Context: an optimization exercise on an open-source flow, tuned for a short achievable clock period and few clock cycles. The choices shown serve that exercise and are no tape-out recipe. Only simulation tests tie the RTL to the original design; equivalence was not proved. Not every run is shown, and edits may drop behaviour that the tests do not exercise.

--- flow/design.v: outline only ---
// module AND_GATE: 16 lines
// module AND_GATE_10_INPUTS: 56 lines
// module AND_GATE_5_INPUTS: 31 lines
// module AND_GATE_6_INPUTS: 36 lines
// module AND_GATE_7_INPUTS: 41 lines
// module AND_GATE_8_INPUTS: 46 lines
// module AND_GATE_BUS: 17 lines
// module Adder: 17 lines
// module Bit_Extender_12_32_SIGN: 8 lines
// module Bit_Extender_20_32_SIGN: 8 lines
// module Comparator: 24 lines
// module Multiplexer_16: 79 lines
// module Multiplexer_bus_16: 80 lines
// module Multiplexer_bus_2: 24 lines
// module Multiplexer_bus_4: 32 lines
// module NOR_GATE_BUS: 17 lines
// module NOT_GATE: 6 lines
// module OR_GATE: 16 lines
// module OR_GATE_11_INPUTS: 61 lines
// module OR_GATE_15_INPUTS: 81 lines
// module OR_GATE_20_INPUTS: 106 lines
// module OR_GATE_8_INPUTS: 46 lines
// module OR_GATE_9_INPUTS: 51 lines
// module OR_GATE_BUS: 17 lines
// module Priority_Encoder: 33 lines
// module Shifter_32_bit: 18 lines
// module Subtractor: 20 lines
// module XOR_GATE_BUS: 23 lines
// module CPU: 493 lines
// module controller: 114 lines
// module controlsignal: 1202 lines
// module controlcompute: 1347 lines
// module alu: 175 lines
// module regifile: 28 lines
// module REGISTER_FLIP_FLOP: 26 lines
// module REGISTER_FLIP_FLOP_PC: 26 lines
module CPU( clk,
            rst,
            go,
            imem_addr,
            imem_rdata,
            dmem_addr,
            dmem_wdata,
            dmem_we,
            dmem_rdata,
            led,
            halted);
  // ...
==> flow/run.sh <==
#!/bin/bash
# synth_recipe.tcl (not shown) runs the flow's synth.tcl, then flattens the netlist and writes it again
# the make line also repeats each setting of config.mk as NAME=value (left out here)
make -C /OpenROAD-flow-scripts/flow DESIGN_CONFIG=/design/flow/config.mk WORK_HOME=/design/flow/orfs CLKGATE_MAP_FILE= SYNTH_SCRIPT=/design/flow/synth_recipe.tcl finish
==> flow/config.mk <==
export PLATFORM = sky130hd
export DESIGN_NAME = CPU
export DESIGN_NICKNAME = CPU
export VERILOG_FILES = /design/flow/design.v
export SDC_FILE = /design/flow/constraint.sdc
export NUM_CORES = 4
export LEC_CHECK = 0
export CAP_MARGIN = 20
export CORE_MARGIN = 2
export CORE_UTILIZATION = 40
export SLEW_MARGIN = 20
==> flow/constraint.sdc <==
create_clock -name core_clock -period 25.0 [get_ports {clk}]
set_input_delay 5.0000 -clock core_clock [delete_from_list [all_inputs] [get_ports {clk}]]
set_output_delay 5.0000 -clock core_clock [all_outputs]
set_load 0.01 [all_outputs]
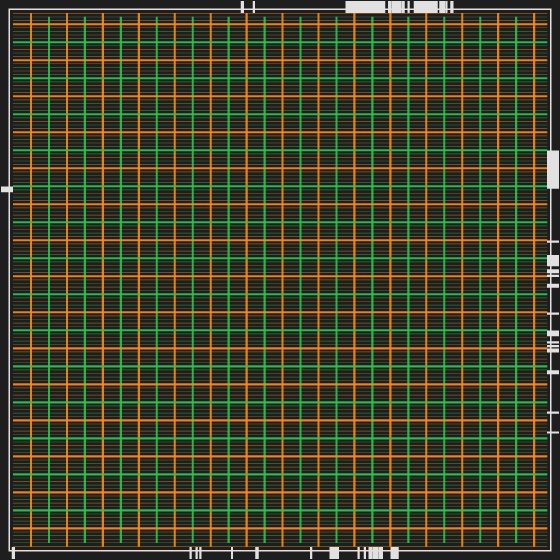
**Above:** run 1 (floorplan with the power grid).
Pins as bars on the die edge.
Orange stands for VSS. Green stands for VDD.
153 signal pins sit on the boundary. 29 straps on met4. The core has 148 rows. 149 met1 rails follow the rows.
core region area: 162400 um^2
Die W: 407.8 um
height of the die: 407.8 um

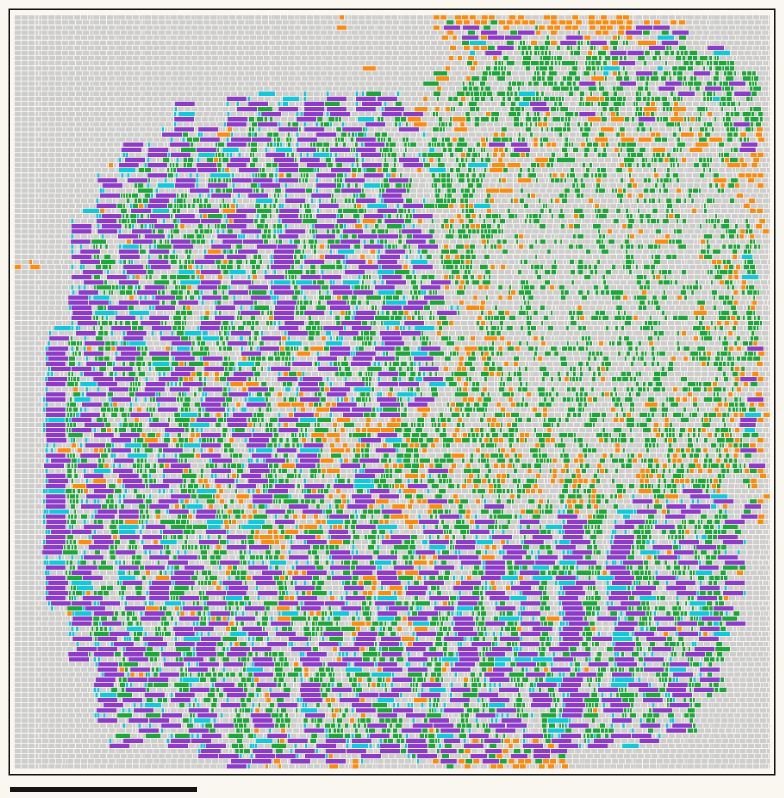
**Above:** run 1 (placement by cell class).
Bar = 100 um. Fill, decap, tap and diode cells in grey.
Green stands for combinational and other logic, cells 4590. Purple stands for flops, cells 1055. Cyan stands for clock drivers and dummy loads, cells 1212. Orange stands for other buffers and delay cells, cells 941.
core utilization of the finished layout: 51.02%
cell area after layout: 82860 um^2

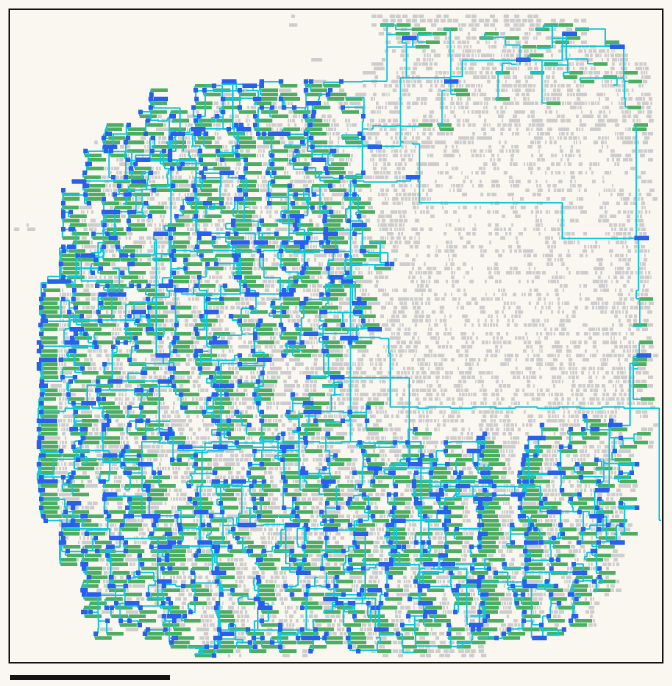
**Above:** run 1 (clock distribution).
Bar = 100 um.
Blue stands for clock drivers, count 1112. Cyan stands for clock wires, length 19700 um. Green stands for flip-flops, count 1055.
Position of the flops: spread over the die.

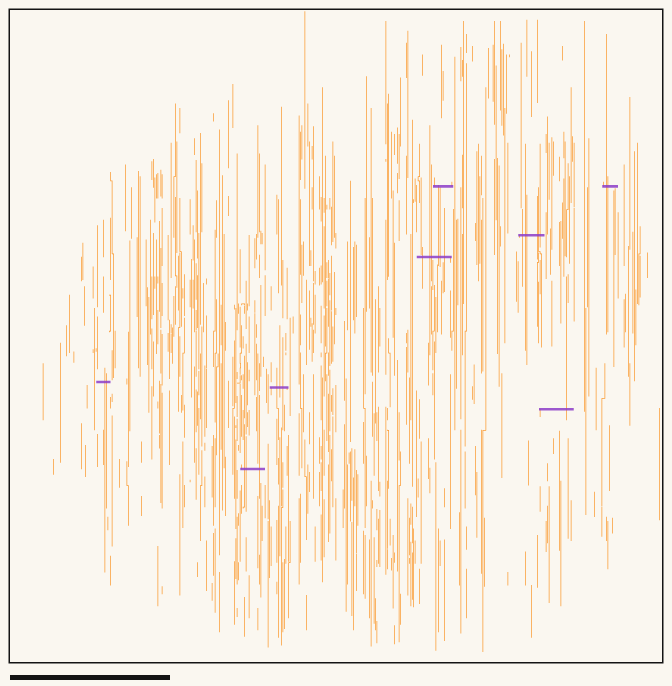
**Above:** run 1 (metal layers overlaid).
Bar = 100 um. Only two layers are drawn.
Orange stands for metal 4, wire length 27.7 mm. Purple stands for metal 5, wire length 106 um.
detailed-route via count: 66770
All-Layer GR Usage: 39.11%

==> impl_summary.txt, run 1 <==
----------------------------------------------------
[Layout]
  Fraction of area in clock buffers and inverters ... about a tenth
  Ratio of cells with drive above 1 in the final layout ... 18.02%
  Share of the final layout cell area in sequential cells ... between 30% and 40%
  Register area ... 31370 um^2
  Multi-Input Combinational ... between 4000 and 5000
  Total inserted antenna cells ... 12
  Largest cell class by area ... multi-input gates
  Area grow syn2layout ... 27.02%
  Clock buffers ... around 120

[Critical path]
  Worst EP arrival ... about 13 ns
  Category of the worst setup path capture point ... register
  Crit path depth ... 30
  Slowest cell on the critical path ... sky130_fd_sc_hd__nor2_4
  Number of cells on the worst reg-to-reg path ... 28
  Peak per-stage delay on the critical path ... approximately 0.8 ns
  Critical Path Fanout Max ... 46
  Crit-path leading delay family ... compound AO/OA/AOI/OAI gates

[Clock tree]
  Postcts setup bufs ... 0
  H-tree Lvls ... 3
  Cts bufs inserted ... 120
  Clock-pin transition on the worst setup and hold timing paths ... about 0.070 ns
  Root buffer selected by CTS ... sky130_fd_sc_hd__clkbuf_16
  PostCTS Resize Cnt ... 0
  Clk sinks ... between 1000 and 1500
  TritonCTS clock tree ... built

[Yosys]
  Sequential share of the synthesized area ... 48.08%
  Top_reg_cell synth ... sky130_fd_sc_hd__edfxtp_1
  Basic-gate share of the synthesized area counting and, or, nand and nor cells ... approximately 14%
  Main combinational cell family by area after synthesis ... compound AO/OA/AOI/OAI gates
  Synthesized-area fraction occupied by ao, oa, aoi and oai cells ... between 20% and 30%
  Synth area leader ... sky130_fd_sc_hd__edfxtp_1
  Average footprint of a synthesized cell ... 10.55 um^2
  Number of library cell types mapped by synthesis ... around 120
  Biggest area contributors in the synthesized netlist ... sky130_fd_sc_hd__edfxtp_1, sky130_fd_sc_hd__mux2i_1, sky130_fd_sc_hd__nand2_1
  Synth top area share ... approximately 46%
  Number of enable-type register cells in the synthesized netlist ... about 990
  Count leader, synth ... sky130_fd_sc_hd__edfxtp_1
  Async SR Flop Fraction ... under 10%
  Post-Synth Adder-Cell Area ... about 2.6%
  Nets in the synthesized netlist ... 6388

[Floorplan]
  Number of tapcells ... around 2200
  Floorplan die area ... ~170000 um^2

[Worst hold path]
  Class of the tightest hold or removal check ... register to register
  Hold Crit Depth ... 1

[Timing]
  Tightest Pin Transition ... about 1.4 ns
  Least setup slack across all paths after layout ... ~0.36 ns
  Setup Total Neg Slack ... 0 ns
  Count of endpoints failing setup in the final report ... 0
  Clk_skew ... 0.1207 ns
  Worst hold slack ... between 0.4 and 0.5 ns
  Number of pins exceeding their max-slew limit in the final report ... 0

[Drt]
  First DRT Iteration DRCs ... around 11000
  DRC violations left ... 0
  Highest routed layer ... met5
  Drt via density ... between 6 and 7
  Post-route antenna net violation count ... 0
  Routed len/inst ... ~34 um
  Wire length on met3 ... 47510 um

[Outcome]
  Status ... no timing/DRC/antenna violations

[Placement]
  Number of buffer cells added on primary ports ... 150
  Post-place setup slack ... -0.1668 ns
  Final HPWL DP ... 227800 um

[Global route]
  Met3 Track Usage GR ... a little over an eighth
  Total grt overflow ... 0
  Pin count of the biggest net entering global routing ... 74
  Global-route wire length before repair ... 466200 um

----------------------------------------------------
Testbench counts for the RTL of run 1, summed over its fixed seeds: cycles 39,453.
**Run 1: track usage over the die**

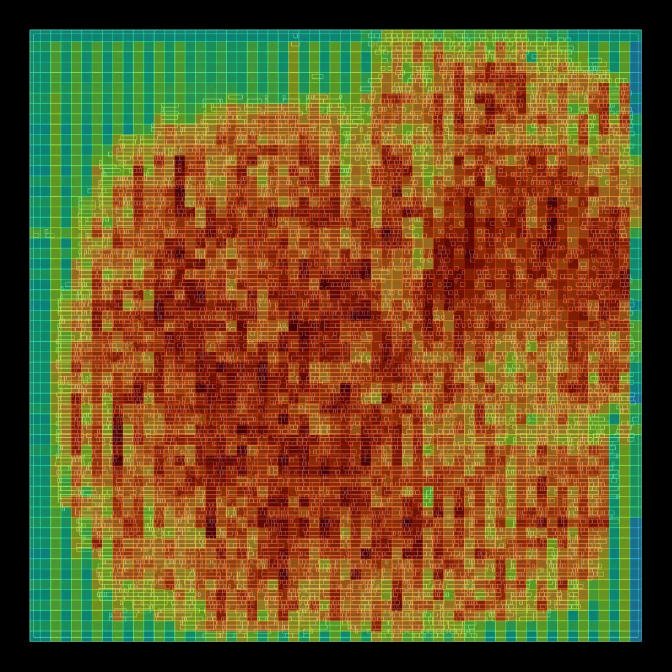

==> run 2: a larger rewrite; changed files in full <==
==> flow/design.v <==
`timescale 1ns/1ps
module CPU (clk, rst, go, imem_addr, imem_rdata, dmem_addr, dmem_wdata,
            dmem_we, dmem_rdata, led, halted);
   input         clk;
   input         rst;
   input         go;
   output [9:0]  imem_addr;
   input  [31:0] imem_rdata;
   output [9:0]  dmem_addr;
   output [31:0] dmem_wdata;
   output        dmem_we;
   input  [31:0] dmem_rdata;
   output [31:0] led;
   output        halted;
   reg  [31:0] pc_f;
   reg         x_valid;
   reg  [31:0] x_ir;
   reg  [31:0] x_pc;
   reg  [31:0] x_pc4;
   reg  [4:0]  m_rd;         
   reg  [31:0] m_res;
   reg         m_ld;
   reg         m_lhu;
   reg         m_a1;
   reg  [9:0]  dmem_addr_r;
   reg  [31:0] dmem_wdata_r;
   reg         dmem_we_r;
   reg  [4:0]  w_rd;
   reg  [31:0] w_alu;
   reg  [31:0] w_mem;
   reg         w_ld;
   reg         w_lhu;
   reg         w_a1;
   reg  [31:0] led_r;
   reg         halted_r;
   assign imem_addr  = pc_f[11:2];
   assign dmem_addr  = dmem_addr_r;
   assign dmem_wdata = dmem_wdata_r;
   assign dmem_we    = dmem_we_r;
   assign led        = led_r;
   assign halted     = halted_r;
   wire [31:0] w_half = {16'd0, w_a1 ? w_mem[31:16] : w_mem[15:0]};
   wire [31:0] w_val  = w_ld ? (w_lhu ? w_half : w_mem) : w_alu;
   wire [31:0] rf [0:31];
   assign rf[0] = 32'd0;
   genvar gi;
   generate
      for (gi = 1; gi < 32; gi = gi + 1) begin : gen_rf
         reg [31:0] r;
         always @(posedge clk)
            if (w_rd == gi) r <= w_val;
         assign rf[gi] = r;
      end
   endgenerate
   wire [6:0] opc  = x_ir[6:0];
   wire [4:0] rd   = x_ir[11:7];
   wire [2:0] f3   = x_ir[14:12];
   wire [4:0] rs1  = x_ir[19:15];
   wire [4:0] rs2  = x_ir[24:20];
   wire is_op   = (opc == 7'b0110011);
   wire is_opi  = (opc == 7'b0010011);
   wire is_ld   = (opc == 7'b0000011);
   wire is_st   = (opc == 7'b0100011);
   wire is_br   = (opc == 7'b1100011);
   wire is_jal  = (opc == 7'b1101111);
   wire is_jalr = (opc == 7'b1100111);
   wire is_sys  = (opc == 7'b1110011) && !x_ir[21];
   wire writes_rd = is_op | is_opi | is_ld | is_jal | is_jalr;
   wire uses_rs1  = is_op | is_opi | is_ld | is_st | is_br | is_jalr;
   wire uses_rs2  = is_op | is_st | is_br;
   wire [31:0] imm_i = {{20{x_ir[31]}}, x_ir[31:20]};
   wire [31:0] imm_s = {{20{x_ir[31]}}, x_ir[31:25], x_ir[11:7]};
   wire [31:0] imm_b = {{19{x_ir[31]}}, x_ir[31], x_ir[7], x_ir[30:25], x_ir[11:8], 1'b0};
   wire [31:0] imm_j = {{11{x_ir[31]}}, x_ir[31], x_ir[19:12], x_ir[20], x_ir[30:21], 1'b0};
   wire m_hit1 = (m_rd != 5'd0) && (m_rd == rs1);
   wire w_hit1 = (w_rd != 5'd0) && (w_rd == rs1);
   wire m_hit2 = (m_rd != 5'd0) && (m_rd == rs2);
   wire w_hit2 = (w_rd != 5'd0) && (w_rd == rs2);
   wire [31:0] opa = m_hit1 ? m_res : w_hit1 ? w_val : rf[rs1];
   wire [31:0] opb = m_hit2 ? m_res : w_hit2 ? w_val : rf[rs2];
   wire [31:0] a7 = (m_rd == 5'd17) ? m_res : (w_rd == 5'd17) ? w_val : rf[17];
   wire [31:0] a0 = (m_rd == 5'd10) ? m_res : (w_rd == 5'd10) ? w_val : rf[10];
   wire hazard = x_valid && m_ld && (m_rd != 5'd0) &&
                 ((uses_rs1 && m_rd == rs1) || (uses_rs2 && m_rd == rs2) ||
                  (is_sys && (m_rd == 5'd17 || m_rd == 5'd10)));
   wire stall  = hazard | halted_r;
   wire x_go   = x_valid & ~stall;
   wire [31:0] alu_b   = is_op ? opb : imm_i;
   wire        sub     = is_op & x_ir[30];
   wire [31:0] addsub  = sub ? (opa - alu_b) : (opa + alu_b);
   wire        lt_s    = ($signed(opa) < $signed(alu_b));
   wire        lt_u    = (opa < alu_b);
   wire [4:0]  shamt   = alu_b[4:0];
   wire [31:0] sll     = opa << shamt;
   wire [31:0] srx     = $signed({x_ir[30] & opa[31], opa}) >>> shamt;
   reg  [31:0] alu_res;
   always @(*) begin
      case (f3)
         3'd0: alu_res = addsub;
         3'd1: alu_res = sll;
         3'd2: alu_res = {31'd0, lt_s};
         3'd3: alu_res = {31'd0, lt_u};
         3'd4: alu_res = opa ^ alu_b;
         3'd5: alu_res = srx;
         3'd6: alu_res = opa | alu_b;
         default: alu_res = opa & alu_b;
      endcase
   end
   wire        eq      = (opa == opb);
   wire        blt     = ($signed(opa) < $signed(opb));
   wire        taken   = is_br & ((f3 == 3'd0) ? eq : (f3 == 3'd1) ? ~eq : blt);
   wire        quirk   = is_jalr && (rd == rs1) && (rd != 5'd0);
   wire [31:0] base    = quirk ? x_pc4 : opa;
   wire [31:0] sum     = base + (is_st ? imm_s : imm_i);
   wire [31:0] rel     = x_pc + (is_jal ? imm_j : imm_b);
   wire        redirect = x_go & (taken | is_jal | is_jalr);
   wire [31:0] target  = is_jalr ? {sum[31:1], 1'b0} : rel;
   wire        ecall_go = x_go & is_sys;
   wire        disp     = (a7 == 32'd34);
   always @(posedge clk or posedge rst) begin
      if (rst) begin
         pc_f    <= 32'd0;
         x_valid <= 1'b0;
      end else if (redirect) begin
         pc_f    <= target;
         x_valid <= 1'b0;
      end else if (!stall) begin
         pc_f    <= pc_f + 32'd4;
         x_valid <= 1'b1;
      end
   end
   always @(posedge clk) begin
      if (!stall) begin
         x_ir  <= imem_rdata;
         x_pc  <= pc_f;
         x_pc4 <= pc_f + 32'd4;
      end
   end
   always @(posedge clk or posedge rst) begin
      if (rst) begin
         m_rd      <= 5'd0;
         m_ld      <= 1'b0;
         dmem_we_r <= 1'b0;
         w_rd      <= 5'd0;
         w_ld      <= 1'b0;
         led_r     <= 32'd0;
         halted_r  <= 1'b0;
      end else begin
         m_rd      <= (x_go & writes_rd) ? rd : 5'd0;
         m_ld      <= x_go & is_ld;
         dmem_we_r <= x_go & is_st;
         w_rd      <= m_rd;
         w_ld      <= m_ld;
         if (ecall_go & disp)
            led_r <= a0;
         if (halted_r) begin
            if (go) halted_r <= 1'b0;
         end else if (ecall_go & ~disp)
            halted_r <= 1'b1;
      end
   end
   always @(posedge clk) begin
      m_res        <= (is_jal | is_jalr) ? x_pc4 : alu_res;
      m_lhu        <= (f3 == 3'd5);
      m_a1         <= sum[1];
      dmem_addr_r  <= sum[11:2];
      dmem_wdata_r <= opb;
      w_alu        <= m_res;
      w_mem        <= dmem_rdata;
      w_lhu        <= m_lhu;
      w_a1         <= m_a1;
   end
endmodule
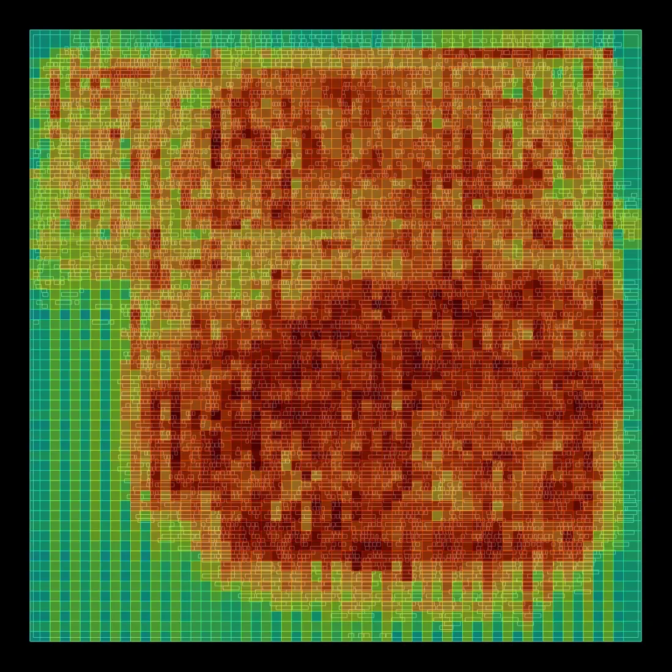
**Above:** run 2 (track usage over the die).
met3 Track Usage GR: 18.40%
All-Layer GR Usage: 41.28%
core utilization of the finished layout: 45.90%
global-route track usage on met2: 53.63%
busiest grt layer: met1

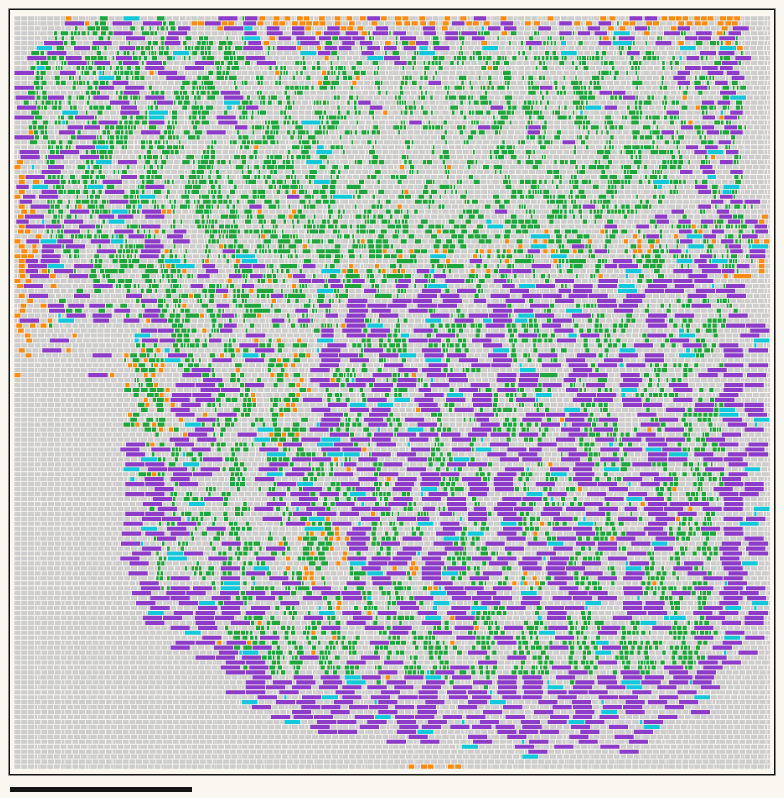
**Above:** run 2 (placement by cell class).
Bar = 100 um. Fill, decap, tap and diode cells in grey.
Orange stands for other buffers and delay cells, cells 384. Purple stands for flops, cells 1307. Cyan stands for clock drivers and dummy loads, cells 268. Green stands for combinational and other logic, cells 4505.
share of the final layout cell area in sequential cells: 46.73%
Core Rows: 152

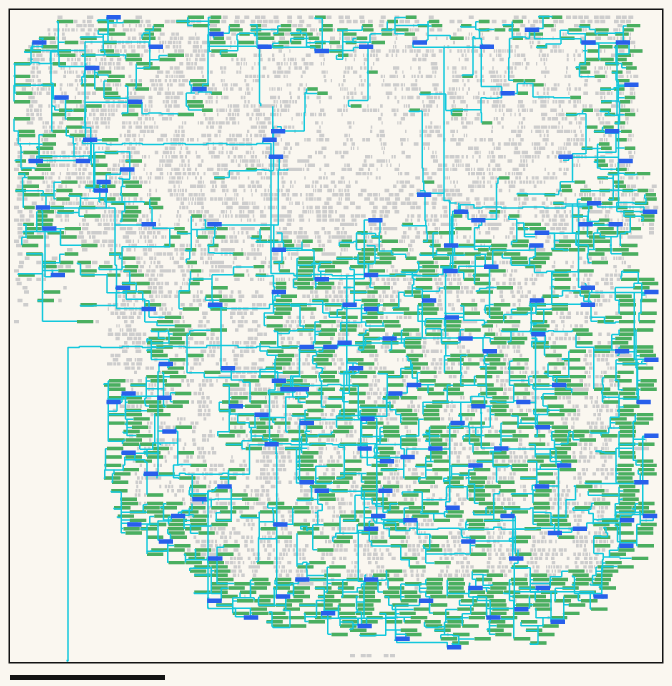
**Above:** run 2 (clock distribution).
Bar = 100 um.
Green stands for flip-flops, count 1307. Blue stands for clock drivers, count 145. Cyan stands for clock wires, length 17800 um.
Position of the flops: spread over the die.
clk_skew: 0.05198 ns

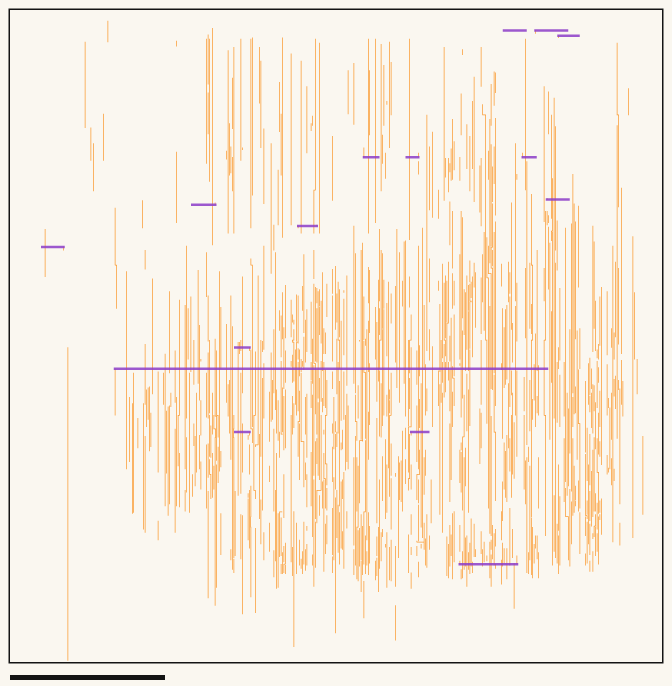
**Above:** run 2 (metal layers overlaid).
Bar = 100 um. Only two layers are drawn.
Purple stands for metal 5, wire length 470 um. Orange stands for metal 4, wire length 31.6 mm.
DRT Wirelength: 373700 um
detailed-route via count: 64040
routed len/inst: 42.48 um

==> impl_summary.txt, run 2 <==
----------------------------------------------------
[Outcome]
  Status ... no timing/DRC/antenna violations

[Clock tree]
  Clock-pin transition on the worst setup and hold timing paths ... roughly 0.07 ns
  Root buffer selected by CTS ... sky130_fd_sc_hd__clkbuf_16
  Clk sinks ... between 1000 and 1500
  Postcts setup bufs ... 0
  Cts bufs inserted ... 145
  PostCTS Resize Cnt ... 0
  TritonCTS clock tree ... built
  H-tree Lvls ... 4

[Placement]
  Final HPWL DP ... approximately 240000 um
  Post-place setup slack ... roughly 16 ns
  Number of buffer cells added on primary ports ... ~150

[Floorplan]
  Floorplan die area ... between 150000 and 200000 um^2
  Number of tapcells ... 2310
  Core region area ... 171500 um^2
  Height of the die ... 419.4 um

[Layout]
  Fraction of area in clock buffers and inverters ... between 6 and 7%
  Largest cell class by area ... flip-flops and latches
  Register area ... 36790 um^2
  Ratio of cells with drive above 1 in the final layout ... 11.39%
  Area grow syn2layout ... 14.06%
  Multi-Input Combinational ... between 4000 and 5000
  Cell area after layout ... between 70000 and 80000 um^2

[Drt]
  DRC violations left ... 0
  Post-route antenna net violation count ... 0
  Highest routed layer ... met5
  First DRT Iteration DRCs ... 14490
  Wire length on met3 ... roughly 64000 um
  Drt via density ... about 7.3

[Yosys]
  Synthesized-area fraction occupied by ao, oa, aoi and oai cells ... between 15 and 20%
  Synth area leader ... sky130_fd_sc_hd__edfxtp_1
  Number of library cell types mapped by synthesis ... 110
  Average footprint of a synthesized cell ... roughly 11 um^2
  Nets in the synthesized netlist ... ~6500
  Post-Synth Adder-Cell Area ... approximately 3.6%
  Top_reg_cell synth ... sky130_fd_sc_hd__edfxtp_1
  Biggest area contributors in the synthesized netlist ... sky130_fd_sc_hd__edfxtp_1, sky130_fd_sc_hd__a22oi_1, sky130_fd_sc_hd__dfxtp_1
  Number of enable-type register cells in the synthesized netlist ... about 1000
  Basic-gate share of the synthesized area counting and, or, nand and nor cells ... between 10% and 20%
  Main combinational cell family by area after synthesis ... compound AO/OA/AOI/OAI gates
  Area share of xor/xnor cells in the synthesized design ... under 10%
  Async SR Flop Fraction ... under 10%
  Synth top area share ... about 44%

[Timing]
  Setup Total Neg Slack ... 0 ns
  Post-route fraction of the period consumed by the critical path ... between 30% and 40%
  Tightest Pin Transition ... around 1.3 ns
  Count of endpoints failing setup in the final report ... 0
  Number of pins exceeding their max-slew limit in the final report ... 0
  Worst hold slack ... 0.3343 ns

[Worst hold path]
  Class of the tightest hold or removal check ... register to register

[Critical path]
  Crit-path leading delay family ... compound AO/OA/AOI/OAI gates
  Worst EP arrival ... 10.30 ns
  Category of the worst setup path capture point ... register
  Number of cells on the worst reg-to-reg path ... 23
  Slowest cell on the critical path ... sky130_fd_sc_hd__nor2_4
  Most frequent cell on the critical path ... sky130_fd_sc_hd__a21oi_1
  Crit path depth ... 23
  Critical Path Fanout Max ... 25

[Global route]
  Global-route wire length before repair ... approximately 500000 um

----------------------------------------------------
Testbench counts for the RTL of run 2, summed over its fixed seeds: cycles 46,601.
**Run 2: floorplan with the power grid**

Pins as bars on the die edge.
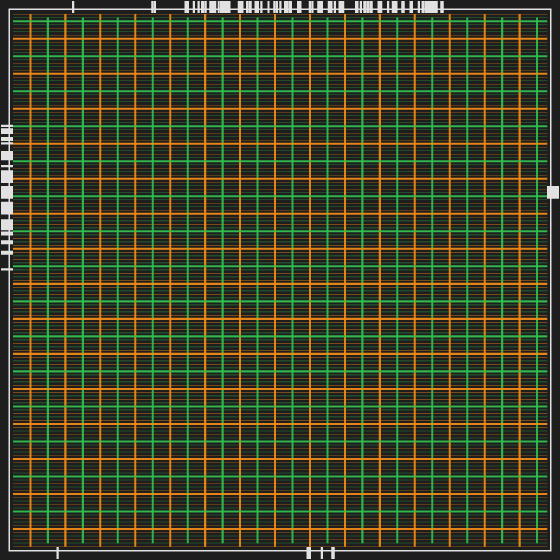

--- run 3 (changed files replaced; the others as in run 2) ---
removed: flow/run.sh
==> flow/design.v <==
`timescale 1ns/1ps
module CPU (clk, rst, go, imem_addr, imem_rdata, dmem_addr, dmem_wdata,
            dmem_we, dmem_rdata, led, halted);
   input         clk;
   input         rst;
   input         go;
   output [9:0]  imem_addr;
   input  [31:0] imem_rdata;
   output [9:0]  dmem_addr;
   output [31:0] dmem_wdata;
   output        dmem_we;
   input  [31:0] dmem_rdata;
   output [31:0] led;
   output        halted;
   reg  [31:0] pc_f;
   reg         x_valid;
   reg  [31:0] x_ir;
   reg  [31:0] x_imm;        
   reg  [31:0] x_pc;
   reg  [31:0] x_pc4;
   reg         x_pred;       
   reg  [31:0] x_ptgt;       
   reg  [31:1] x_s1;         
   reg  [31:1] x_s2;
   reg         x_fm1, x_fw1, x_fm2, x_fw2;    
   reg         x_hz;         
   reg  [4:0]  x_rd;         
   reg         x_ld, x_st, x_jal, x_jalr, x_sys, x_link;
   reg         x_beq, x_bne, x_blt;
   reg         x_rr;         
   reg         x_sub;        
   reg         x_quirk;      
   reg         x_sel_add, x_sel_log, x_sel_shf, x_sel_lt;
   reg  [1:0]  x_log;        
   reg         x_ltu;
   reg         x_sra;
   reg         x_right;
   reg  [4:0]  m_rd;         
   reg  [31:0] m_add;
   reg  [31:0] m_log;
   reg  [31:0] m_shf;
   reg         m_lt;
   reg         m_sel_add, m_sel_log, m_sel_shf, m_sel_lt;
   reg         m_ld;
   reg         m_lhu;
   reg         m_a1;
   reg  [9:0]  dmem_addr_r;
   reg  [31:0] dmem_wdata_r;
   reg         dmem_we_r;
   reg  [4:0]  w_rd;
   reg  [31:0] w_alu;
   reg  [31:0] w_mem;
   reg         w_ld;
   reg         w_lhu;
   reg         w_a1;
   reg  [31:0] led_r;
   reg         halted_r;
   assign imem_addr  = pc_f[11:2];
   assign dmem_addr  = dmem_addr_r;
   assign dmem_wdata = dmem_wdata_r;
   assign dmem_we    = dmem_we_r;
   assign led        = led_r;
   assign halted     = halted_r;
   localparam NB = 16;
   reg  [NB-1:0] btb_v;
   reg  [5:0]    btb_tag [0:NB-1];
   reg  [9:0]    btb_tgt [0:NB-1];
   wire [3:0]    f_idx  = pc_f[5:2];
   wire          f_hit  = btb_v[f_idx] && (btb_tag[f_idx] == pc_f[11:6]);
   wire [31:0]   f_tgt  = {pc_f[31:12], btb_tgt[f_idx], 2'b00};
   wire [31:0]   f_pc4  = pc_f + 32'd4;
   wire [31:0] m_val  = ({32{m_sel_add}} & m_add) | ({32{m_sel_log}} & m_log) |
                        ({32{m_sel_shf}} & m_shf) | {31'd0, m_sel_lt & m_lt};
   wire [31:0] w_half = {16'd0, w_a1 ? w_mem[31:16] : w_mem[15:0]};
   wire [31:0] w_val  = w_ld ? (w_lhu ? w_half : w_mem) : w_alu;
   reg  [31:0] rf1, rf2;
   wire [31:0] rf [1:31];
   genvar gi;
   generate
      for (gi = 1; gi < 32; gi = gi + 1) begin : gen_rf
         reg [31:0] r;
         always @(posedge clk)
            if (w_rd == gi) r <= w_val;
         assign rf[gi] = r;
      end
   endgenerate
   integer k;
   always @(*) begin
      rf1 = 32'd0;
      rf2 = 32'd0;
      for (k = 1; k < 32; k = k + 1) begin
         rf1 = rf1 | ({32{x_s1[k]}} & rf[k]);
         rf2 = rf2 | ({32{x_s2[k]}} & rf[k]);
      end
   end
   wire [31:0] opa = x_fm1 ? m_val : x_fw1 ? w_val : rf1;
   wire [31:0] opb = x_fm2 ? m_val : x_fw2 ? w_val : rf2;
   wire stall  = (x_valid & x_hz) | (halted_r & ~go);
   wire x_go   = x_valid & ~stall;
   wire [31:0] alu_b   = x_rr ? opb : x_imm;
   wire [31:0] addsub;
   wire        carry;
   ks_add32 u_alu (.a(opa), .b(alu_b ^ {32{x_sub}}), .cin(x_sub), .s(addsub), .cout(carry));
   wire        lt_s    = (opa[31] ^ alu_b[31]) ? opa[31] : addsub[31];
   wire        lt_u    = ~carry;
   wire [4:0]  shamt   = alu_b[4:0];
   wire [31:0] sll     = opa << shamt;
   wire [31:0] srx     = $signed({x_sra & opa[31], opa}) >>> shamt;
   wire [31:0] logic_r = x_link ? x_pc4 :
                         (x_log == 2'd0) ? (opa ^ alu_b) :
                         (x_log == 2'd2) ? (opa | alu_b) : (opa & alu_b);
   wire        eq      = (opa == opb);
   wire        taken   = (x_beq & eq) | (x_bne & ~eq) | (x_blt & lt_s);
   wire [31:0] base    = x_quirk ? x_pc4 : opa;
   wire [31:0] sum;
   ks_add32 u_agu (.a(base), .b(x_imm), .cin(1'b0), .s(sum), .cout());
   wire [31:0] rel;
   ks_add32 u_rel (.a(x_pc), .b(x_imm), .cin(1'b0), .s(rel), .cout());
   wire        off4    = (x_imm == 32'd4);
   wire        jump    = (taken | x_jal) & ~off4;
   wire        pred_ok = (rel == x_ptgt);
   wire        redirect = x_go & (x_jalr | (x_pred ? ~(jump & pred_ok) : jump));
   wire [31:0] target  = x_jalr ? {sum[31:1], 1'b0} : jump ? rel : x_pc4;
   wire        btb_set = x_go & jump & ~x_pred;
   wire        btb_clr = x_go & x_pred & ~(jump & pred_ok);
   wire        ecall_go = x_go & x_sys;
   wire        disp     = (opa == 32'd34);
   wire [31:0] in     = imem_rdata;
   wire [6:0]  in_opc = in[6:0];
   wire [2:0]  in_f3  = in[14:12];
   wire        in_op  = (in_opc == 7'b0110011);
   wire        in_opi = (in_opc == 7'b0010011);
   wire        in_ld  = (in_opc == 7'b0000011);
   wire        in_st  = (in_opc == 7'b0100011);
   wire        in_br  = (in_opc == 7'b1100011);
   wire        in_jal = (in_opc == 7'b1101111);
   wire        in_jalr = (in_opc == 7'b1100111);
   wire        in_sys = (in_opc == 7'b1110011) && !in[21];
   wire        in_alu = in_op | in_opi;
   wire        in_u1  = in_op | in_opi | in_ld | in_st | in_br | in_jalr | in_sys;
   wire        in_u2  = in_op | in_st | in_br | in_sys;
   wire        in_wr  = in_op | in_opi | in_ld | in_jal | in_jalr;
   wire [4:0]  in_rd  = (in_wr && in[11:7] != 5'd0) ? in[11:7] : 5'd0;
   wire [4:0]  in_rs1 = in_sys ? 5'd17 : in[19:15];
   wire [4:0]  in_rs2 = in_sys ? 5'd10 : in[24:20];
   wire [31:0] in_imm = in_st  ? {{20{in[31]}}, in[31:25], in[11:7]} :
                        in_br  ? {{19{in[31]}}, in[31], in[7], in[30:25], in[11:8], 1'b0} :
                        in_jal ? {{11{in[31]}}, in[31], in[19:12], in[20], in[30:21], 1'b0} :
                                 {{20{in[31]}}, in[31:20]};
   wire [4:0]  nm_rd  = x_valid ? x_rd : 5'd0;
   always @(posedge clk or posedge rst) begin
      if (rst) begin
         pc_f    <= 32'd0;
         x_valid <= 1'b0;
      end else if (redirect) begin
         pc_f    <= target;
         x_valid <= 1'b0;
      end else if (!stall) begin
         pc_f    <= f_hit ? f_tgt : f_pc4;
         x_valid <= 1'b1;
      end
   end
   always @(posedge clk) begin
      if (!stall) begin
         x_ir      <= in;
         x_imm     <= in_imm;
         x_pc      <= pc_f;
         x_pc4     <= f_pc4;
         x_pred    <= f_hit;
         x_ptgt    <= f_tgt;
         for (k = 1; k < 32; k = k + 1) begin
            x_s1[k] <= (in_rs1 == k);
            x_s2[k] <= (in_rs2 == k);
         end
         x_rd      <= in_rd;
         x_ld      <= in_ld;
         x_st      <= in_st;
         x_jal     <= in_jal;
         x_jalr    <= in_jalr;
         x_sys     <= in_sys;
         x_link    <= in_jal | in_jalr;
         x_beq     <= in_br & (in_f3 == 3'd0);
         x_bne     <= in_br & (in_f3 == 3'd1);
         x_blt     <= in_br & (in_f3 == 3'd4);
         x_rr      <= in_op | in_br;
         x_sub     <= in_br | (in_op & in[30] & (in_f3 == 3'd0)) | (in_f3 == 3'd2) | (in_f3 == 3'd3);
         x_quirk   <= in_jalr & (in[11:7] == in[19:15]) & (in[11:7] != 5'd0);
         x_sel_add <= in_alu & (in_f3 == 3'd0);
         x_sel_shf <= in_alu & (in_f3 == 3'd1 || in_f3 == 3'd5);
         x_sel_lt  <= in_alu & (in_f3 == 3'd2 || in_f3 == 3'd3);
         x_sel_log <= (in_alu & (in_f3 == 3'd4 || in_f3 == 3'd6 || in_f3 == 3'd7)) | in_jal | in_jalr;
         x_log     <= {in_f3[1], in_f3[0]};
         x_ltu     <= in_f3[0];
         x_sra     <= in[30];
         x_right   <= in_f3[2];
         x_fm1     <= (nm_rd != 5'd0) && (nm_rd == in_rs1);
         x_fm2     <= (nm_rd != 5'd0) && (nm_rd == in_rs2);
         x_fw1     <= (m_rd != 5'd0) && (m_rd == in_rs1);
         x_fw2     <= (m_rd != 5'd0) && (m_rd == in_rs2);
         x_hz      <= x_valid && x_ld && (nm_rd != 5'd0) &&
                      ((in_u1 && nm_rd == in_rs1) || (in_u2 && nm_rd == in_rs2));
      end else begin
         x_fm1  <= 1'b0;
         x_fm2  <= 1'b0;
         x_fw1  <= x_fm1;
         x_fw2  <= x_fm2;
         x_hz   <= 1'b0;
      end
   end
   reg          u_set, u_clr;
   reg  [3:0]   u_idx;
   reg  [5:0]   u_tag;
   reg  [9:0]   u_tgt;
   always @(posedge clk or posedge rst) begin
      if (rst) begin
         u_set <= 1'b0;
         u_clr <= 1'b0;
         btb_v <= {NB{1'b0}};
      end else begin
         u_set <= btb_set;
         u_clr <= btb_clr;
         if (u_set)
            btb_v[u_idx] <= 1'b1;
         else if (u_clr)
            btb_v[u_idx] <= 1'b0;
      end
   end
   always @(posedge clk) begin
      u_idx <= x_pc[5:2];
      u_tag <= x_pc[11:6];
      u_tgt <= rel[11:2];
      if (u_set) begin
         btb_tag[u_idx] <= u_tag;
         btb_tgt[u_idx] <= u_tgt;
      end
   end
   always @(posedge clk or posedge rst) begin
      if (rst) begin
         m_rd      <= 5'd0;
         m_ld      <= 1'b0;
         dmem_we_r <= 1'b0;
         w_rd      <= 5'd0;
         w_ld      <= 1'b0;
         led_r     <= 32'd0;
         halted_r  <= 1'b0;
      end else begin
         m_rd      <= x_go ? x_rd : 5'd0;
         m_ld      <= x_go & x_ld;
         dmem_we_r <= x_go & x_st;
         w_rd      <= m_rd;
         w_ld      <= m_ld;
         if (ecall_go & disp)
            led_r <= opb;
         halted_r  <= (halted_r & ~go) | (ecall_go & ~disp);
      end
   end
   always @(posedge clk) begin
      m_add        <= addsub;
      m_log        <= logic_r;
      m_shf        <= x_right ? srx : sll;
      m_lt         <= x_ltu ? lt_u : lt_s;
      m_sel_add    <= x_sel_add;
      m_sel_log    <= x_sel_log;
      m_sel_shf    <= x_sel_shf;
      m_sel_lt     <= x_sel_lt;
      m_lhu        <= (x_ir[14:12] == 3'd5);
      m_a1         <= sum[1];
      dmem_addr_r  <= sum[11:2];
      dmem_wdata_r <= opb;
      w_alu        <= m_val;
      w_mem        <= dmem_rdata;
      w_lhu        <= m_lhu;
      w_a1         <= m_a1;
   end
endmodule
module ks_add32 (a, b, cin, s, cout);
   input  [31:0] a;
   input  [31:0] b;
   input         cin;
   output [31:0] s;
   output        cout;
   wire [31:0] p0 = a ^ b;
   wire [31:0] g [0:5];
   wire [31:0] p [0:5];
   assign g[0] = {a[31:1] & b[31:1], (a[0] & b[0]) | (p0[0] & cin)};
   assign p[0] = p0;
   genvar l, i;
   generate
      for (l = 1; l <= 5; l = l + 1) begin : lvl
         for (i = 0; i < 32; i = i + 1) begin : bt
            if (i >= (1 << (l - 1))) begin : op
               assign g[l][i] = g[l-1][i] | (p[l-1][i] & g[l-1][i - (1 << (l - 1))]);
               assign p[l][i] = p[l-1][i] & p[l-1][i - (1 << (l - 1))];
            end else begin : pass
               assign g[l][i] = g[l-1][i];
               assign p[l][i] = p[l-1][i];
            end
         end
      end
   endgenerate
   assign s    = p0 ^ {g[5][30:0], cin};
   assign cout = g[5][31];
endmodule
==> flow/flow/run.sh <==
#!/bin/bash
# The standard layout, with timing repair aimed at a much shorter period than
# the 25 ns the design is signed off at (the constraints are unchanged; only
# repair_timing's setup margin is raised), and with the resizer free to pick
# cells of any footprint.
set -euo pipefail
cd "$(dirname "$0")/.."
export SETUP_SLACK_MARGIN=19
bash standard.sh MATCH_CELL_FOOTPRINT=0 finish > standard_flow.log 2>&1
==> flow/standard.sh <==
#!/bin/bash
# synth_recipe.tcl (not shown) runs the flow's synth.tcl, then flattens the netlist and writes it again
# the make line also repeats each setting of config.mk as NAME=value (left out here)
make -C /OpenROAD-flow-scripts/flow DESIGN_CONFIG=/design/flow/config.mk WORK_HOME=/design/flow/orfs CLKGATE_MAP_FILE= SYNTH_SCRIPT=/design/flow/synth_recipe.tcl "${@:-finish}"
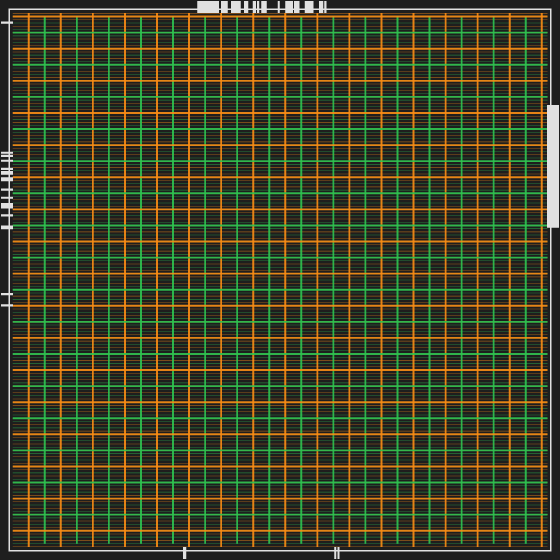
**Above:** run 3 (floorplan with the power grid).
Pins as bars on the die edge.
Die W: 457.1 um
core region area: 204400 um^2

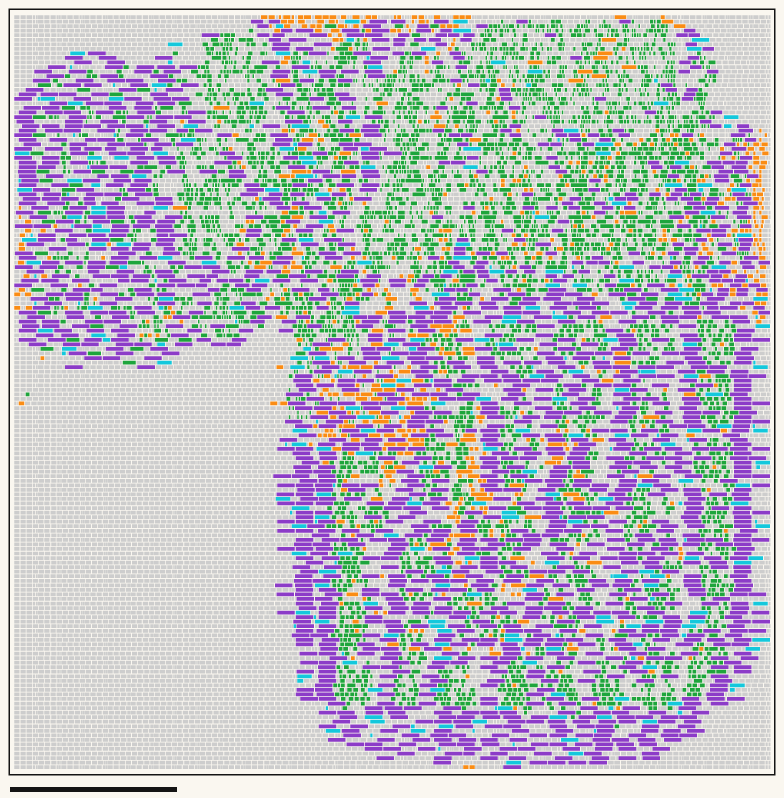
**Above:** run 3 (placement by cell class).
Bar = 100 um. Fill, decap, tap and diode cells in grey.
Orange stands for other buffers and delay cells, cells 749. Purple stands for flops, cells 1761. Green stands for combinational and other logic, cells 4402. Cyan stands for clock drivers and dummy loads, cells 340.
share of the final layout cell area in sequential cells: 49.56%
cell area after layout: 101100 um^2

==> impl_summary.txt, run 3 <==
----------------------------------------------------
[Layout]
  Non-clock inverter count ... between 200 and 250
  Most frequent standard cell in the layout excluding fill and tap cells ... sky130_fd_sc_hd__edfxtp_1
  Largest register FFs ... 992
  Share of final layout cell area taken by non-clock buffers ... between 7 and 8%
  Ratio of cells with drive above 1 in the final layout ... approximately 22%
  Number of nets in the final layout ... between 7000 and 8000
  Total inserted antenna cells ... 17
  Final instance count without filler cells ... 9957
  Core utilization of the finished layout ... around half
  Clock buffers ... ~230
  Register area ... between 50000 and 60000 um^2
  Multi-Input Combinational ... about 4200
  Share of cell area taken by multi-input logic gates ... between 30% and 40%
  Largest cell class by area ... flip-flops and latches
  Non-clock buffer count in the final layout ... ~750
  Sequential cell count ... between 1500 and 2000
  Fraction of area in clock buffers and inverters ... between 6 and 7%
  Highest-count cells in the layout ignoring fill and taps ... sky130_fd_sc_hd__edfxtp_1, sky130_fd_sc_hd__buf_4, sky130_fd_sc_hd__a22oi_1, sky130_fd_sc_hd__nand2_1, sky130_fd_sc_hd__nor2_1
  Number of inserted filler cells in the final layout ... approximately 18000
  Area taken by multi-input logic gates ... between 30000 and 40000 um^2
  Area grow syn2layout ... 23.13%

[Global route]
  Initial antenna violation count ... 20
  Busiest grt layer ... met2
  Total grt overflow ... 0
  Via count of the first global-routing pass ... approximately 66000
  Pin count of the biggest net entering global routing ... slightly below 70
  Global-route wire length before repair ... about 520000 um
  Global-route track usage on met2 ... 49.15%

[Yosys]
  Number of library cell types mapped by synthesis ... 103
  Biggest area contributors in the synthesized netlist ... sky130_fd_sc_hd__edfxtp_1, sky130_fd_sc_hd__dfxtp_1, sky130_fd_sc_hd__a22oi_1
  Count leader, synth ... sky130_fd_sc_hd__edfxtp_1
  Synth top area share ... between 50% and 60%
  Synth Register Bits ... between 1500 and 2000
  Sequential share of the synthesized area ... 60.93%
  Area share of xor/xnor cells in the synthesized design ... around 2.6%
  Cell types with the highest counts after synthesis ... sky130_fd_sc_hd__edfxtp_1, sky130_fd_sc_hd__a22oi_1, sky130_fd_sc_hd__nor2_1, sky130_fd_sc_hd__nand2_1, sky130_fd_sc_hd__a21oi_1
  Synth area leader ... sky130_fd_sc_hd__edfxtp_1
  Average footprint of a synthesized cell ... between 10 and 15 um^2
  Number of enable-type register cells in the synthesized netlist ... ~1400
  Nets in the synthesized netlist ... between 6000 and 7000
  Async SR Flop Fraction ... 5.508%
  Post-Synth Adder-Cell Area ... approximately 2.5%
  Synthesized-area fraction occupied by ao, oa, aoi and oai cells ... a little under a fifth
  Main combinational cell family by area after synthesis ... compound AO/OA/AOI/OAI gates
  Basic-gate share of the synthesized area counting and, or, nand and nor cells ... 8.244%
  Mux share of post-synthesis cell area ... under 10%
  Top_reg_cell synth ... sky130_fd_sc_hd__edfxtp_1
  Yosys warning total ... 2
  Cell area after synthesis ... 82110 um^2
  Post-Syn Instances ... about 6600

[Floorplan]
  Top-level I/O count ... 153
  Number of tapcells ... between 2000 and 3000
  Core Rows ... roughly 170
  Starting utilization of the core area ... approximately two fifths
  Floorplan die area ... roughly 210000 um^2

[Drt]
  Routed len/inst ... 39.09 um
  Routed met1 length ... about 130000 um
  Highest routed layer ... met5
  First DRT Iteration DRCs ... about 15000
  DRC violations left ... 0
  Wire length on met3 ... between 60000 and 70000 um
  Detailed-route via count ... about 70000
  DRT Wirelength ... around 390000 um
  Drt first pass iters ... 12
  Drt via density ... 7.084
  Detail Route met2 WL ... between 150000 and 200000 um
  Post-route antenna net violation count ... 0

[Timing]
  Max frequency ... 153.6 MHz
  Setup Total Neg Slack ... 0 ns
  Setup repair after global routing missed its margin ... yes
  Worst hold slack ... roughly 0.33 ns
  Tightest Pin Transition ... ~1.1 ns
  Least setup slack across all paths after layout ... about 18 ns
  Count of endpoints failing setup in the final report ... 0
  Number of failing hold endpoints at the final stage ... 0
  Post-layout minimum cycle time ... 6.511 ns
  Max-slew headroom at the worst pin ... around a quarter
  Number of pins exceeding their max-slew limit in the final report ... 0
  Post-route fraction of the period consumed by the critical path ... between 20% and 30%

[Clock tree]
  Cts bufs inserted ... 184
  TritonCTS clock tree ... built
  Postcts setup bufs ... about 210
  Clock-pin transition on the worst setup and hold timing paths ... about 0.060 ns
  Root buffer selected by CTS ... sky130_fd_sc_hd__clkbuf_16
  PostCTS Resize Cnt ... a little under 900
  H-tree Lvls ... 4
  Clock Path Buffers ... 3
  Clock latency reported for the late side of the worst-skew pair ... 0.87 ns
  Hold buffers post-CTS ... 0
  Clk sinks ... around 1800

[Outcome]
  Status ... no timing/DRC/antenna violations

[Critical path]
  Critical setup path kind ... register to output port
  Crit path depth ... 1
  Worst path required time ... 20.00 ns
  Worst path buffer plus inverter count ... 1
  Kind of launch point of the worst setup path ... register
  Peak per-stage delay on the critical path ... between 0.5 and 0.6 ns
  Cell chain of the critical path ... buf_6
  Slowest cell on the critical path ... sky130_fd_sc_hd__dfrtp_4
  Number of cells on the worst reg-to-reg path ... 31
  Crit-path leading delay family ... flip-flops
  Critical Path Fanout Max ... 2
  Setup slack on the worst flop-to-flop path ... ~19 ns
  Category of the worst setup path capture point ... output port
  Worst EP arrival ... between 1.5 and 2 ns

[Placement]
  Placed cell count ... between 9000 and 10000
  Final HPWL DP ... ~230000 um
  Number of buffer cells added on primary ports ... between 150 and 200
  Routability-driven placement congestion ratio ... about 1
  Post-place setup slack ... roughly 16 ns
  Placed inst area ... 87780 um^2

[Job]
  Number of max-cap violations ... 0

[Worst hold path]
  Class of the tightest hold or removal check ... register to register
  Hold Crit Depth ... 0

----------------------------------------------------
Testbench counts for the RTL of run 3, summed over its fixed seeds: cycles 42,774.
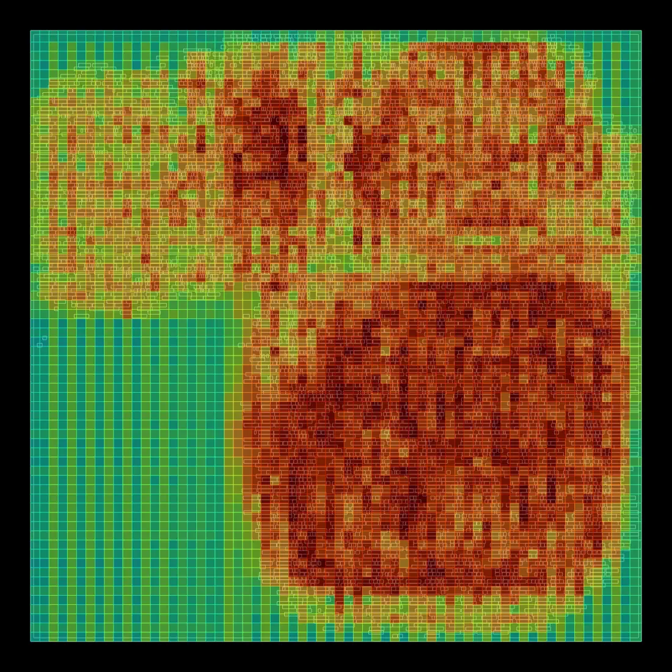
**Above:** run 3 (track usage over the die).
All-Layer GR Usage: 35.68%
Global Route met1 Usage: 44.93%
met3 Track Usage GR: 15.66%

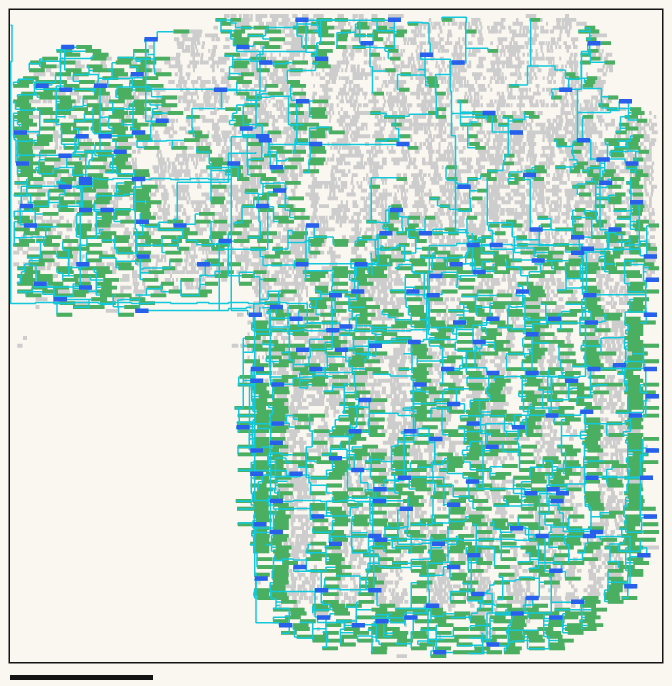
**Above:** run 3 (clock distribution).
Bar = 100 um.
Blue stands for clock drivers, count 184. Green stands for flip-flops, count 1761. Cyan stands for clock wires, length 21.9 mm.
There are 185 routed clock nets. Position of the flops: spread over the die.
clk_skew: 0.1285 ns

**Run 3: metal layers overlaid**

Bar = 100 um. Only two layers are drawn.
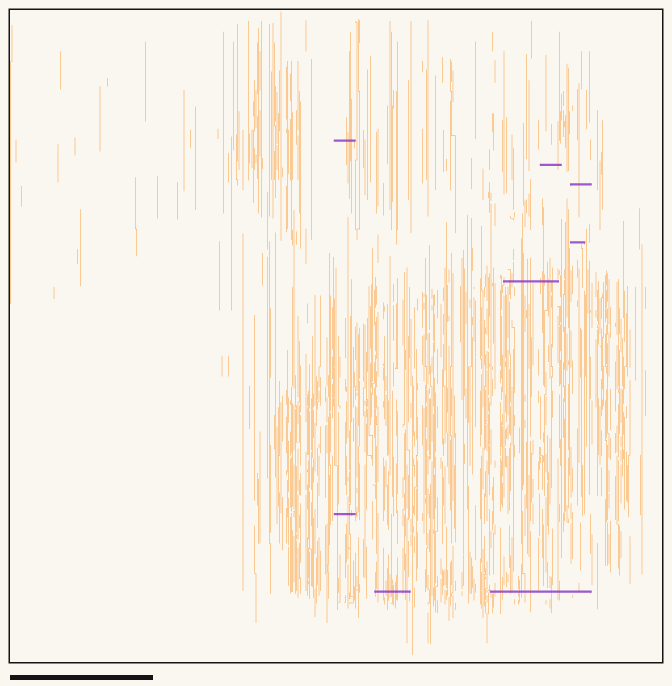

==> run 3 -> run 4 <==
--- a/flow/design.v
+++ b/flow/design.v
@@ -19,6 +19,6 @@
    reg  [31:0] x_pc;
    reg  [31:0] x_pc4;
-   reg         x_pred;       
-   reg  [31:0] x_ptgt;       
+   reg  [31:0] x_pnext;      
+   reg         x_pbtb;       
    reg  [31:1] x_s1;         
    reg  [31:1] x_s2;
@@ -117,11 +117,12 @@
    wire [31:0] rel;
    ks_add32 u_rel (.a(x_pc), .b(x_imm), .cin(1'b0), .s(rel), .cout());
-   wire        off4    = (x_imm == 32'd4);
-   wire        jump    = (taken | x_jal) & ~off4;
-   wire        pred_ok = (rel == x_ptgt);
-   wire        redirect = x_go & (x_jalr | (x_pred ? ~(jump & pred_ok) : jump));
+   wire        jump    = taken | x_jal;
+   wire        ok_rel  = (rel == x_pnext);
+   wire        ok_seq  = (x_pc4 == x_pnext);
+   wire        mis     = jump ? ~ok_rel : ~ok_seq;
+   wire        redirect = x_go & (x_jalr | mis);
    wire [31:0] target  = x_jalr ? {sum[31:1], 1'b0} : jump ? rel : x_pc4;
-   wire        btb_set = x_go & jump & ~x_pred;
-   wire        btb_clr = x_go & x_pred & ~(jump & pred_ok);
+   wire        btb_set = x_go & taken & ~x_imm[31] & mis;
+   wire        btb_clr = x_go & x_pbtb & mis;
    wire        ecall_go = x_go & x_sys;
    wire        disp     = (opa == 32'd34);
@@ -148,4 +149,10 @@
                         in_jal ? {{11{in[31]}}, in[31], in[19:12], in[20], in[30:21], 1'b0} :
                                  {{20{in[31]}}, in[31:20]};
+   wire        f_stat = (in_opc == 7'b1101111) | ((in_opc == 7'b1100011) & in[31]);
+   wire [31:0] f_off  = in[3] ? {{11{in[31]}}, in[31], in[19:12], in[20], in[30:21], 1'b0}
+                              : {{19{in[31]}}, in[31], in[7], in[30:25], in[11:8], 1'b0};
+   wire [31:0] f_star;
+   ks_add32 u_fst (.a(pc_f), .b(f_off), .cin(1'b0), .s(f_star), .cout());
+   wire [31:0] f_next = f_stat ? f_star : f_hit ? f_tgt : f_pc4;
    wire [4:0]  nm_rd  = x_valid ? x_rd : 5'd0;
    always @(posedge clk or posedge rst) begin
@@ -157,5 +164,5 @@
          x_valid <= 1'b0;
       end else if (!stall) begin
-         pc_f    <= f_hit ? f_tgt : f_pc4;
+         pc_f    <= f_next;
          x_valid <= 1'b1;
       end
@@ -167,6 +174,6 @@
          x_pc      <= pc_f;
          x_pc4     <= f_pc4;
-         x_pred    <= f_hit;
-         x_ptgt    <= f_tgt;
+         x_pnext   <= f_next;
+         x_pbtb    <= ~f_stat & f_hit;
          for (k = 1; k < 32; k = k + 1) begin
             x_s1[k] <= (in_rs1 == k);
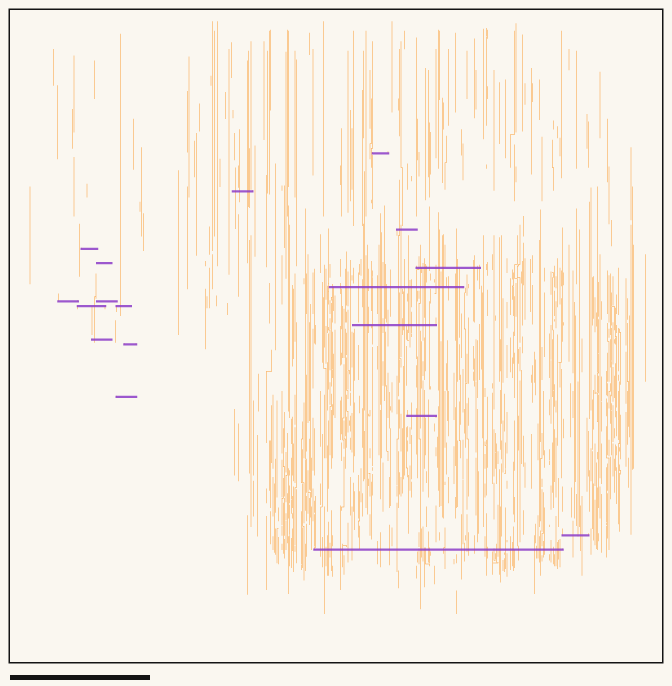
**Above:** run 4 (metal layers overlaid).
Bar = 100 um. Only two layers are drawn.
Orange stands for metal 4, wire length 33.4 mm. Purple stands for metal 5, wire length 567 um.
All-Layer GR Usage: 35.27%
DRT Wirelength: 394700 um
detailed-route via count: 71650
routed len/inst: 38.60 um

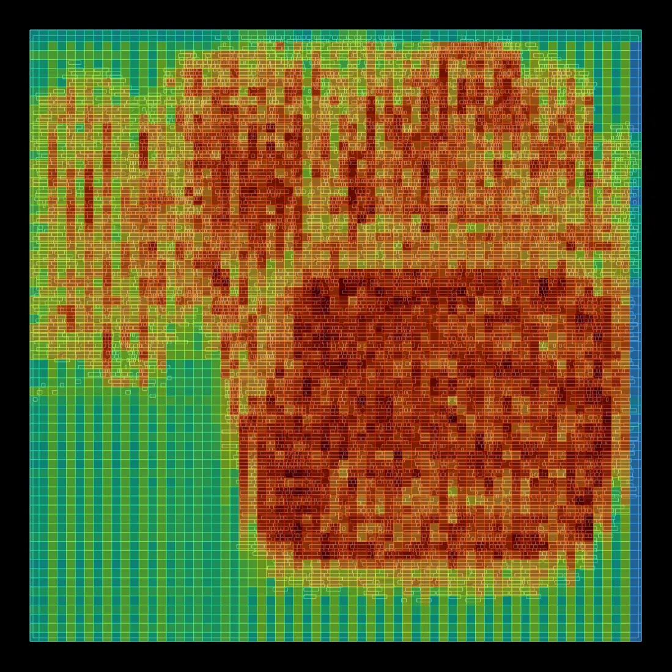
**Above:** run 4 (track usage over the die).
met3 Track Usage GR: 15.26%
global-route track usage on met2: 47.88%
busiest grt layer: met2
Global Route met1 Usage: 45.63%

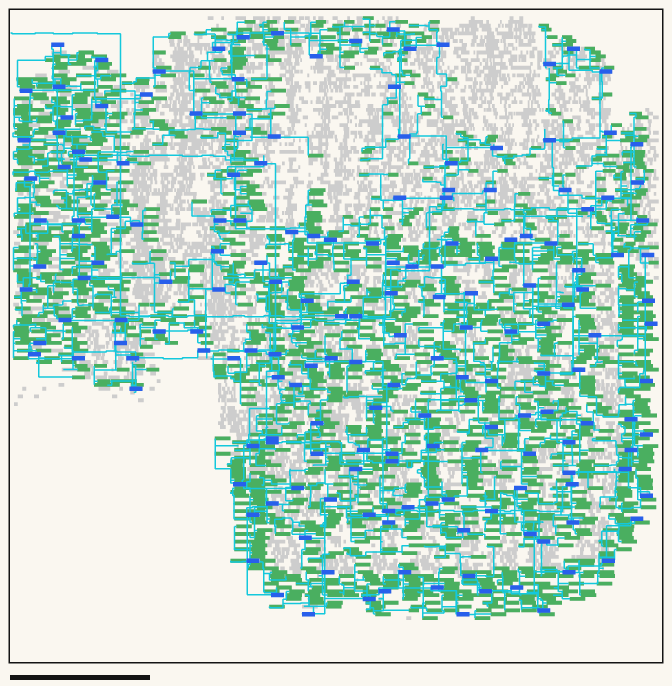
**Above:** run 4 (clock distribution).
Bar = 100 um.
Blue stands for clock drivers, count 186. Green stands for flip-flops, count 1783. Cyan stands for clock wires, length 21.9 mm.
Position of the flops: spread over the die. There are 187 routed clock nets.
clock latency reported for the late side of the worst-skew pair: 0.90 ns
clk_skew: 0.1202 ns

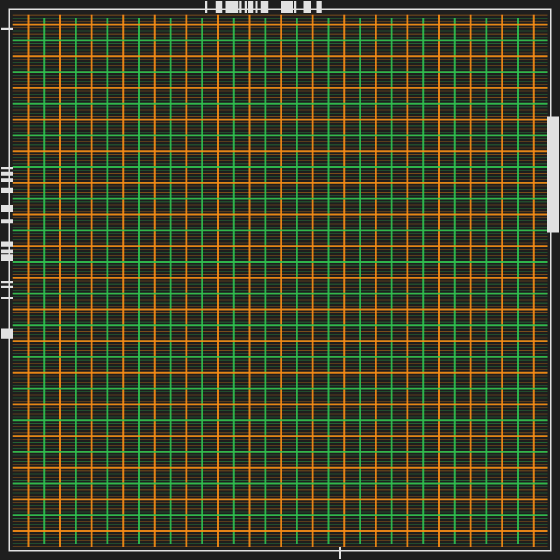
**Above:** run 4 (floorplan with the power grid).
Pins as bars on the die edge.
core region area: 210000 um^2
Die W: 464.1 um
height of the die: 464.1 um

==> impl_summary.txt, run 4 <==
----------------------------------------------------
[Drt]
  Wire length on met3 ... 67570 um
  Drt via density ... roughly 7.0
  First DRT Iteration DRCs ... 14540
  Detail Route met2 WL ... ~150000 um
  Highest routed layer ... met5
  DRC violations left ... 0
  Post-route antenna net violation count ... 0
  Routed met1 length ... 138500 um
  Drt first pass iters ... 13

[Layout]
  Largest cell class by area ... flip-flops and latches
  Area grow syn2layout ... 21.08%
  Area taken by multi-input logic gates ... approximately 33000 um^2
  Non-clock inverter count ... 210
  Share of final layout cell area taken by non-clock buffers ... under 10%
  Register area ... 50750 um^2
  Clock buffers ... ~240
  Fraction of area in clock buffers and inverters ... 6.107%
  Number of inserted filler cells in the final layout ... between 15000 and 20000
  Share of the final layout cell area in sequential cells ... between 40% and 50%
  Number of nets in the final layout ... around 7500
  Largest register FFs ... ~990
  Core utilization of the finished layout ... between 40 and 50%
  Cell area after layout ... 102500 um^2
  Total inserted antenna cells ... 15
  Non-clock buffer count in the final layout ... 742
  Final instance count without filler cells ... roughly 10000
  Sequential cell count ... between 1500 and 2000
  Share of cell area taken by multi-input logic gates ... 32.58%
  Ratio of cells with drive above 1 in the final layout ... 20.64%
  Multi-Input Combinational ... between 4000 and 5000
  Highest-count cells in the layout ignoring fill and taps ... sky130_fd_sc_hd__edfxtp_1, sky130_fd_sc_hd__nand2_1, sky130_fd_sc_hd__buf_4, sky130_fd_sc_hd__a22oi_1, sky130_fd_sc_hd__a21oi_1
  Most frequent standard cell in the layout excluding fill and tap cells ... sky130_fd_sc_hd__edfxtp_1

[Placement]
  Placed inst area ... between 90000 and 100000 um^2
  Routability-driven placement congestion ratio ... between 1 and 1.5
  Placed cell count ... about 9500
  Post-place setup slack ... around 15 ns
  Final HPWL DP ... 230900 um
  Number of buffer cells added on primary ports ... about 150

[Critical path]
  Crit path depth ... 20
  Cell chain of the critical path ... buf_16 -> buf_6 -> mux2i_4 -> buf_4 -> fa_2 -> nor2b_4 -> o31ai_4 -> a211oi_2 -> o211ai_1 -> buf_4 -> a311oi_4 -> o21bai_2 -> a31oi_2 -> a211o_1 -> a21oi_2 -> xnor2_2 -> o31ai_2 -> nand3_1 -> o221ai_2 -> a21oi_2
  Setup slack on the worst flop-to-flop path ... ~18 ns
  Worst EP arrival ... around 8.5 ns
  Peak per-stage delay on the critical path ... a little over 0.4 ns
  Critical setup path kind ... primary input to register
  Critical Path Fanout Max ... 6
  Slowest cell on the critical path ... sky130_fd_sc_hd__fa_2
  Kind of launch point of the worst setup path ... primary input
  Number of cells on the worst reg-to-reg path ... 26
  Category of the worst setup path capture point ... register
  Worst path buffer plus inverter count ... 4
  Worst path required time ... approximately 26 ns
  Crit-path leading delay family ... compound AO/OA/AOI/OAI gates

[Yosys]
  Main combinational cell family by area after synthesis ... compound AO/OA/AOI/OAI gates
  Post-Syn Instances ... 6725
  Biggest area contributors in the synthesized netlist ... sky130_fd_sc_hd__edfxtp_1, sky130_fd_sc_hd__dfxtp_1, sky130_fd_sc_hd__a22oi_1
  Async SR Flop Fraction ... 5.440%
  Average footprint of a synthesized cell ... 12.59 um^2
  Number of enable-type register cells in the synthesized netlist ... ~1500
  Synth Register Bits ... 1783
  Count leader, synth ... sky130_fd_sc_hd__edfxtp_1
  Synth top area share ... approximately 51%
  Synthesized-area fraction occupied by ao, oa, aoi and oai cells ... around 17%
  Top_reg_cell synth ... sky130_fd_sc_hd__edfxtp_1
  Nets in the synthesized netlist ... 6988
  Area share of xor/xnor cells in the synthesized design ... between 3 and 4%
  Mux share of post-synthesis cell area ... 5.731%
  Synth area leader ... sky130_fd_sc_hd__edfxtp_1
  Yosys warning total ... 2
  Post-Synth Adder-Cell Area ... ~3%
  Number of library cell types mapped by synthesis ... 97
  Sequential share of the synthesized area ... between 50% and 60%
  Cell types with the highest counts after synthesis ... sky130_fd_sc_hd__edfxtp_1, sky130_fd_sc_hd__nand2_1, sky130_fd_sc_hd__a22oi_1, sky130_fd_sc_hd__a21oi_1, sky130_fd_sc_hd__nor2_1
  Cell area after synthesis ... around 85000 um^2
  Basic-gate share of the synthesized area counting and, or, nand and nor cells ... a little over 8%

[Timing]
  Setup repair after global routing missed its margin ... yes
  Least setup slack across all paths after layout ... approximately 17 ns
  Number of pins exceeding their max-slew limit in the final report ... 0
  Post-route fraction of the period consumed by the critical path ... between 30% and 40%
  Post-layout minimum cycle time ... ~7.7 ns
  Setup Total Neg Slack ... 0 ns
  Worst hold slack ... roughly 0.34 ns
  Max-slew headroom at the worst pin ... between 10% and 20%
  Count of endpoints failing setup in the final report ... 0
  Tightest Pin Transition ... about 1.2 ns
  Number of failing hold endpoints at the final stage ... 0
  Max frequency ... 129.5 MHz

[Clock tree]
  Clock Path Buffers ... 3
  Clk sinks ... around 1800
  Clock-pin transition on the worst setup and hold timing paths ... ~0.060 ns
  Cts bufs inserted ... 186
  TritonCTS clock tree ... built
  H-tree Lvls ... 4
  Postcts setup bufs ... 191
  Root buffer selected by CTS ... sky130_fd_sc_hd__clkbuf_16
  PostCTS Resize Cnt ... ~800
  Hold buffers post-CTS ... 0

[Global route]
  Total grt overflow ... 0
  Via count of the first global-routing pass ... 66880
  Global-route wire length before repair ... ~530000 um
  Pin count of the biggest net entering global routing ... 67
  Initial antenna violation count ... 27

[Floorplan]
  Core Rows ... around 170
  Top-level I/O count ... 153
  Floorplan die area ... 215400 um^2
  Starting utilization of the core area ... roughly two fifths
  Number of tapcells ... about 2800

[Job]
  Number of max-cap violations ... 0

[Worst hold path]
  Class of the tightest hold or removal check ... register to register
  Hold Crit Depth ... 0

[Outcome]
  Status ... no timing/DRC/antenna violations

----------------------------------------------------
Testbench counts for the RTL of run 4, summed over its fixed seeds: cycles 41,672.
**Run 4: placement by cell class**

Bar = 100 um. Fill, decap, tap and diode cells in grey.
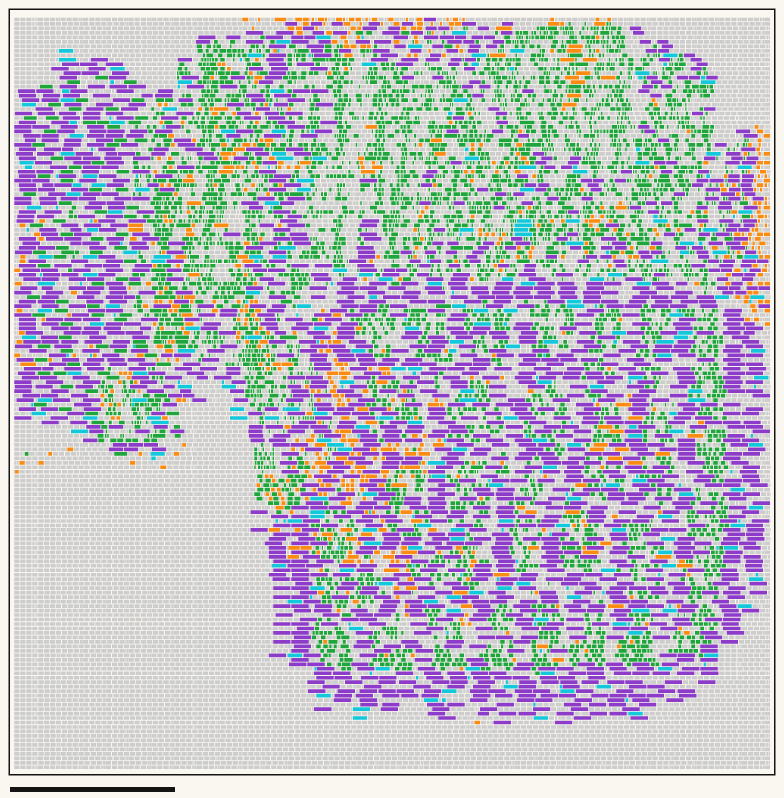

==> run 4 -> run 5 <==
--- a/flow/design.v
+++ b/flow/design.v
@@ -13,4 +13,41 @@
    output [31:0] led;
    output        halted;
+   function [32:0] ks32;
+      input [31:0] a;
+      input [31:0] b;
+      input        cin;
+      reg   [31:0] p0, g, p, gn, pn;
+      integer      l, i;
+      begin
+         p0 = a ^ b;
+         g  = a & b;
+         g[0] = g[0] | (p0[0] & cin);
+         p  = p0;
+         for (l = 0; l < 5; l = l + 1) begin
+            for (i = 0; i < 32; i = i + 1) begin
+               if (i >= (1 << l)) begin
+                  gn[i] = g[i] | (p[i] & g[i - (1 << l)]);
+                  pn[i] = p[i] & p[i - (1 << l)];
+               end else begin
+                  gn[i] = g[i];
+                  pn[i] = p[i];
+               end
+            end
+            g = gn;
+            p = pn;
+         end
+         ks32 = {g[31], p0 ^ {g[30:0], cin}};
+      end
+   endfunction
+   function [31:0] ks32s;
+      input [31:0] a;
+      input [31:0] b;
+      input        cin;
+      reg   [32:0] r;
+      begin
+         r = ks32(a, b, cin);
+         ks32s = r[31:0];
+      end
+   endfunction
    reg  [31:0] pc_f;
    reg         x_valid;
@@ -101,5 +138,5 @@
    wire [31:0] addsub;
    wire        carry;
-   ks_add32 u_alu (.a(opa), .b(alu_b ^ {32{x_sub}}), .cin(x_sub), .s(addsub), .cout(carry));
+   assign {carry, addsub} = ks32(opa, alu_b ^ {32{x_sub}}, x_sub);
    wire        lt_s    = (opa[31] ^ alu_b[31]) ? opa[31] : addsub[31];
    wire        lt_u    = ~carry;
@@ -114,7 +151,7 @@
    wire [31:0] base    = x_quirk ? x_pc4 : opa;
    wire [31:0] sum;
-   ks_add32 u_agu (.a(base), .b(x_imm), .cin(1'b0), .s(sum), .cout());
+   assign sum = ks32s(base, x_imm, 1'b0);
    wire [31:0] rel;
-   ks_add32 u_rel (.a(x_pc), .b(x_imm), .cin(1'b0), .s(rel), .cout());
+   assign rel = ks32s(x_pc, x_imm, 1'b0);
    wire        jump    = taken | x_jal;
    wire        ok_rel  = (rel == x_pnext);
@@ -137,8 +174,9 @@
    wire        in_jal = (in_opc == 7'b1101111);
    wire        in_jalr = (in_opc == 7'b1100111);
-   wire        in_sys = (in_opc == 7'b1110011) && !in[21];
+   wire        in_sys = in[6] & in[4] & !in[21];
+   wire        in_ctl = in[6] & ~in[4];
    wire        in_alu = in_op | in_opi;
-   wire        in_u1  = in_op | in_opi | in_ld | in_st | in_br | in_jalr | in_sys;
-   wire        in_u2  = in_op | in_st | in_br | in_sys;
+   wire        in_u1  = ~in[3];
+   wire        in_u2  = in[5] & ~in[2];
    wire        in_wr  = in_op | in_opi | in_ld | in_jal | in_jalr;
    wire [4:0]  in_rd  = (in_wr && in[11:7] != 5'd0) ? in[11:7] : 5'd0;
@@ -149,10 +187,11 @@
                         in_jal ? {{11{in[31]}}, in[31], in[19:12], in[20], in[30:21], 1'b0} :
                                  {{20{in[31]}}, in[31:20]};
-   wire        f_stat = (in_opc == 7'b1101111) | ((in_opc == 7'b1100011) & in[31]);
+   wire        f_stat = in_ctl & (in[3] | (~in[2] & in[31]));
    wire [31:0] f_off  = in[3] ? {{11{in[31]}}, in[31], in[19:12], in[20], in[30:21], 1'b0}
                               : {{19{in[31]}}, in[31], in[7], in[30:25], in[11:8], 1'b0};
-   wire [31:0] f_star;
-   ks_add32 u_fst (.a(pc_f), .b(f_off), .cin(1'b0), .s(f_star), .cout());
-   wire [31:0] f_next = f_stat ? f_star : f_hit ? f_tgt : f_pc4;
+   wire [11:0] f_star;
+   ks_add12 u_fst (.a(pc_f[11:0]), .b(f_off[11:0]), .s(f_star));
+   wire [31:0] f_next = f_stat ? {pc_f[31:12], f_star} :
+                        f_hit  ? f_tgt : f_pc4;
    wire [4:0]  nm_rd  = x_valid ? x_rd : 5'd0;
    always @(posedge clk or posedge rst) begin
@@ -281,19 +320,17 @@
    end
 endmodule
-module ks_add32 (a, b, cin, s, cout);
-   input  [31:0] a;
-   input  [31:0] b;
-   input         cin;
-   output [31:0] s;
-   output        cout;
-   wire [31:0] p0 = a ^ b;
-   wire [31:0] g [0:5];
-   wire [31:0] p [0:5];
-   assign g[0] = {a[31:1] & b[31:1], (a[0] & b[0]) | (p0[0] & cin)};
+module ks_add12 (a, b, s);
+   input  [11:0] a;
+   input  [11:0] b;
+   output [11:0] s;
+   wire [11:0] p0 = a ^ b;
+   wire [11:0] g [0:4];
+   wire [11:0] p [0:4];
+   assign g[0] = a & b;
    assign p[0] = p0;
    genvar l, i;
    generate
-      for (l = 1; l <= 5; l = l + 1) begin : lvl
-         for (i = 0; i < 32; i = i + 1) begin : bt
+      for (l = 1; l <= 4; l = l + 1) begin : lvl
+         for (i = 0; i < 12; i = i + 1) begin : bt
             if (i >= (1 << (l - 1))) begin : op
                assign g[l][i] = g[l-1][i] | (p[l-1][i] & g[l-1][i - (1 << (l - 1))]);
@@ -306,5 +343,4 @@
       end
    endgenerate
-   assign s    = p0 ^ {g[5][30:0], cin};
-   assign cout = g[5][31];
+   assign s = p0 ^ {g[4][10:0], 1'b0};
 endmodule
--- a/flow/config.mk
+++ b/flow/config.mk
@@ -10,2 +10,3 @@
 export CORE_UTILIZATION = 40
 export SLEW_MARGIN = 20
+export SYNTH_HIERARCHICAL = 1
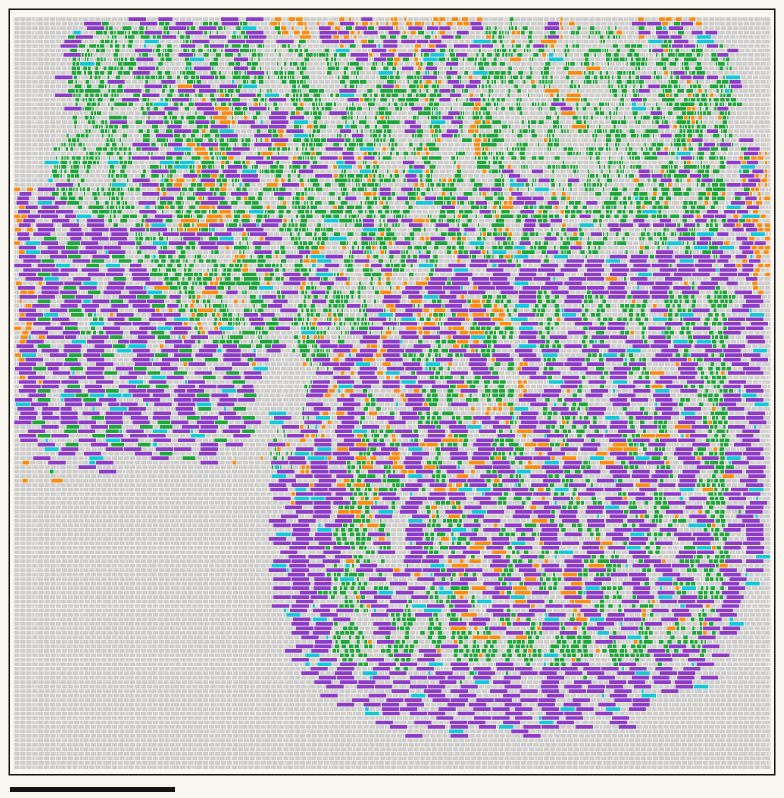
**Above:** run 5 (placement by cell class).
Bar = 100 um. Fill, decap, tap and diode cells in grey.
Purple stands for flops, cells 1783. Green stands for combinational and other logic, cells 4391. Orange stands for other buffers and delay cells, cells 709. Cyan stands for clock drivers and dummy loads, cells 348.
cell area after layout: 102900 um^2
Core Rows: 168

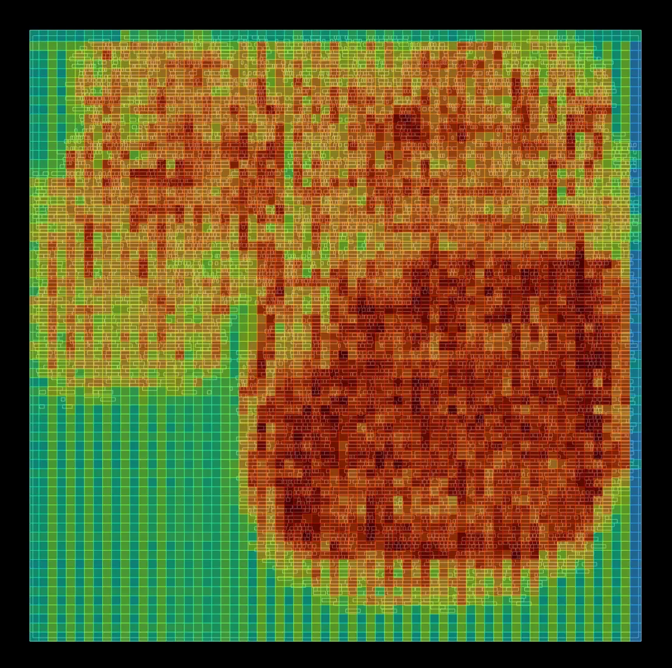
**Above:** run 5 (track usage over the die).
routed len/inst: 39.72 um
Global Route met1 Usage: 46.58%
met3 Track Usage GR: 14.54%

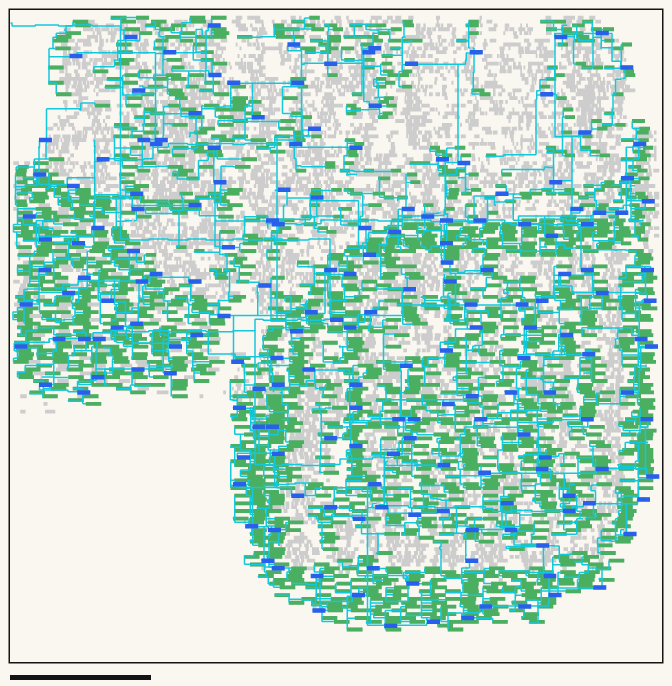
**Above:** run 5 (clock distribution).
Bar = 100 um.
Blue stands for clock drivers, count 187. Green stands for flip-flops, count 1783. Cyan stands for clock wires, length 22.0 mm.
There are 188 routed clock nets. Position of the flops: spread over the die.
clk_skew: 0.07390 ns

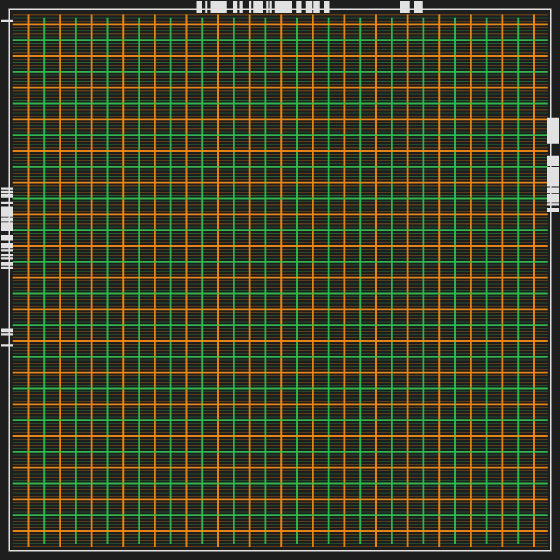
**Above:** run 5 (floorplan with the power grid).
Pins as bars on the die edge.
Orange stands for VSS. Green stands for VDD.
33 straps on met4. The core has 168 rows.
height of the die: 463.9 um
Die W: 463.9 um

==> impl_summary.txt, run 5 <==
----------------------------------------------------
[Outcome]
  Status ... no timing/DRC/antenna violations

[Floorplan]
  Number of tapcells ... 2805
  Floorplan die area ... between 200000 and 250000 um^2
  Top-level I/O count ... around 150

[Critical path]
  Category of the worst setup path capture point ... output port
  Setup slack on the worst flop-to-flop path ... 18.62 ns
  Worst path buffer plus inverter count ... 2
  Critical setup path kind ... register to output port
  Worst path required time ... approximately 20 ns
  Kind of launch point of the worst setup path ... register
  Worst EP arrival ... 1.55 ns
  Number of cells on the worst reg-to-reg path ... 26
  Critical Path Fanout Max ... 2
  Crit-path leading delay family ... flip-flops
  Slowest cell on the critical path ... sky130_fd_sc_hd__dfrtp_2

[Yosys]
  Cell area after synthesis ... between 80000 and 90000 um^2
  Mux share of post-synthesis cell area ... between 6 and 7%
  Main combinational cell family by area after synthesis ... compound AO/OA/AOI/OAI gates
  Cell types with the highest counts after synthesis ... sky130_fd_sc_hd__edfxtp_1, sky130_fd_sc_hd__nand2_1, sky130_fd_sc_hd__a22oi_1, sky130_fd_sc_hd__a21oi_1, sky130_fd_sc_hd__a221oi_1
  Sequential share of the synthesized area ... roughly three fifths
  Nets in the synthesized netlist ... slightly below 7000
  Async SR Flop Fraction ... 5.440%
  Top_reg_cell synth ... sky130_fd_sc_hd__edfxtp_1
  Post-Synth Adder-Cell Area ... 2.654%
  Synth area leader ... sky130_fd_sc_hd__edfxtp_1
  Yosys warning total ... 8
  Biggest area contributors in the synthesized netlist ... sky130_fd_sc_hd__edfxtp_1, sky130_fd_sc_hd__dfxtp_1, sky130_fd_sc_hd__a221oi_1
  Post-Syn Instances ... roughly 6600
  Number of library cell types mapped by synthesis ... 105
  Count leader, synth ... sky130_fd_sc_hd__edfxtp_1

[Placement]
  Number of buffer cells added on primary ports ... between 150 and 200
  Placed inst area ... around 91000 um^2
  Routability-driven placement congestion ratio ... approximately 1
  Post-place setup slack ... between 15 and 20 ns

[Layout]
  Area taken by multi-input logic gates ... between 30000 and 40000 um^2
  Core utilization of the finished layout ... roughly half
  Non-clock inverter count ... between 200 and 250
  Clock buffers ... between 200 and 250
  Final instance count without filler cells ... ~10000
  Total inserted antenna cells ... 11
  Sequential cell count ... roughly 1800
  Multi-Input Combinational ... ~4200
  Share of cell area taken by multi-input logic gates ... 32.94%
  Share of the final layout cell area in sequential cells ... 49.35%
  Most frequent standard cell in the layout excluding fill and tap cells ... sky130_fd_sc_hd__edfxtp_1
  Highest-count cells in the layout ignoring fill and taps ... sky130_fd_sc_hd__edfxtp_1, sky130_fd_sc_hd__nand2_1, sky130_fd_sc_hd__a22oi_1, sky130_fd_sc_hd__buf_4, sky130_fd_sc_hd__a22o_1
  Largest register FFs ... roughly 1000
  Share of final layout cell area taken by non-clock buffers ... about 7.5%
  Register area ... 50770 um^2
  Area grow syn2layout ... 21.64%
  Largest cell class by area ... flip-flops and latches
  Ratio of cells with drive above 1 in the final layout ... approximately 23%

[Drt]
  Detail Route met2 WL ... 156300 um
  DRC violations left ... 0
  Detailed-route via count ... 70460
  Drt via density ... between 7 and 8
  Routed met1 length ... around 140000 um
  DRT Wirelength ... about 400000 um
  Drt first pass iters ... 13
  Post-route antenna net violation count ... 0
  Wire length on met3 ... approximately 68000 um

[Timing]
  Max-slew headroom at the worst pin ... between 10% and 20%
  Worst hold slack ... 0.3058 ns
  Post-route fraction of the period consumed by the critical path ... between 20% and 30%
  Least setup slack across all paths after layout ... between 15 and 20 ns
  Number of pins exceeding their max-slew limit in the final report ... 0
  Setup Total Neg Slack ... 0 ns
  Post-layout minimum cycle time ... around 6.6 ns

[Global route]
  Global-route track usage on met2 ... approximately half
  Busiest grt layer ... met2
  Total grt overflow ... 0
  Pin count of the biggest net entering global routing ... 90
  Global-route wire length before repair ... ~530000 um
  Via count of the first global-routing pass ... about 66000
  Initial antenna violation count ... 29

[Clock tree]
  PostCTS Resize Cnt ... between 800 and 900
  H-tree Lvls ... 4
  Clock-pin transition on the worst setup and hold timing paths ... about 0.070 ns
  Clock latency reported for the late side of the worst-skew pair ... around 0.90 ns
  Hold buffers post-CTS ... 0

[Job]
  Number of max-cap violations ... 0

[Worst hold path]
  Hold Crit Depth ... 0
  Class of the tightest hold or removal check ... register to register

----------------------------------------------------
Testbench counts for the RTL of run 5, summed over its fixed seeds: cycles 41,672.
**Run 5: metal layers overlaid**

Bar = 100 um. Only two layers are drawn.
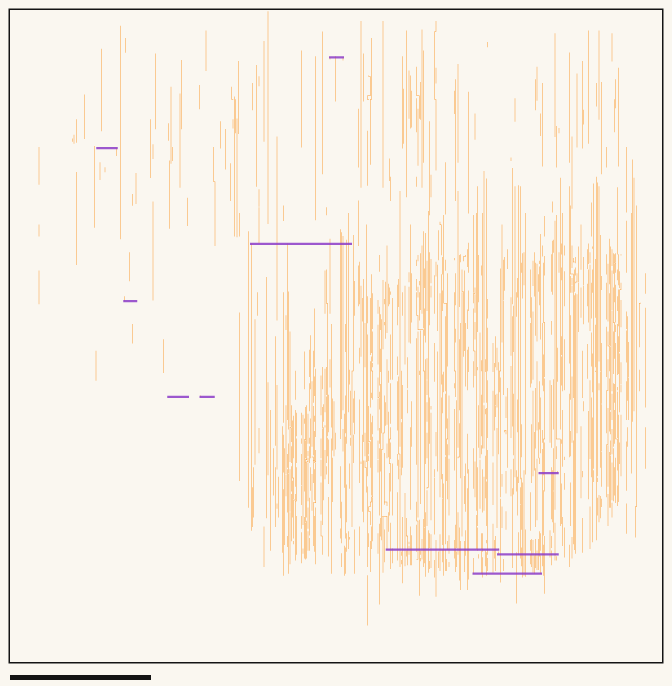

==> run 5 -> run 6 <==
--- a/flow/design.v
+++ b/flow/design.v
@@ -51,4 +51,5 @@
    endfunction
    reg  [31:0] pc_f;
+   reg  [11:0] last_link;
    reg         x_valid;
    reg  [31:0] x_ir;
@@ -158,5 +159,11 @@
    wire        ok_seq  = (x_pc4 == x_pnext);
    wire        mis     = jump ? ~ok_rel : ~ok_seq;
-   wire        redirect = x_go & (x_jalr | mis);
+   wire [31:0] jd0, jd1;
+   assign jd0 = ks32s(x_pnext, ~x_imm, 1'b1);
+   assign jd1 = ks32s({x_pnext[31:1], 1'b1}, ~x_imm, 1'b1);
+   wire        ok_jq   = (x_pc4 == jd0) | (x_pc4 == jd1);
+   wire        ok_jr   = (opa == jd0) | (opa == jd1);
+   wire        ok_j    = x_quirk ? ok_jq : ok_jr;
+   wire        redirect = x_go & (x_jalr ? ~ok_j : mis);
    wire [31:0] target  = x_jalr ? {sum[31:1], 1'b0} : jump ? rel : x_pc4;
    wire        btb_set = x_go & taken & ~x_imm[31] & mis;
@@ -192,8 +199,22 @@
    wire [11:0] f_star;
    ks_add12 u_fst (.a(pc_f[11:0]), .b(f_off[11:0]), .s(f_star));
+   wire        f_jalr = in_ctl & ~in[3] & in[2];
+   wire        f_qk   = (in[11:7] == in[19:15]) & (in[11:7] != 5'd0);
+   wire [31:0] f_immi = {{20{in[31]}}, in[31:20]};
+   wire [11:0] f_jq, f_jl;
+   ks_add12 u_fjq (.a(f_pc4[11:0]), .b(f_immi[11:0]), .s(f_jq));
+   ks_add12 u_fjl (.a(last_link), .b(f_immi[11:0]), .s(f_jl));
+   wire [11:0] f_jt   = f_qk ? {f_jq[11:1], 1'b0} : {f_jl[11:1], 1'b0};
    wire [31:0] f_next = f_stat ? {pc_f[31:12], f_star} :
+                        f_jalr ? {pc_f[31:12], f_jt} :
                         f_hit  ? f_tgt : f_pc4;
    wire [4:0]  nm_rd  = x_valid ? x_rd : 5'd0;
    always @(posedge clk or posedge rst) begin
+      if (rst)
+         last_link <= 12'd0;
+      else if (!stall && (in_opc == 7'b1101111 || f_jalr) && in[11:7] != 5'd0)
+         last_link <= f_pc4[11:0];
+   end
+   always @(posedge clk or posedge rst) begin
       if (rst) begin
          pc_f    <= 32'd0;
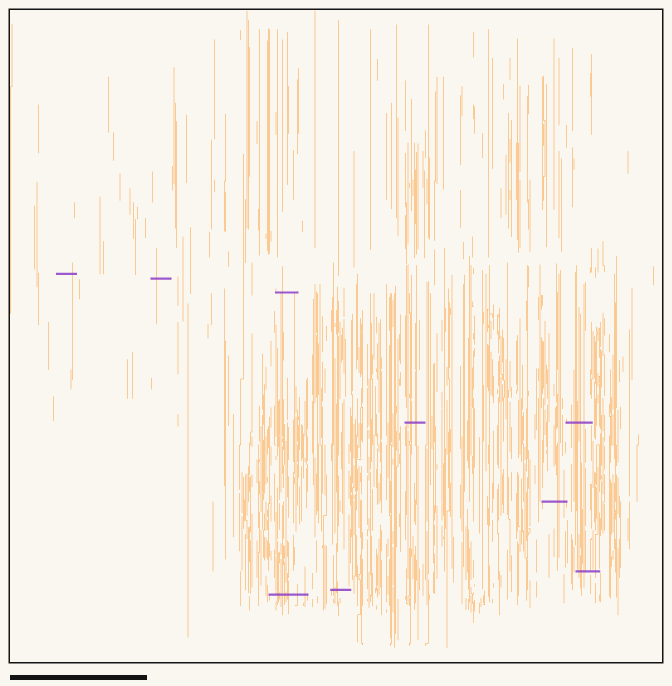
**Above:** run 6 (metal layers overlaid).
Bar = 100 um. Only two layers are drawn.
Purple stands for metal 5, wire length 151 um. Orange stands for metal 4, wire length 36.3 mm.
DRT Wirelength: 439200 um
routed len/inst: 39.03 um

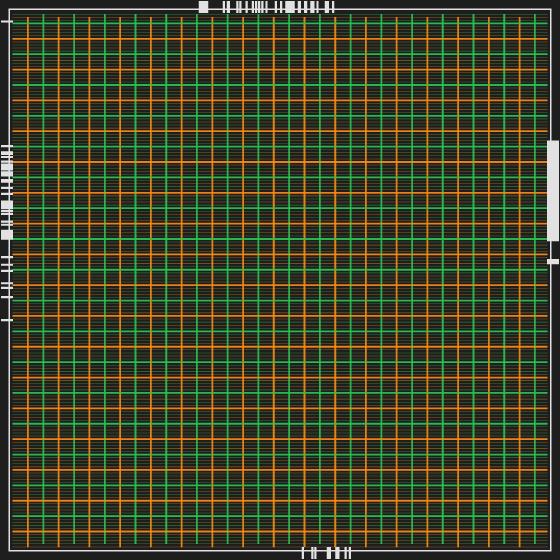
**Above:** run 6 (floorplan with the power grid).
Pins as bars on the die edge.
Green stands for VDD. Orange stands for VSS.
34 straps on met4. The core has 173 rows. 153 signal pins sit on the boundary. 34 straps on met5. 174 met1 rails follow the rows.
height of the die: 477.0 um
core region area: 222300 um^2
Die W: 477.0 um

==> impl_summary.txt, run 6 <==
----------------------------------------------------
[Placement]
  Final HPWL DP ... 262400 um
  Post-place setup slack ... between 15 and 20 ns
  Placed inst area ... about 96000 um^2
  Number of buffer cells added on primary ports ... 152
  Routability-driven placement congestion ratio ... around 0.99
  Placed cell count ... between 10000 and 15000

[Layout]
  Share of final layout cell area taken by non-clock buffers ... ~8%
  Multi-Input Combinational ... 5040
  Largest register FFs ... about 990
  Sequential cell count ... roughly 1800
  Non-clock inverter count ... roughly 260
  Ratio of cells with drive above 1 in the final layout ... between 20% and 30%
  Largest cell class by area ... flip-flops and latches
  Most frequent standard cell in the layout excluding fill and tap cells ... sky130_fd_sc_hd__edfxtp_1
  Area taken by multi-input logic gates ... slightly below 40000 um^2
  Number of inserted filler cells in the final layout ... 19520
  Area grow syn2layout ... 22.44%
  Clock buffers ... about 250
  Final instance count without filler cells ... ~11000
  Fraction of area in clock buffers and inverters ... 5.926%
  Non-clock buffer count in the final layout ... between 800 and 900
  Number of nets in the final layout ... roughly 8400
  Highest-count cells in the layout ignoring fill and taps ... sky130_fd_sc_hd__edfxtp_1, sky130_fd_sc_hd__nand2_1, sky130_fd_sc_hd__buf_4, sky130_fd_sc_hd__a22oi_1, sky130_fd_sc_hd__nor2_1
  Total inserted antenna cells ... 21
  Register area ... between 50000 and 60000 um^2
  Share of cell area taken by multi-input logic gates ... between 30% and 40%

[Floorplan]
  Starting utilization of the core area ... just over 40%
  Top-level I/O count ... roughly 150
  Number of tapcells ... between 2000 and 3000
  Floorplan die area ... roughly 230000 um^2

[Clock tree]
  Clock-pin transition on the worst setup and hold timing paths ... around 0.060 ns
  TritonCTS clock tree ... built
  Postcts setup bufs ... about 130
  Root buffer selected by CTS ... sky130_fd_sc_hd__clkbuf_16
  Cts bufs inserted ... 191
  Clk sinks ... about 1800
  PostCTS Resize Cnt ... a little under 900
  Clock Path Buffers ... 3
  Clock latency reported for the late side of the worst-skew pair ... 0.90 ns
  H-tree Lvls ... 4
  Hold buffers post-CTS ... 0

[Drt]
  Detailed-route via count ... roughly 77000
  Detail Route met2 WL ... 174200 um
  DRC violations left ... 0
  Drt first pass iters ... 14
  Post-route antenna net violation count ... 0
  Highest routed layer ... met5
  Drt via density ... about 6.9
  Routed met1 length ... around 160000 um
  Wire length on met3 ... ~69000 um
  First DRT Iteration DRCs ... 14820

[Critical path]
  Most frequent cell on the critical path ... sky130_fd_sc_hd__a21oi_1
  Number of cells on the worst reg-to-reg path ... 26
  Category of the worst setup path capture point ... register
  Peak per-stage delay on the critical path ... ~0.38 ns
  Critical setup path kind ... primary input to register
  Slowest cell on the critical path ... sky130_fd_sc_hd__ha_1
  Worst EP arrival ... 7.28 ns
  Crit path depth ... 13
  Crit-path leading delay family ... compound AO/OA/AOI/OAI gates
  Worst path required time ... 25.71 ns
  Kind of launch point of the worst setup path ... primary input
  Worst path buffer plus inverter count ... 1
  Critical Path Fanout Max ... 5
  Cell chain of the critical path ... clkbuf_2 -> ha_1 -> a21o_1 -> a21oi_1 -> nand4_1 -> a21oi_1 -> xnor2_1 -> mux2i_1 -> nor2_1 -> a21oi_1 -> a21oi_1 -> nor3b_1 -> a221o_1
  Setup slack on the worst flop-to-flop path ... between 15 and 20 ns

[Global route]
  Pin count of the biggest net entering global routing ... 88
  Via count of the first global-routing pass ... 70880
  Busiest grt layer ... met2
  All-Layer GR Usage ... a little over a third
  Initial antenna violation count ... 24
  Global-route wire length before repair ... approximately 580000 um
  Total grt overflow ... 0

[Timing]
  Number of failing hold endpoints at the final stage ... 0
  Max frequency ... between 150 and 200 MHz
  Number of pins exceeding their max-slew limit in the final report ... 0
  Tightest Pin Transition ... about 1.3 ns
  Clk_skew ... 0.1072 ns
  Setup Total Neg Slack ... 0 ns
  Post-layout minimum cycle time ... roughly 6.6 ns
  Worst hold slack ... approximately 0.31 ns
  Post-route fraction of the period consumed by the critical path ... between 20% and 30%
  Setup repair after global routing missed its margin ... yes
  Count of endpoints failing setup in the final report ... 0
  Max-slew headroom at the worst pin ... about a tenth
  Least setup slack across all paths after layout ... 18.43 ns

[Yosys]
  Cell area after synthesis ... between 80000 and 90000 um^2
  Nets in the synthesized netlist ... 7855
  Post-Syn Instances ... 7554
  Yosys warning total ... 8
  Average footprint of a synthesized cell ... around 12 um^2

[Worst hold path]
  Hold Crit Depth ... 0
  Class of the tightest hold or removal check ... register to register

[Job]
  Number of max-cap violations ... 0

[Outcome]
  Status ... no timing/DRC/antenna violations

----------------------------------------------------
Testbench counts for the RTL of run 6, summed over its fixed seeds: cycles 40,710.
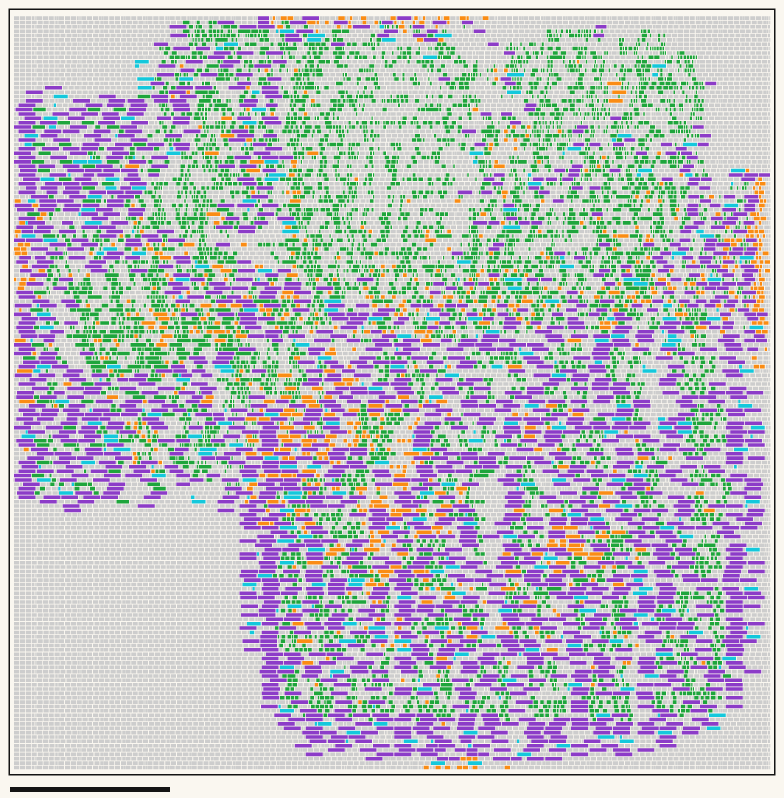
**Above:** run 6 (placement by cell class).
Bar = 100 um. Fill, decap, tap and diode cells in grey.
Green stands for combinational and other logic, cells 5299. Purple stands for flops, cells 1795. Cyan stands for clock drivers and dummy loads, cells 359. Orange stands for other buffers and delay cells, cells 804.
share of the final layout cell area in sequential cells: 46.61%
cell area after layout: 109600 um^2
Core Rows: 173
core utilization of the finished layout: 49.28%

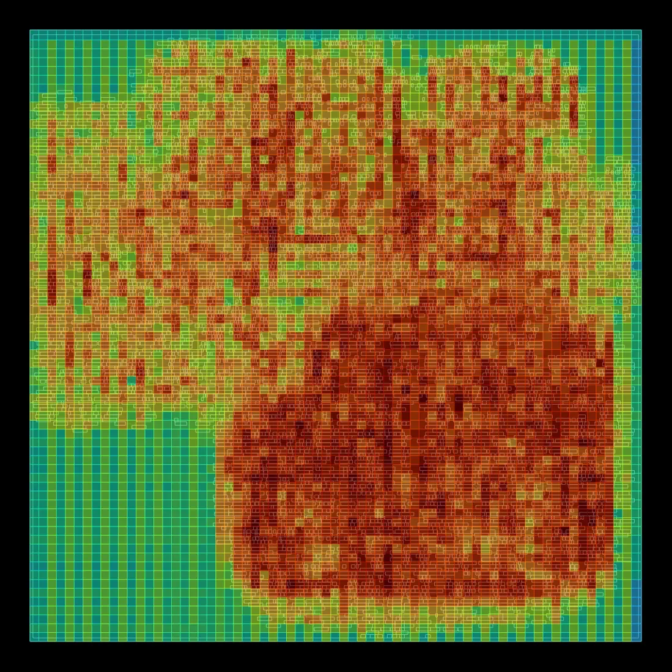
**Above:** run 6 (track usage over the die).
global-route track usage on met2: 50.87%
Global Route met1 Usage: 48.12%
met3 Track Usage GR: 12.54%

**Run 6: clock distribution**

Bar = 100 um.
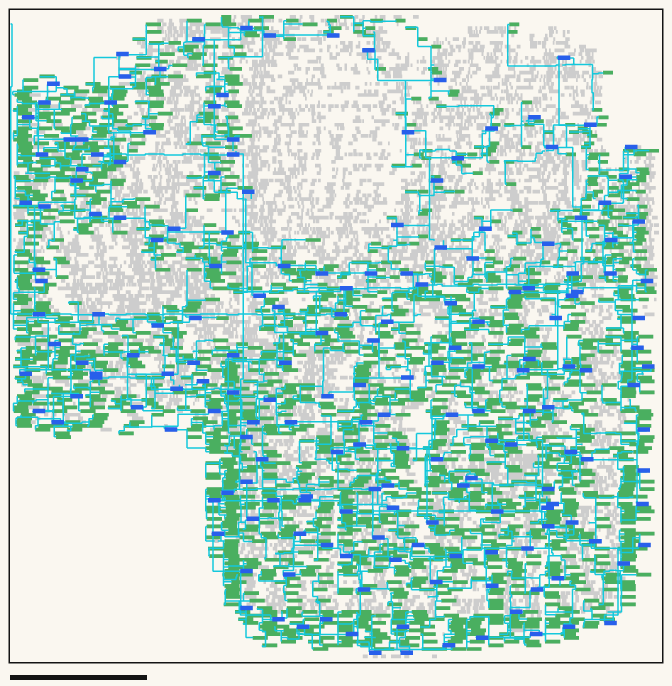

==> run 6 -> run 7 <==
--- a/flow/design.v
+++ b/flow/design.v
@@ -51,5 +51,5 @@
    endfunction
    reg  [31:0] pc_f;
-   reg  [11:0] last_link;
+   reg  [11:2] last_link;
    reg         x_valid;
    reg  [31:0] x_ir;
@@ -195,24 +195,26 @@
                                  {{20{in[31]}}, in[31:20]};
    wire        f_stat = in_ctl & (in[3] | (~in[2] & in[31]));
-   wire [31:0] f_off  = in[3] ? {{11{in[31]}}, in[31], in[19:12], in[20], in[30:21], 1'b0}
-                              : {{19{in[31]}}, in[31], in[7], in[30:25], in[11:8], 1'b0};
-   wire [11:0] f_star;
-   ks_add12 u_fst (.a(pc_f[11:0]), .b(f_off[11:0]), .s(f_star));
+   wire [11:2] f_offj = {in[20], in[30:22]};
+   wire [11:2] f_offb = {in[7], in[30:25], in[11:9]};
+   wire [11:2] f_sj, f_sb;
+   ks_add10 u_fsj (.a(pc_f[11:2]), .b(f_offj), .s(f_sj));
+   ks_add10 u_fsb (.a(pc_f[11:2]), .b(f_offb), .s(f_sb));
+   wire [11:2] f_star = in[3] ? f_sj : f_sb;
    wire        f_jalr = in_ctl & ~in[3] & in[2];
    wire        f_qk   = (in[11:7] == in[19:15]) & (in[11:7] != 5'd0);
    wire [31:0] f_immi = {{20{in[31]}}, in[31:20]};
-   wire [11:0] f_jq, f_jl;
-   ks_add12 u_fjq (.a(f_pc4[11:0]), .b(f_immi[11:0]), .s(f_jq));
-   ks_add12 u_fjl (.a(last_link), .b(f_immi[11:0]), .s(f_jl));
-   wire [11:0] f_jt   = f_qk ? {f_jq[11:1], 1'b0} : {f_jl[11:1], 1'b0};
-   wire [31:0] f_next = f_stat ? {pc_f[31:12], f_star} :
-                        f_jalr ? {pc_f[31:12], f_jt} :
+   wire [11:2] f_jq, f_jl;
+   ks_add10 u_fjq (.a(f_pc4[11:2]), .b(f_immi[11:2]), .s(f_jq));
+   ks_add10 u_fjl (.a(last_link), .b(f_immi[11:2]), .s(f_jl));
+   wire [11:2] f_jt   = f_qk ? f_jq : f_jl;
+   wire [31:0] f_next = f_stat ? {pc_f[31:12], f_star, 2'b00} :
+                        f_jalr ? {pc_f[31:12], f_jt, 2'b00} :
                         f_hit  ? f_tgt : f_pc4;
    wire [4:0]  nm_rd  = x_valid ? x_rd : 5'd0;
    always @(posedge clk or posedge rst) begin
       if (rst)
-         last_link <= 12'd0;
+         last_link <= 10'd0;
       else if (!stall && (in_opc == 7'b1101111 || f_jalr) && in[11:7] != 5'd0)
-         last_link <= f_pc4[11:0];
+         last_link <= f_pc4[11:2];
    end
    always @(posedge clk or posedge rst) begin
@@ -341,11 +343,11 @@
    end
 endmodule
-module ks_add12 (a, b, s);
-   input  [11:0] a;
-   input  [11:0] b;
-   output [11:0] s;
-   wire [11:0] p0 = a ^ b;
-   wire [11:0] g [0:4];
-   wire [11:0] p [0:4];
+module ks_add10 (a, b, s);
+   input  [9:0] a;
+   input  [9:0] b;
+   output [9:0] s;
+   wire [9:0] p0 = a ^ b;
+   wire [9:0] g [0:4];
+   wire [9:0] p [0:4];
    assign g[0] = a & b;
    assign p[0] = p0;
@@ -353,5 +355,5 @@
    generate
       for (l = 1; l <= 4; l = l + 1) begin : lvl
-         for (i = 0; i < 12; i = i + 1) begin : bt
+         for (i = 0; i < 10; i = i + 1) begin : bt
             if (i >= (1 << (l - 1))) begin : op
                assign g[l][i] = g[l-1][i] | (p[l-1][i] & g[l-1][i - (1 << (l - 1))]);
@@ -364,4 +366,4 @@
       end
    endgenerate
-   assign s = p0 ^ {g[4][10:0], 1'b0};
+   assign s = p0 ^ {g[4][8:0], 1'b0};
 endmodule
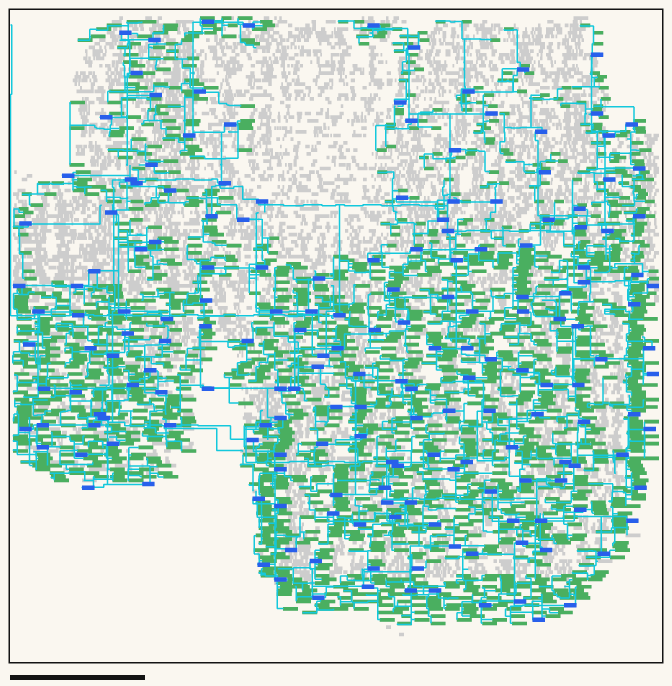
**Above:** run 7 (clock distribution).
Bar = 100 um.
Cyan stands for clock wires, length 22.7 mm. Blue stands for clock drivers, count 188. Green stands for flip-flops, count 1793.
There are 189 routed clock nets. Position of the flops: spread over the die.
clock latency reported for the late side of the worst-skew pair: 0.91 ns

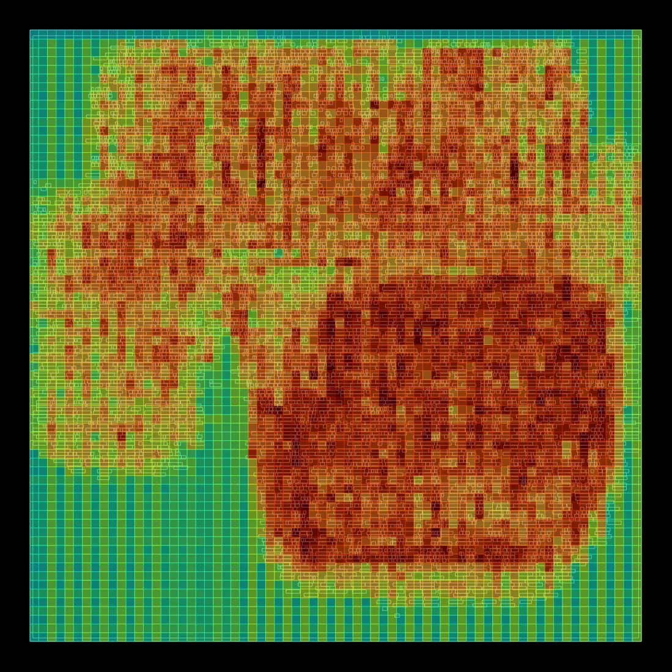
**Above:** run 7 (track usage over the die).
All-Layer GR Usage: 35.88%
routed len/inst: 38.53 um
core utilization of the finished layout: 48.08%

==> impl_summary.txt, run 7 <==
----------------------------------------------------
[Outcome]
  Status ... no timing/DRC/antenna violations

[Yosys]
  Biggest area contributors in the synthesized netlist ... sky130_fd_sc_hd__edfxtp_1, sky130_fd_sc_hd__dfxtp_1, sky130_fd_sc_hd__a22oi_1
  Async SR Flop Fraction ... under 10%
  Nets in the synthesized netlist ... around 8100
  Cell area after synthesis ... approximately 90000 um^2
  Number of library cell types mapped by synthesis ... 110
  Top_reg_cell synth ... sky130_fd_sc_hd__edfxtp_1
  Average footprint of a synthesized cell ... approximately 12 um^2
  Synthesized-area fraction occupied by ao, oa, aoi and oai cells ... a little under a fifth
  Count leader, synth ... sky130_fd_sc_hd__edfxtp_1
  Main combinational cell family by area after synthesis ... compound AO/OA/AOI/OAI gates
  Post-Syn Instances ... 7838
  Cell types with the highest counts after synthesis ... sky130_fd_sc_hd__edfxtp_1, sky130_fd_sc_hd__nand2_1, sky130_fd_sc_hd__a22oi_1, sky130_fd_sc_hd__nor2_1, sky130_fd_sc_hd__a21oi_1
  Yosys warning total ... 8
  Synth Register Bits ... about 1800
  Sequential share of the synthesized area ... between 50% and 60%
  Post-Synth Adder-Cell Area ... under 10%
  Area share of xor/xnor cells in the synthesized design ... 4.698%
  Synth area leader ... sky130_fd_sc_hd__edfxtp_1
  Mux share of post-synthesis cell area ... 4.676%
  Number of enable-type register cells in the synthesized netlist ... around 1500
  Basic-gate share of the synthesized area counting and, or, nand and nor cells ... approximately a tenth

[Timing]
  Setup Total Neg Slack ... 0 ns
  Least setup slack across all paths after layout ... around 18 ns
  Post-route fraction of the period consumed by the critical path ... roughly a quarter
  Number of failing hold endpoints at the final stage ... 0
  Max-slew headroom at the worst pin ... between 10% and 20%
  Post-layout minimum cycle time ... 6.559 ns
  Tightest Pin Transition ... ~1.2 ns
  Count of endpoints failing setup in the final report ... 0
  Worst hold slack ... 0.3353 ns
  Max frequency ... around 150 MHz
  Clk_skew ... between 0.1 and 0.15 ns
  Setup repair after global routing missed its margin ... yes

[Layout]
  Non-clock buffer count in the final layout ... slightly below 700
  Most frequent standard cell in the layout excluding fill and tap cells ... sky130_fd_sc_hd__edfxtp_1
  Register area ... ~50000 um^2
  Non-clock inverter count ... about 290
  Largest cell class by area ... flip-flops and latches
  Share of final layout cell area taken by non-clock buffers ... between 6 and 7%
  Largest register FFs ... just under 1000
  Clock buffers ... ~240
  Fraction of area in clock buffers and inverters ... 5.721%
  Number of nets in the final layout ... 8537
  Ratio of cells with drive above 1 in the final layout ... 18.98%
  Total inserted antenna cells ... 15
  Area taken by multi-input logic gates ... just over 40000 um^2
  Cell area after layout ... approximately 110000 um^2
  Sequential cell count ... between 1500 and 2000
  Area grow syn2layout ... 19.25%
  Multi-Input Combinational ... 5286
  Highest-count cells in the layout ignoring fill and taps ... sky130_fd_sc_hd__edfxtp_1, sky130_fd_sc_hd__nand2_1, sky130_fd_sc_hd__a22oi_1, sky130_fd_sc_hd__nor2_1, sky130_fd_sc_hd__a21oi_1
  Share of the final layout cell area in sequential cells ... between 40% and 50%
  Share of cell area taken by multi-input logic gates ... between 30% and 40%

[Floorplan]
  Top-level I/O count ... around 150
  Floorplan die area ... approximately 230000 um^2
  Number of tapcells ... between 3000 and 4000
  Core Rows ... around 180
  Starting utilization of the core area ... 40.32%

[Drt]
  DRC violations left ... 0
  Detail Route met2 WL ... between 150000 and 200000 um
  Drt via density ... between 6 and 7
  Routed met1 length ... 159200 um
  Wire length on met3 ... 72550 um
  Post-route antenna net violation count ... 0
  First DRT Iteration DRCs ... roughly 16000
  Drt first pass iters ... 12
  Highest routed layer ... met5

[Clock tree]
  Clk sinks ... around 1800
  Root buffer selected by CTS ... sky130_fd_sc_hd__clkbuf_16
  H-tree Lvls ... 4
  Clock Path Buffers ... 3
  Postcts setup bufs ... 117
  Clock-pin transition on the worst setup and hold timing paths ... approximately 0.060 ns
  TritonCTS clock tree ... built
  Hold buffers post-CTS ... 0
  Cts bufs inserted ... about 190
  PostCTS Resize Cnt ... about 690

[Critical path]
  Crit path depth ... 19
  Number of cells on the worst reg-to-reg path ... 19
  Critical Path Fanout Max ... 20
  Setup slack on the worst flop-to-flop path ... about 18 ns
  Kind of launch point of the worst setup path ... register
  Worst path buffer plus inverter count ... 5
  Critical setup path kind ... register to register
  Cell chain of the critical path ... buf_4 -> buf_6 -> a22o_1 -> a221oi_1 -> nand3_1 -> o31a_1 -> a21o_1 -> clkinvlp_4 -> a21oi_1 -> a31oi_1 -> and4bb_2 -> nand4_1 -> and3_2 -> a311o_1 -> buf_4 -> a21o_4 -> buf_12 -> a221o_1 -> a31oi_1
  Worst path required time ... 25.73 ns
  Crit-path leading delay family ... compound AO/OA/AOI/OAI gates
  Category of the worst setup path capture point ... register
  Slowest cell on the critical path ... sky130_fd_sc_hd__and4bb_2
  Worst EP arrival ... between 7 and 8 ns
  Peak per-stage delay on the critical path ... 0.56 ns

[Global route]
  Busiest grt layer ... met2
  Global Route met1 Usage ... between 40% and 50%
  Pin count of the biggest net entering global routing ... 78
  Met3 Track Usage GR ... between 10% and 20%
  Global-route track usage on met2 ... about half
  Via count of the first global-routing pass ... about 74000
  Total grt overflow ... 0
  Initial antenna violation count ... 27
  Global-route wire length before repair ... between 500000 and 600000 um

[Placement]
  Number of buffer cells added on primary ports ... 152
  Placed cell count ... 10760
  Final HPWL DP ... ~270000 um
  Routability-driven placement congestion ratio ... 1.014
  Placed inst area ... 98040 um^2
  Post-place setup slack ... ~16 ns

[Job]
  Number of max-cap violations ... 0

[Worst hold path]
  Class of the tightest hold or removal check ... register to register
  Hold Crit Depth ... 0

----------------------------------------------------
Testbench counts for the RTL of run 7, summed over its fixed seeds: cycles 40,710.
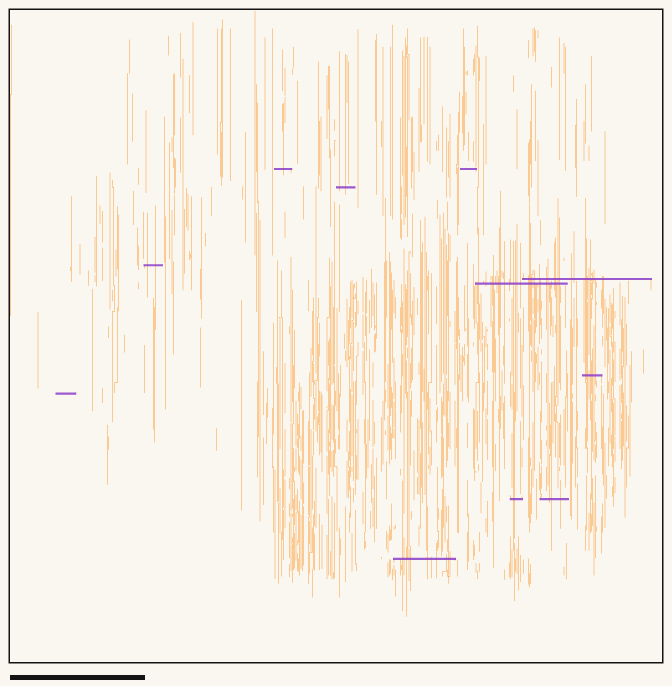
**Above:** run 7 (metal layers overlaid).
Bar = 100 um. Only two layers are drawn.
detailed-route via count: 79640
DRT Wirelength: 440100 um

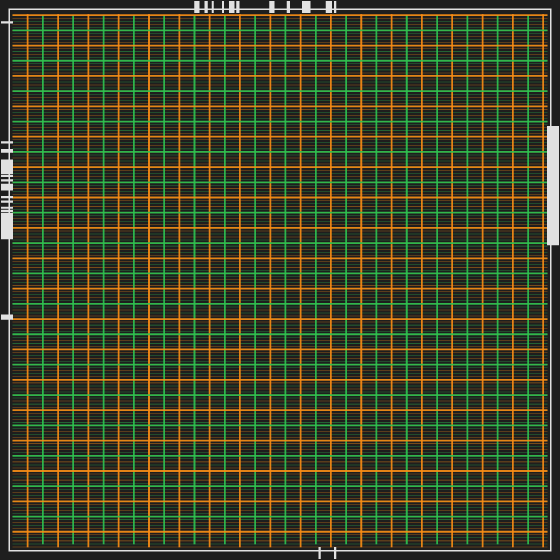
**Above:** run 7 (floorplan with the power grid).
Pins as bars on the die edge.
Green stands for VDD. Orange stands for VSS.
176 met1 rails follow the rows. 35 straps on met4. 153 signal pins sit on the boundary. 35 straps on met5. The core has 175 rows.
Die W: 483.3 um
height of the die: 483.3 um
core region area: 227900 um^2

-- afterwards: timing with drivers on the ports --
Ports are ideal in the flow. The routed layouts listed here were re-timed in OpenROAD. Step 1 sets driving cells, clkbuf_16 on the clock port and buf_2 on the other inputs (assumed; they add their load-dependent delay and slew). Step 2 also shifts input and output timing later by t, the mid clock arrival at the registers, as if the neighbouring blocks saw the same clock. a / b / c = no drivers / after step 1 / after step 2; a / b = the first two.
| run | t, ns | slack for setup (ns) | worst register clock-pin slew, ns |
|---|---|---|---|
| run 2 | 0.902 | 15.458 / 15.458 / 15.458 | 0.07 / 0.07 |
| run 3 | 0.899 | 18.489 / 18.406 / 17.949 | 0.07 / 0.07 |
| run 4 | 0.932 | 17.275 / 17.307 / 16.374 | 0.07 / 0.07 |
| run 5 | 0.957 | 18.449 / 18.352 / 17.545 | 0.07 / 0.07 |
| run 6 | 0.943 | 18.426 / 18.368 / 17.425 | 0.07 / 0.07 |
| run 7 | 0.944 | 18.441 / 18.368 / 17.607 | 0.07 / 0.07 |
After both steps setup and hold are still met in every run listed. The setup slack of run 6, which loses most, moves by -0.058 ns with the drivers and by -1.001 ns with both steps.
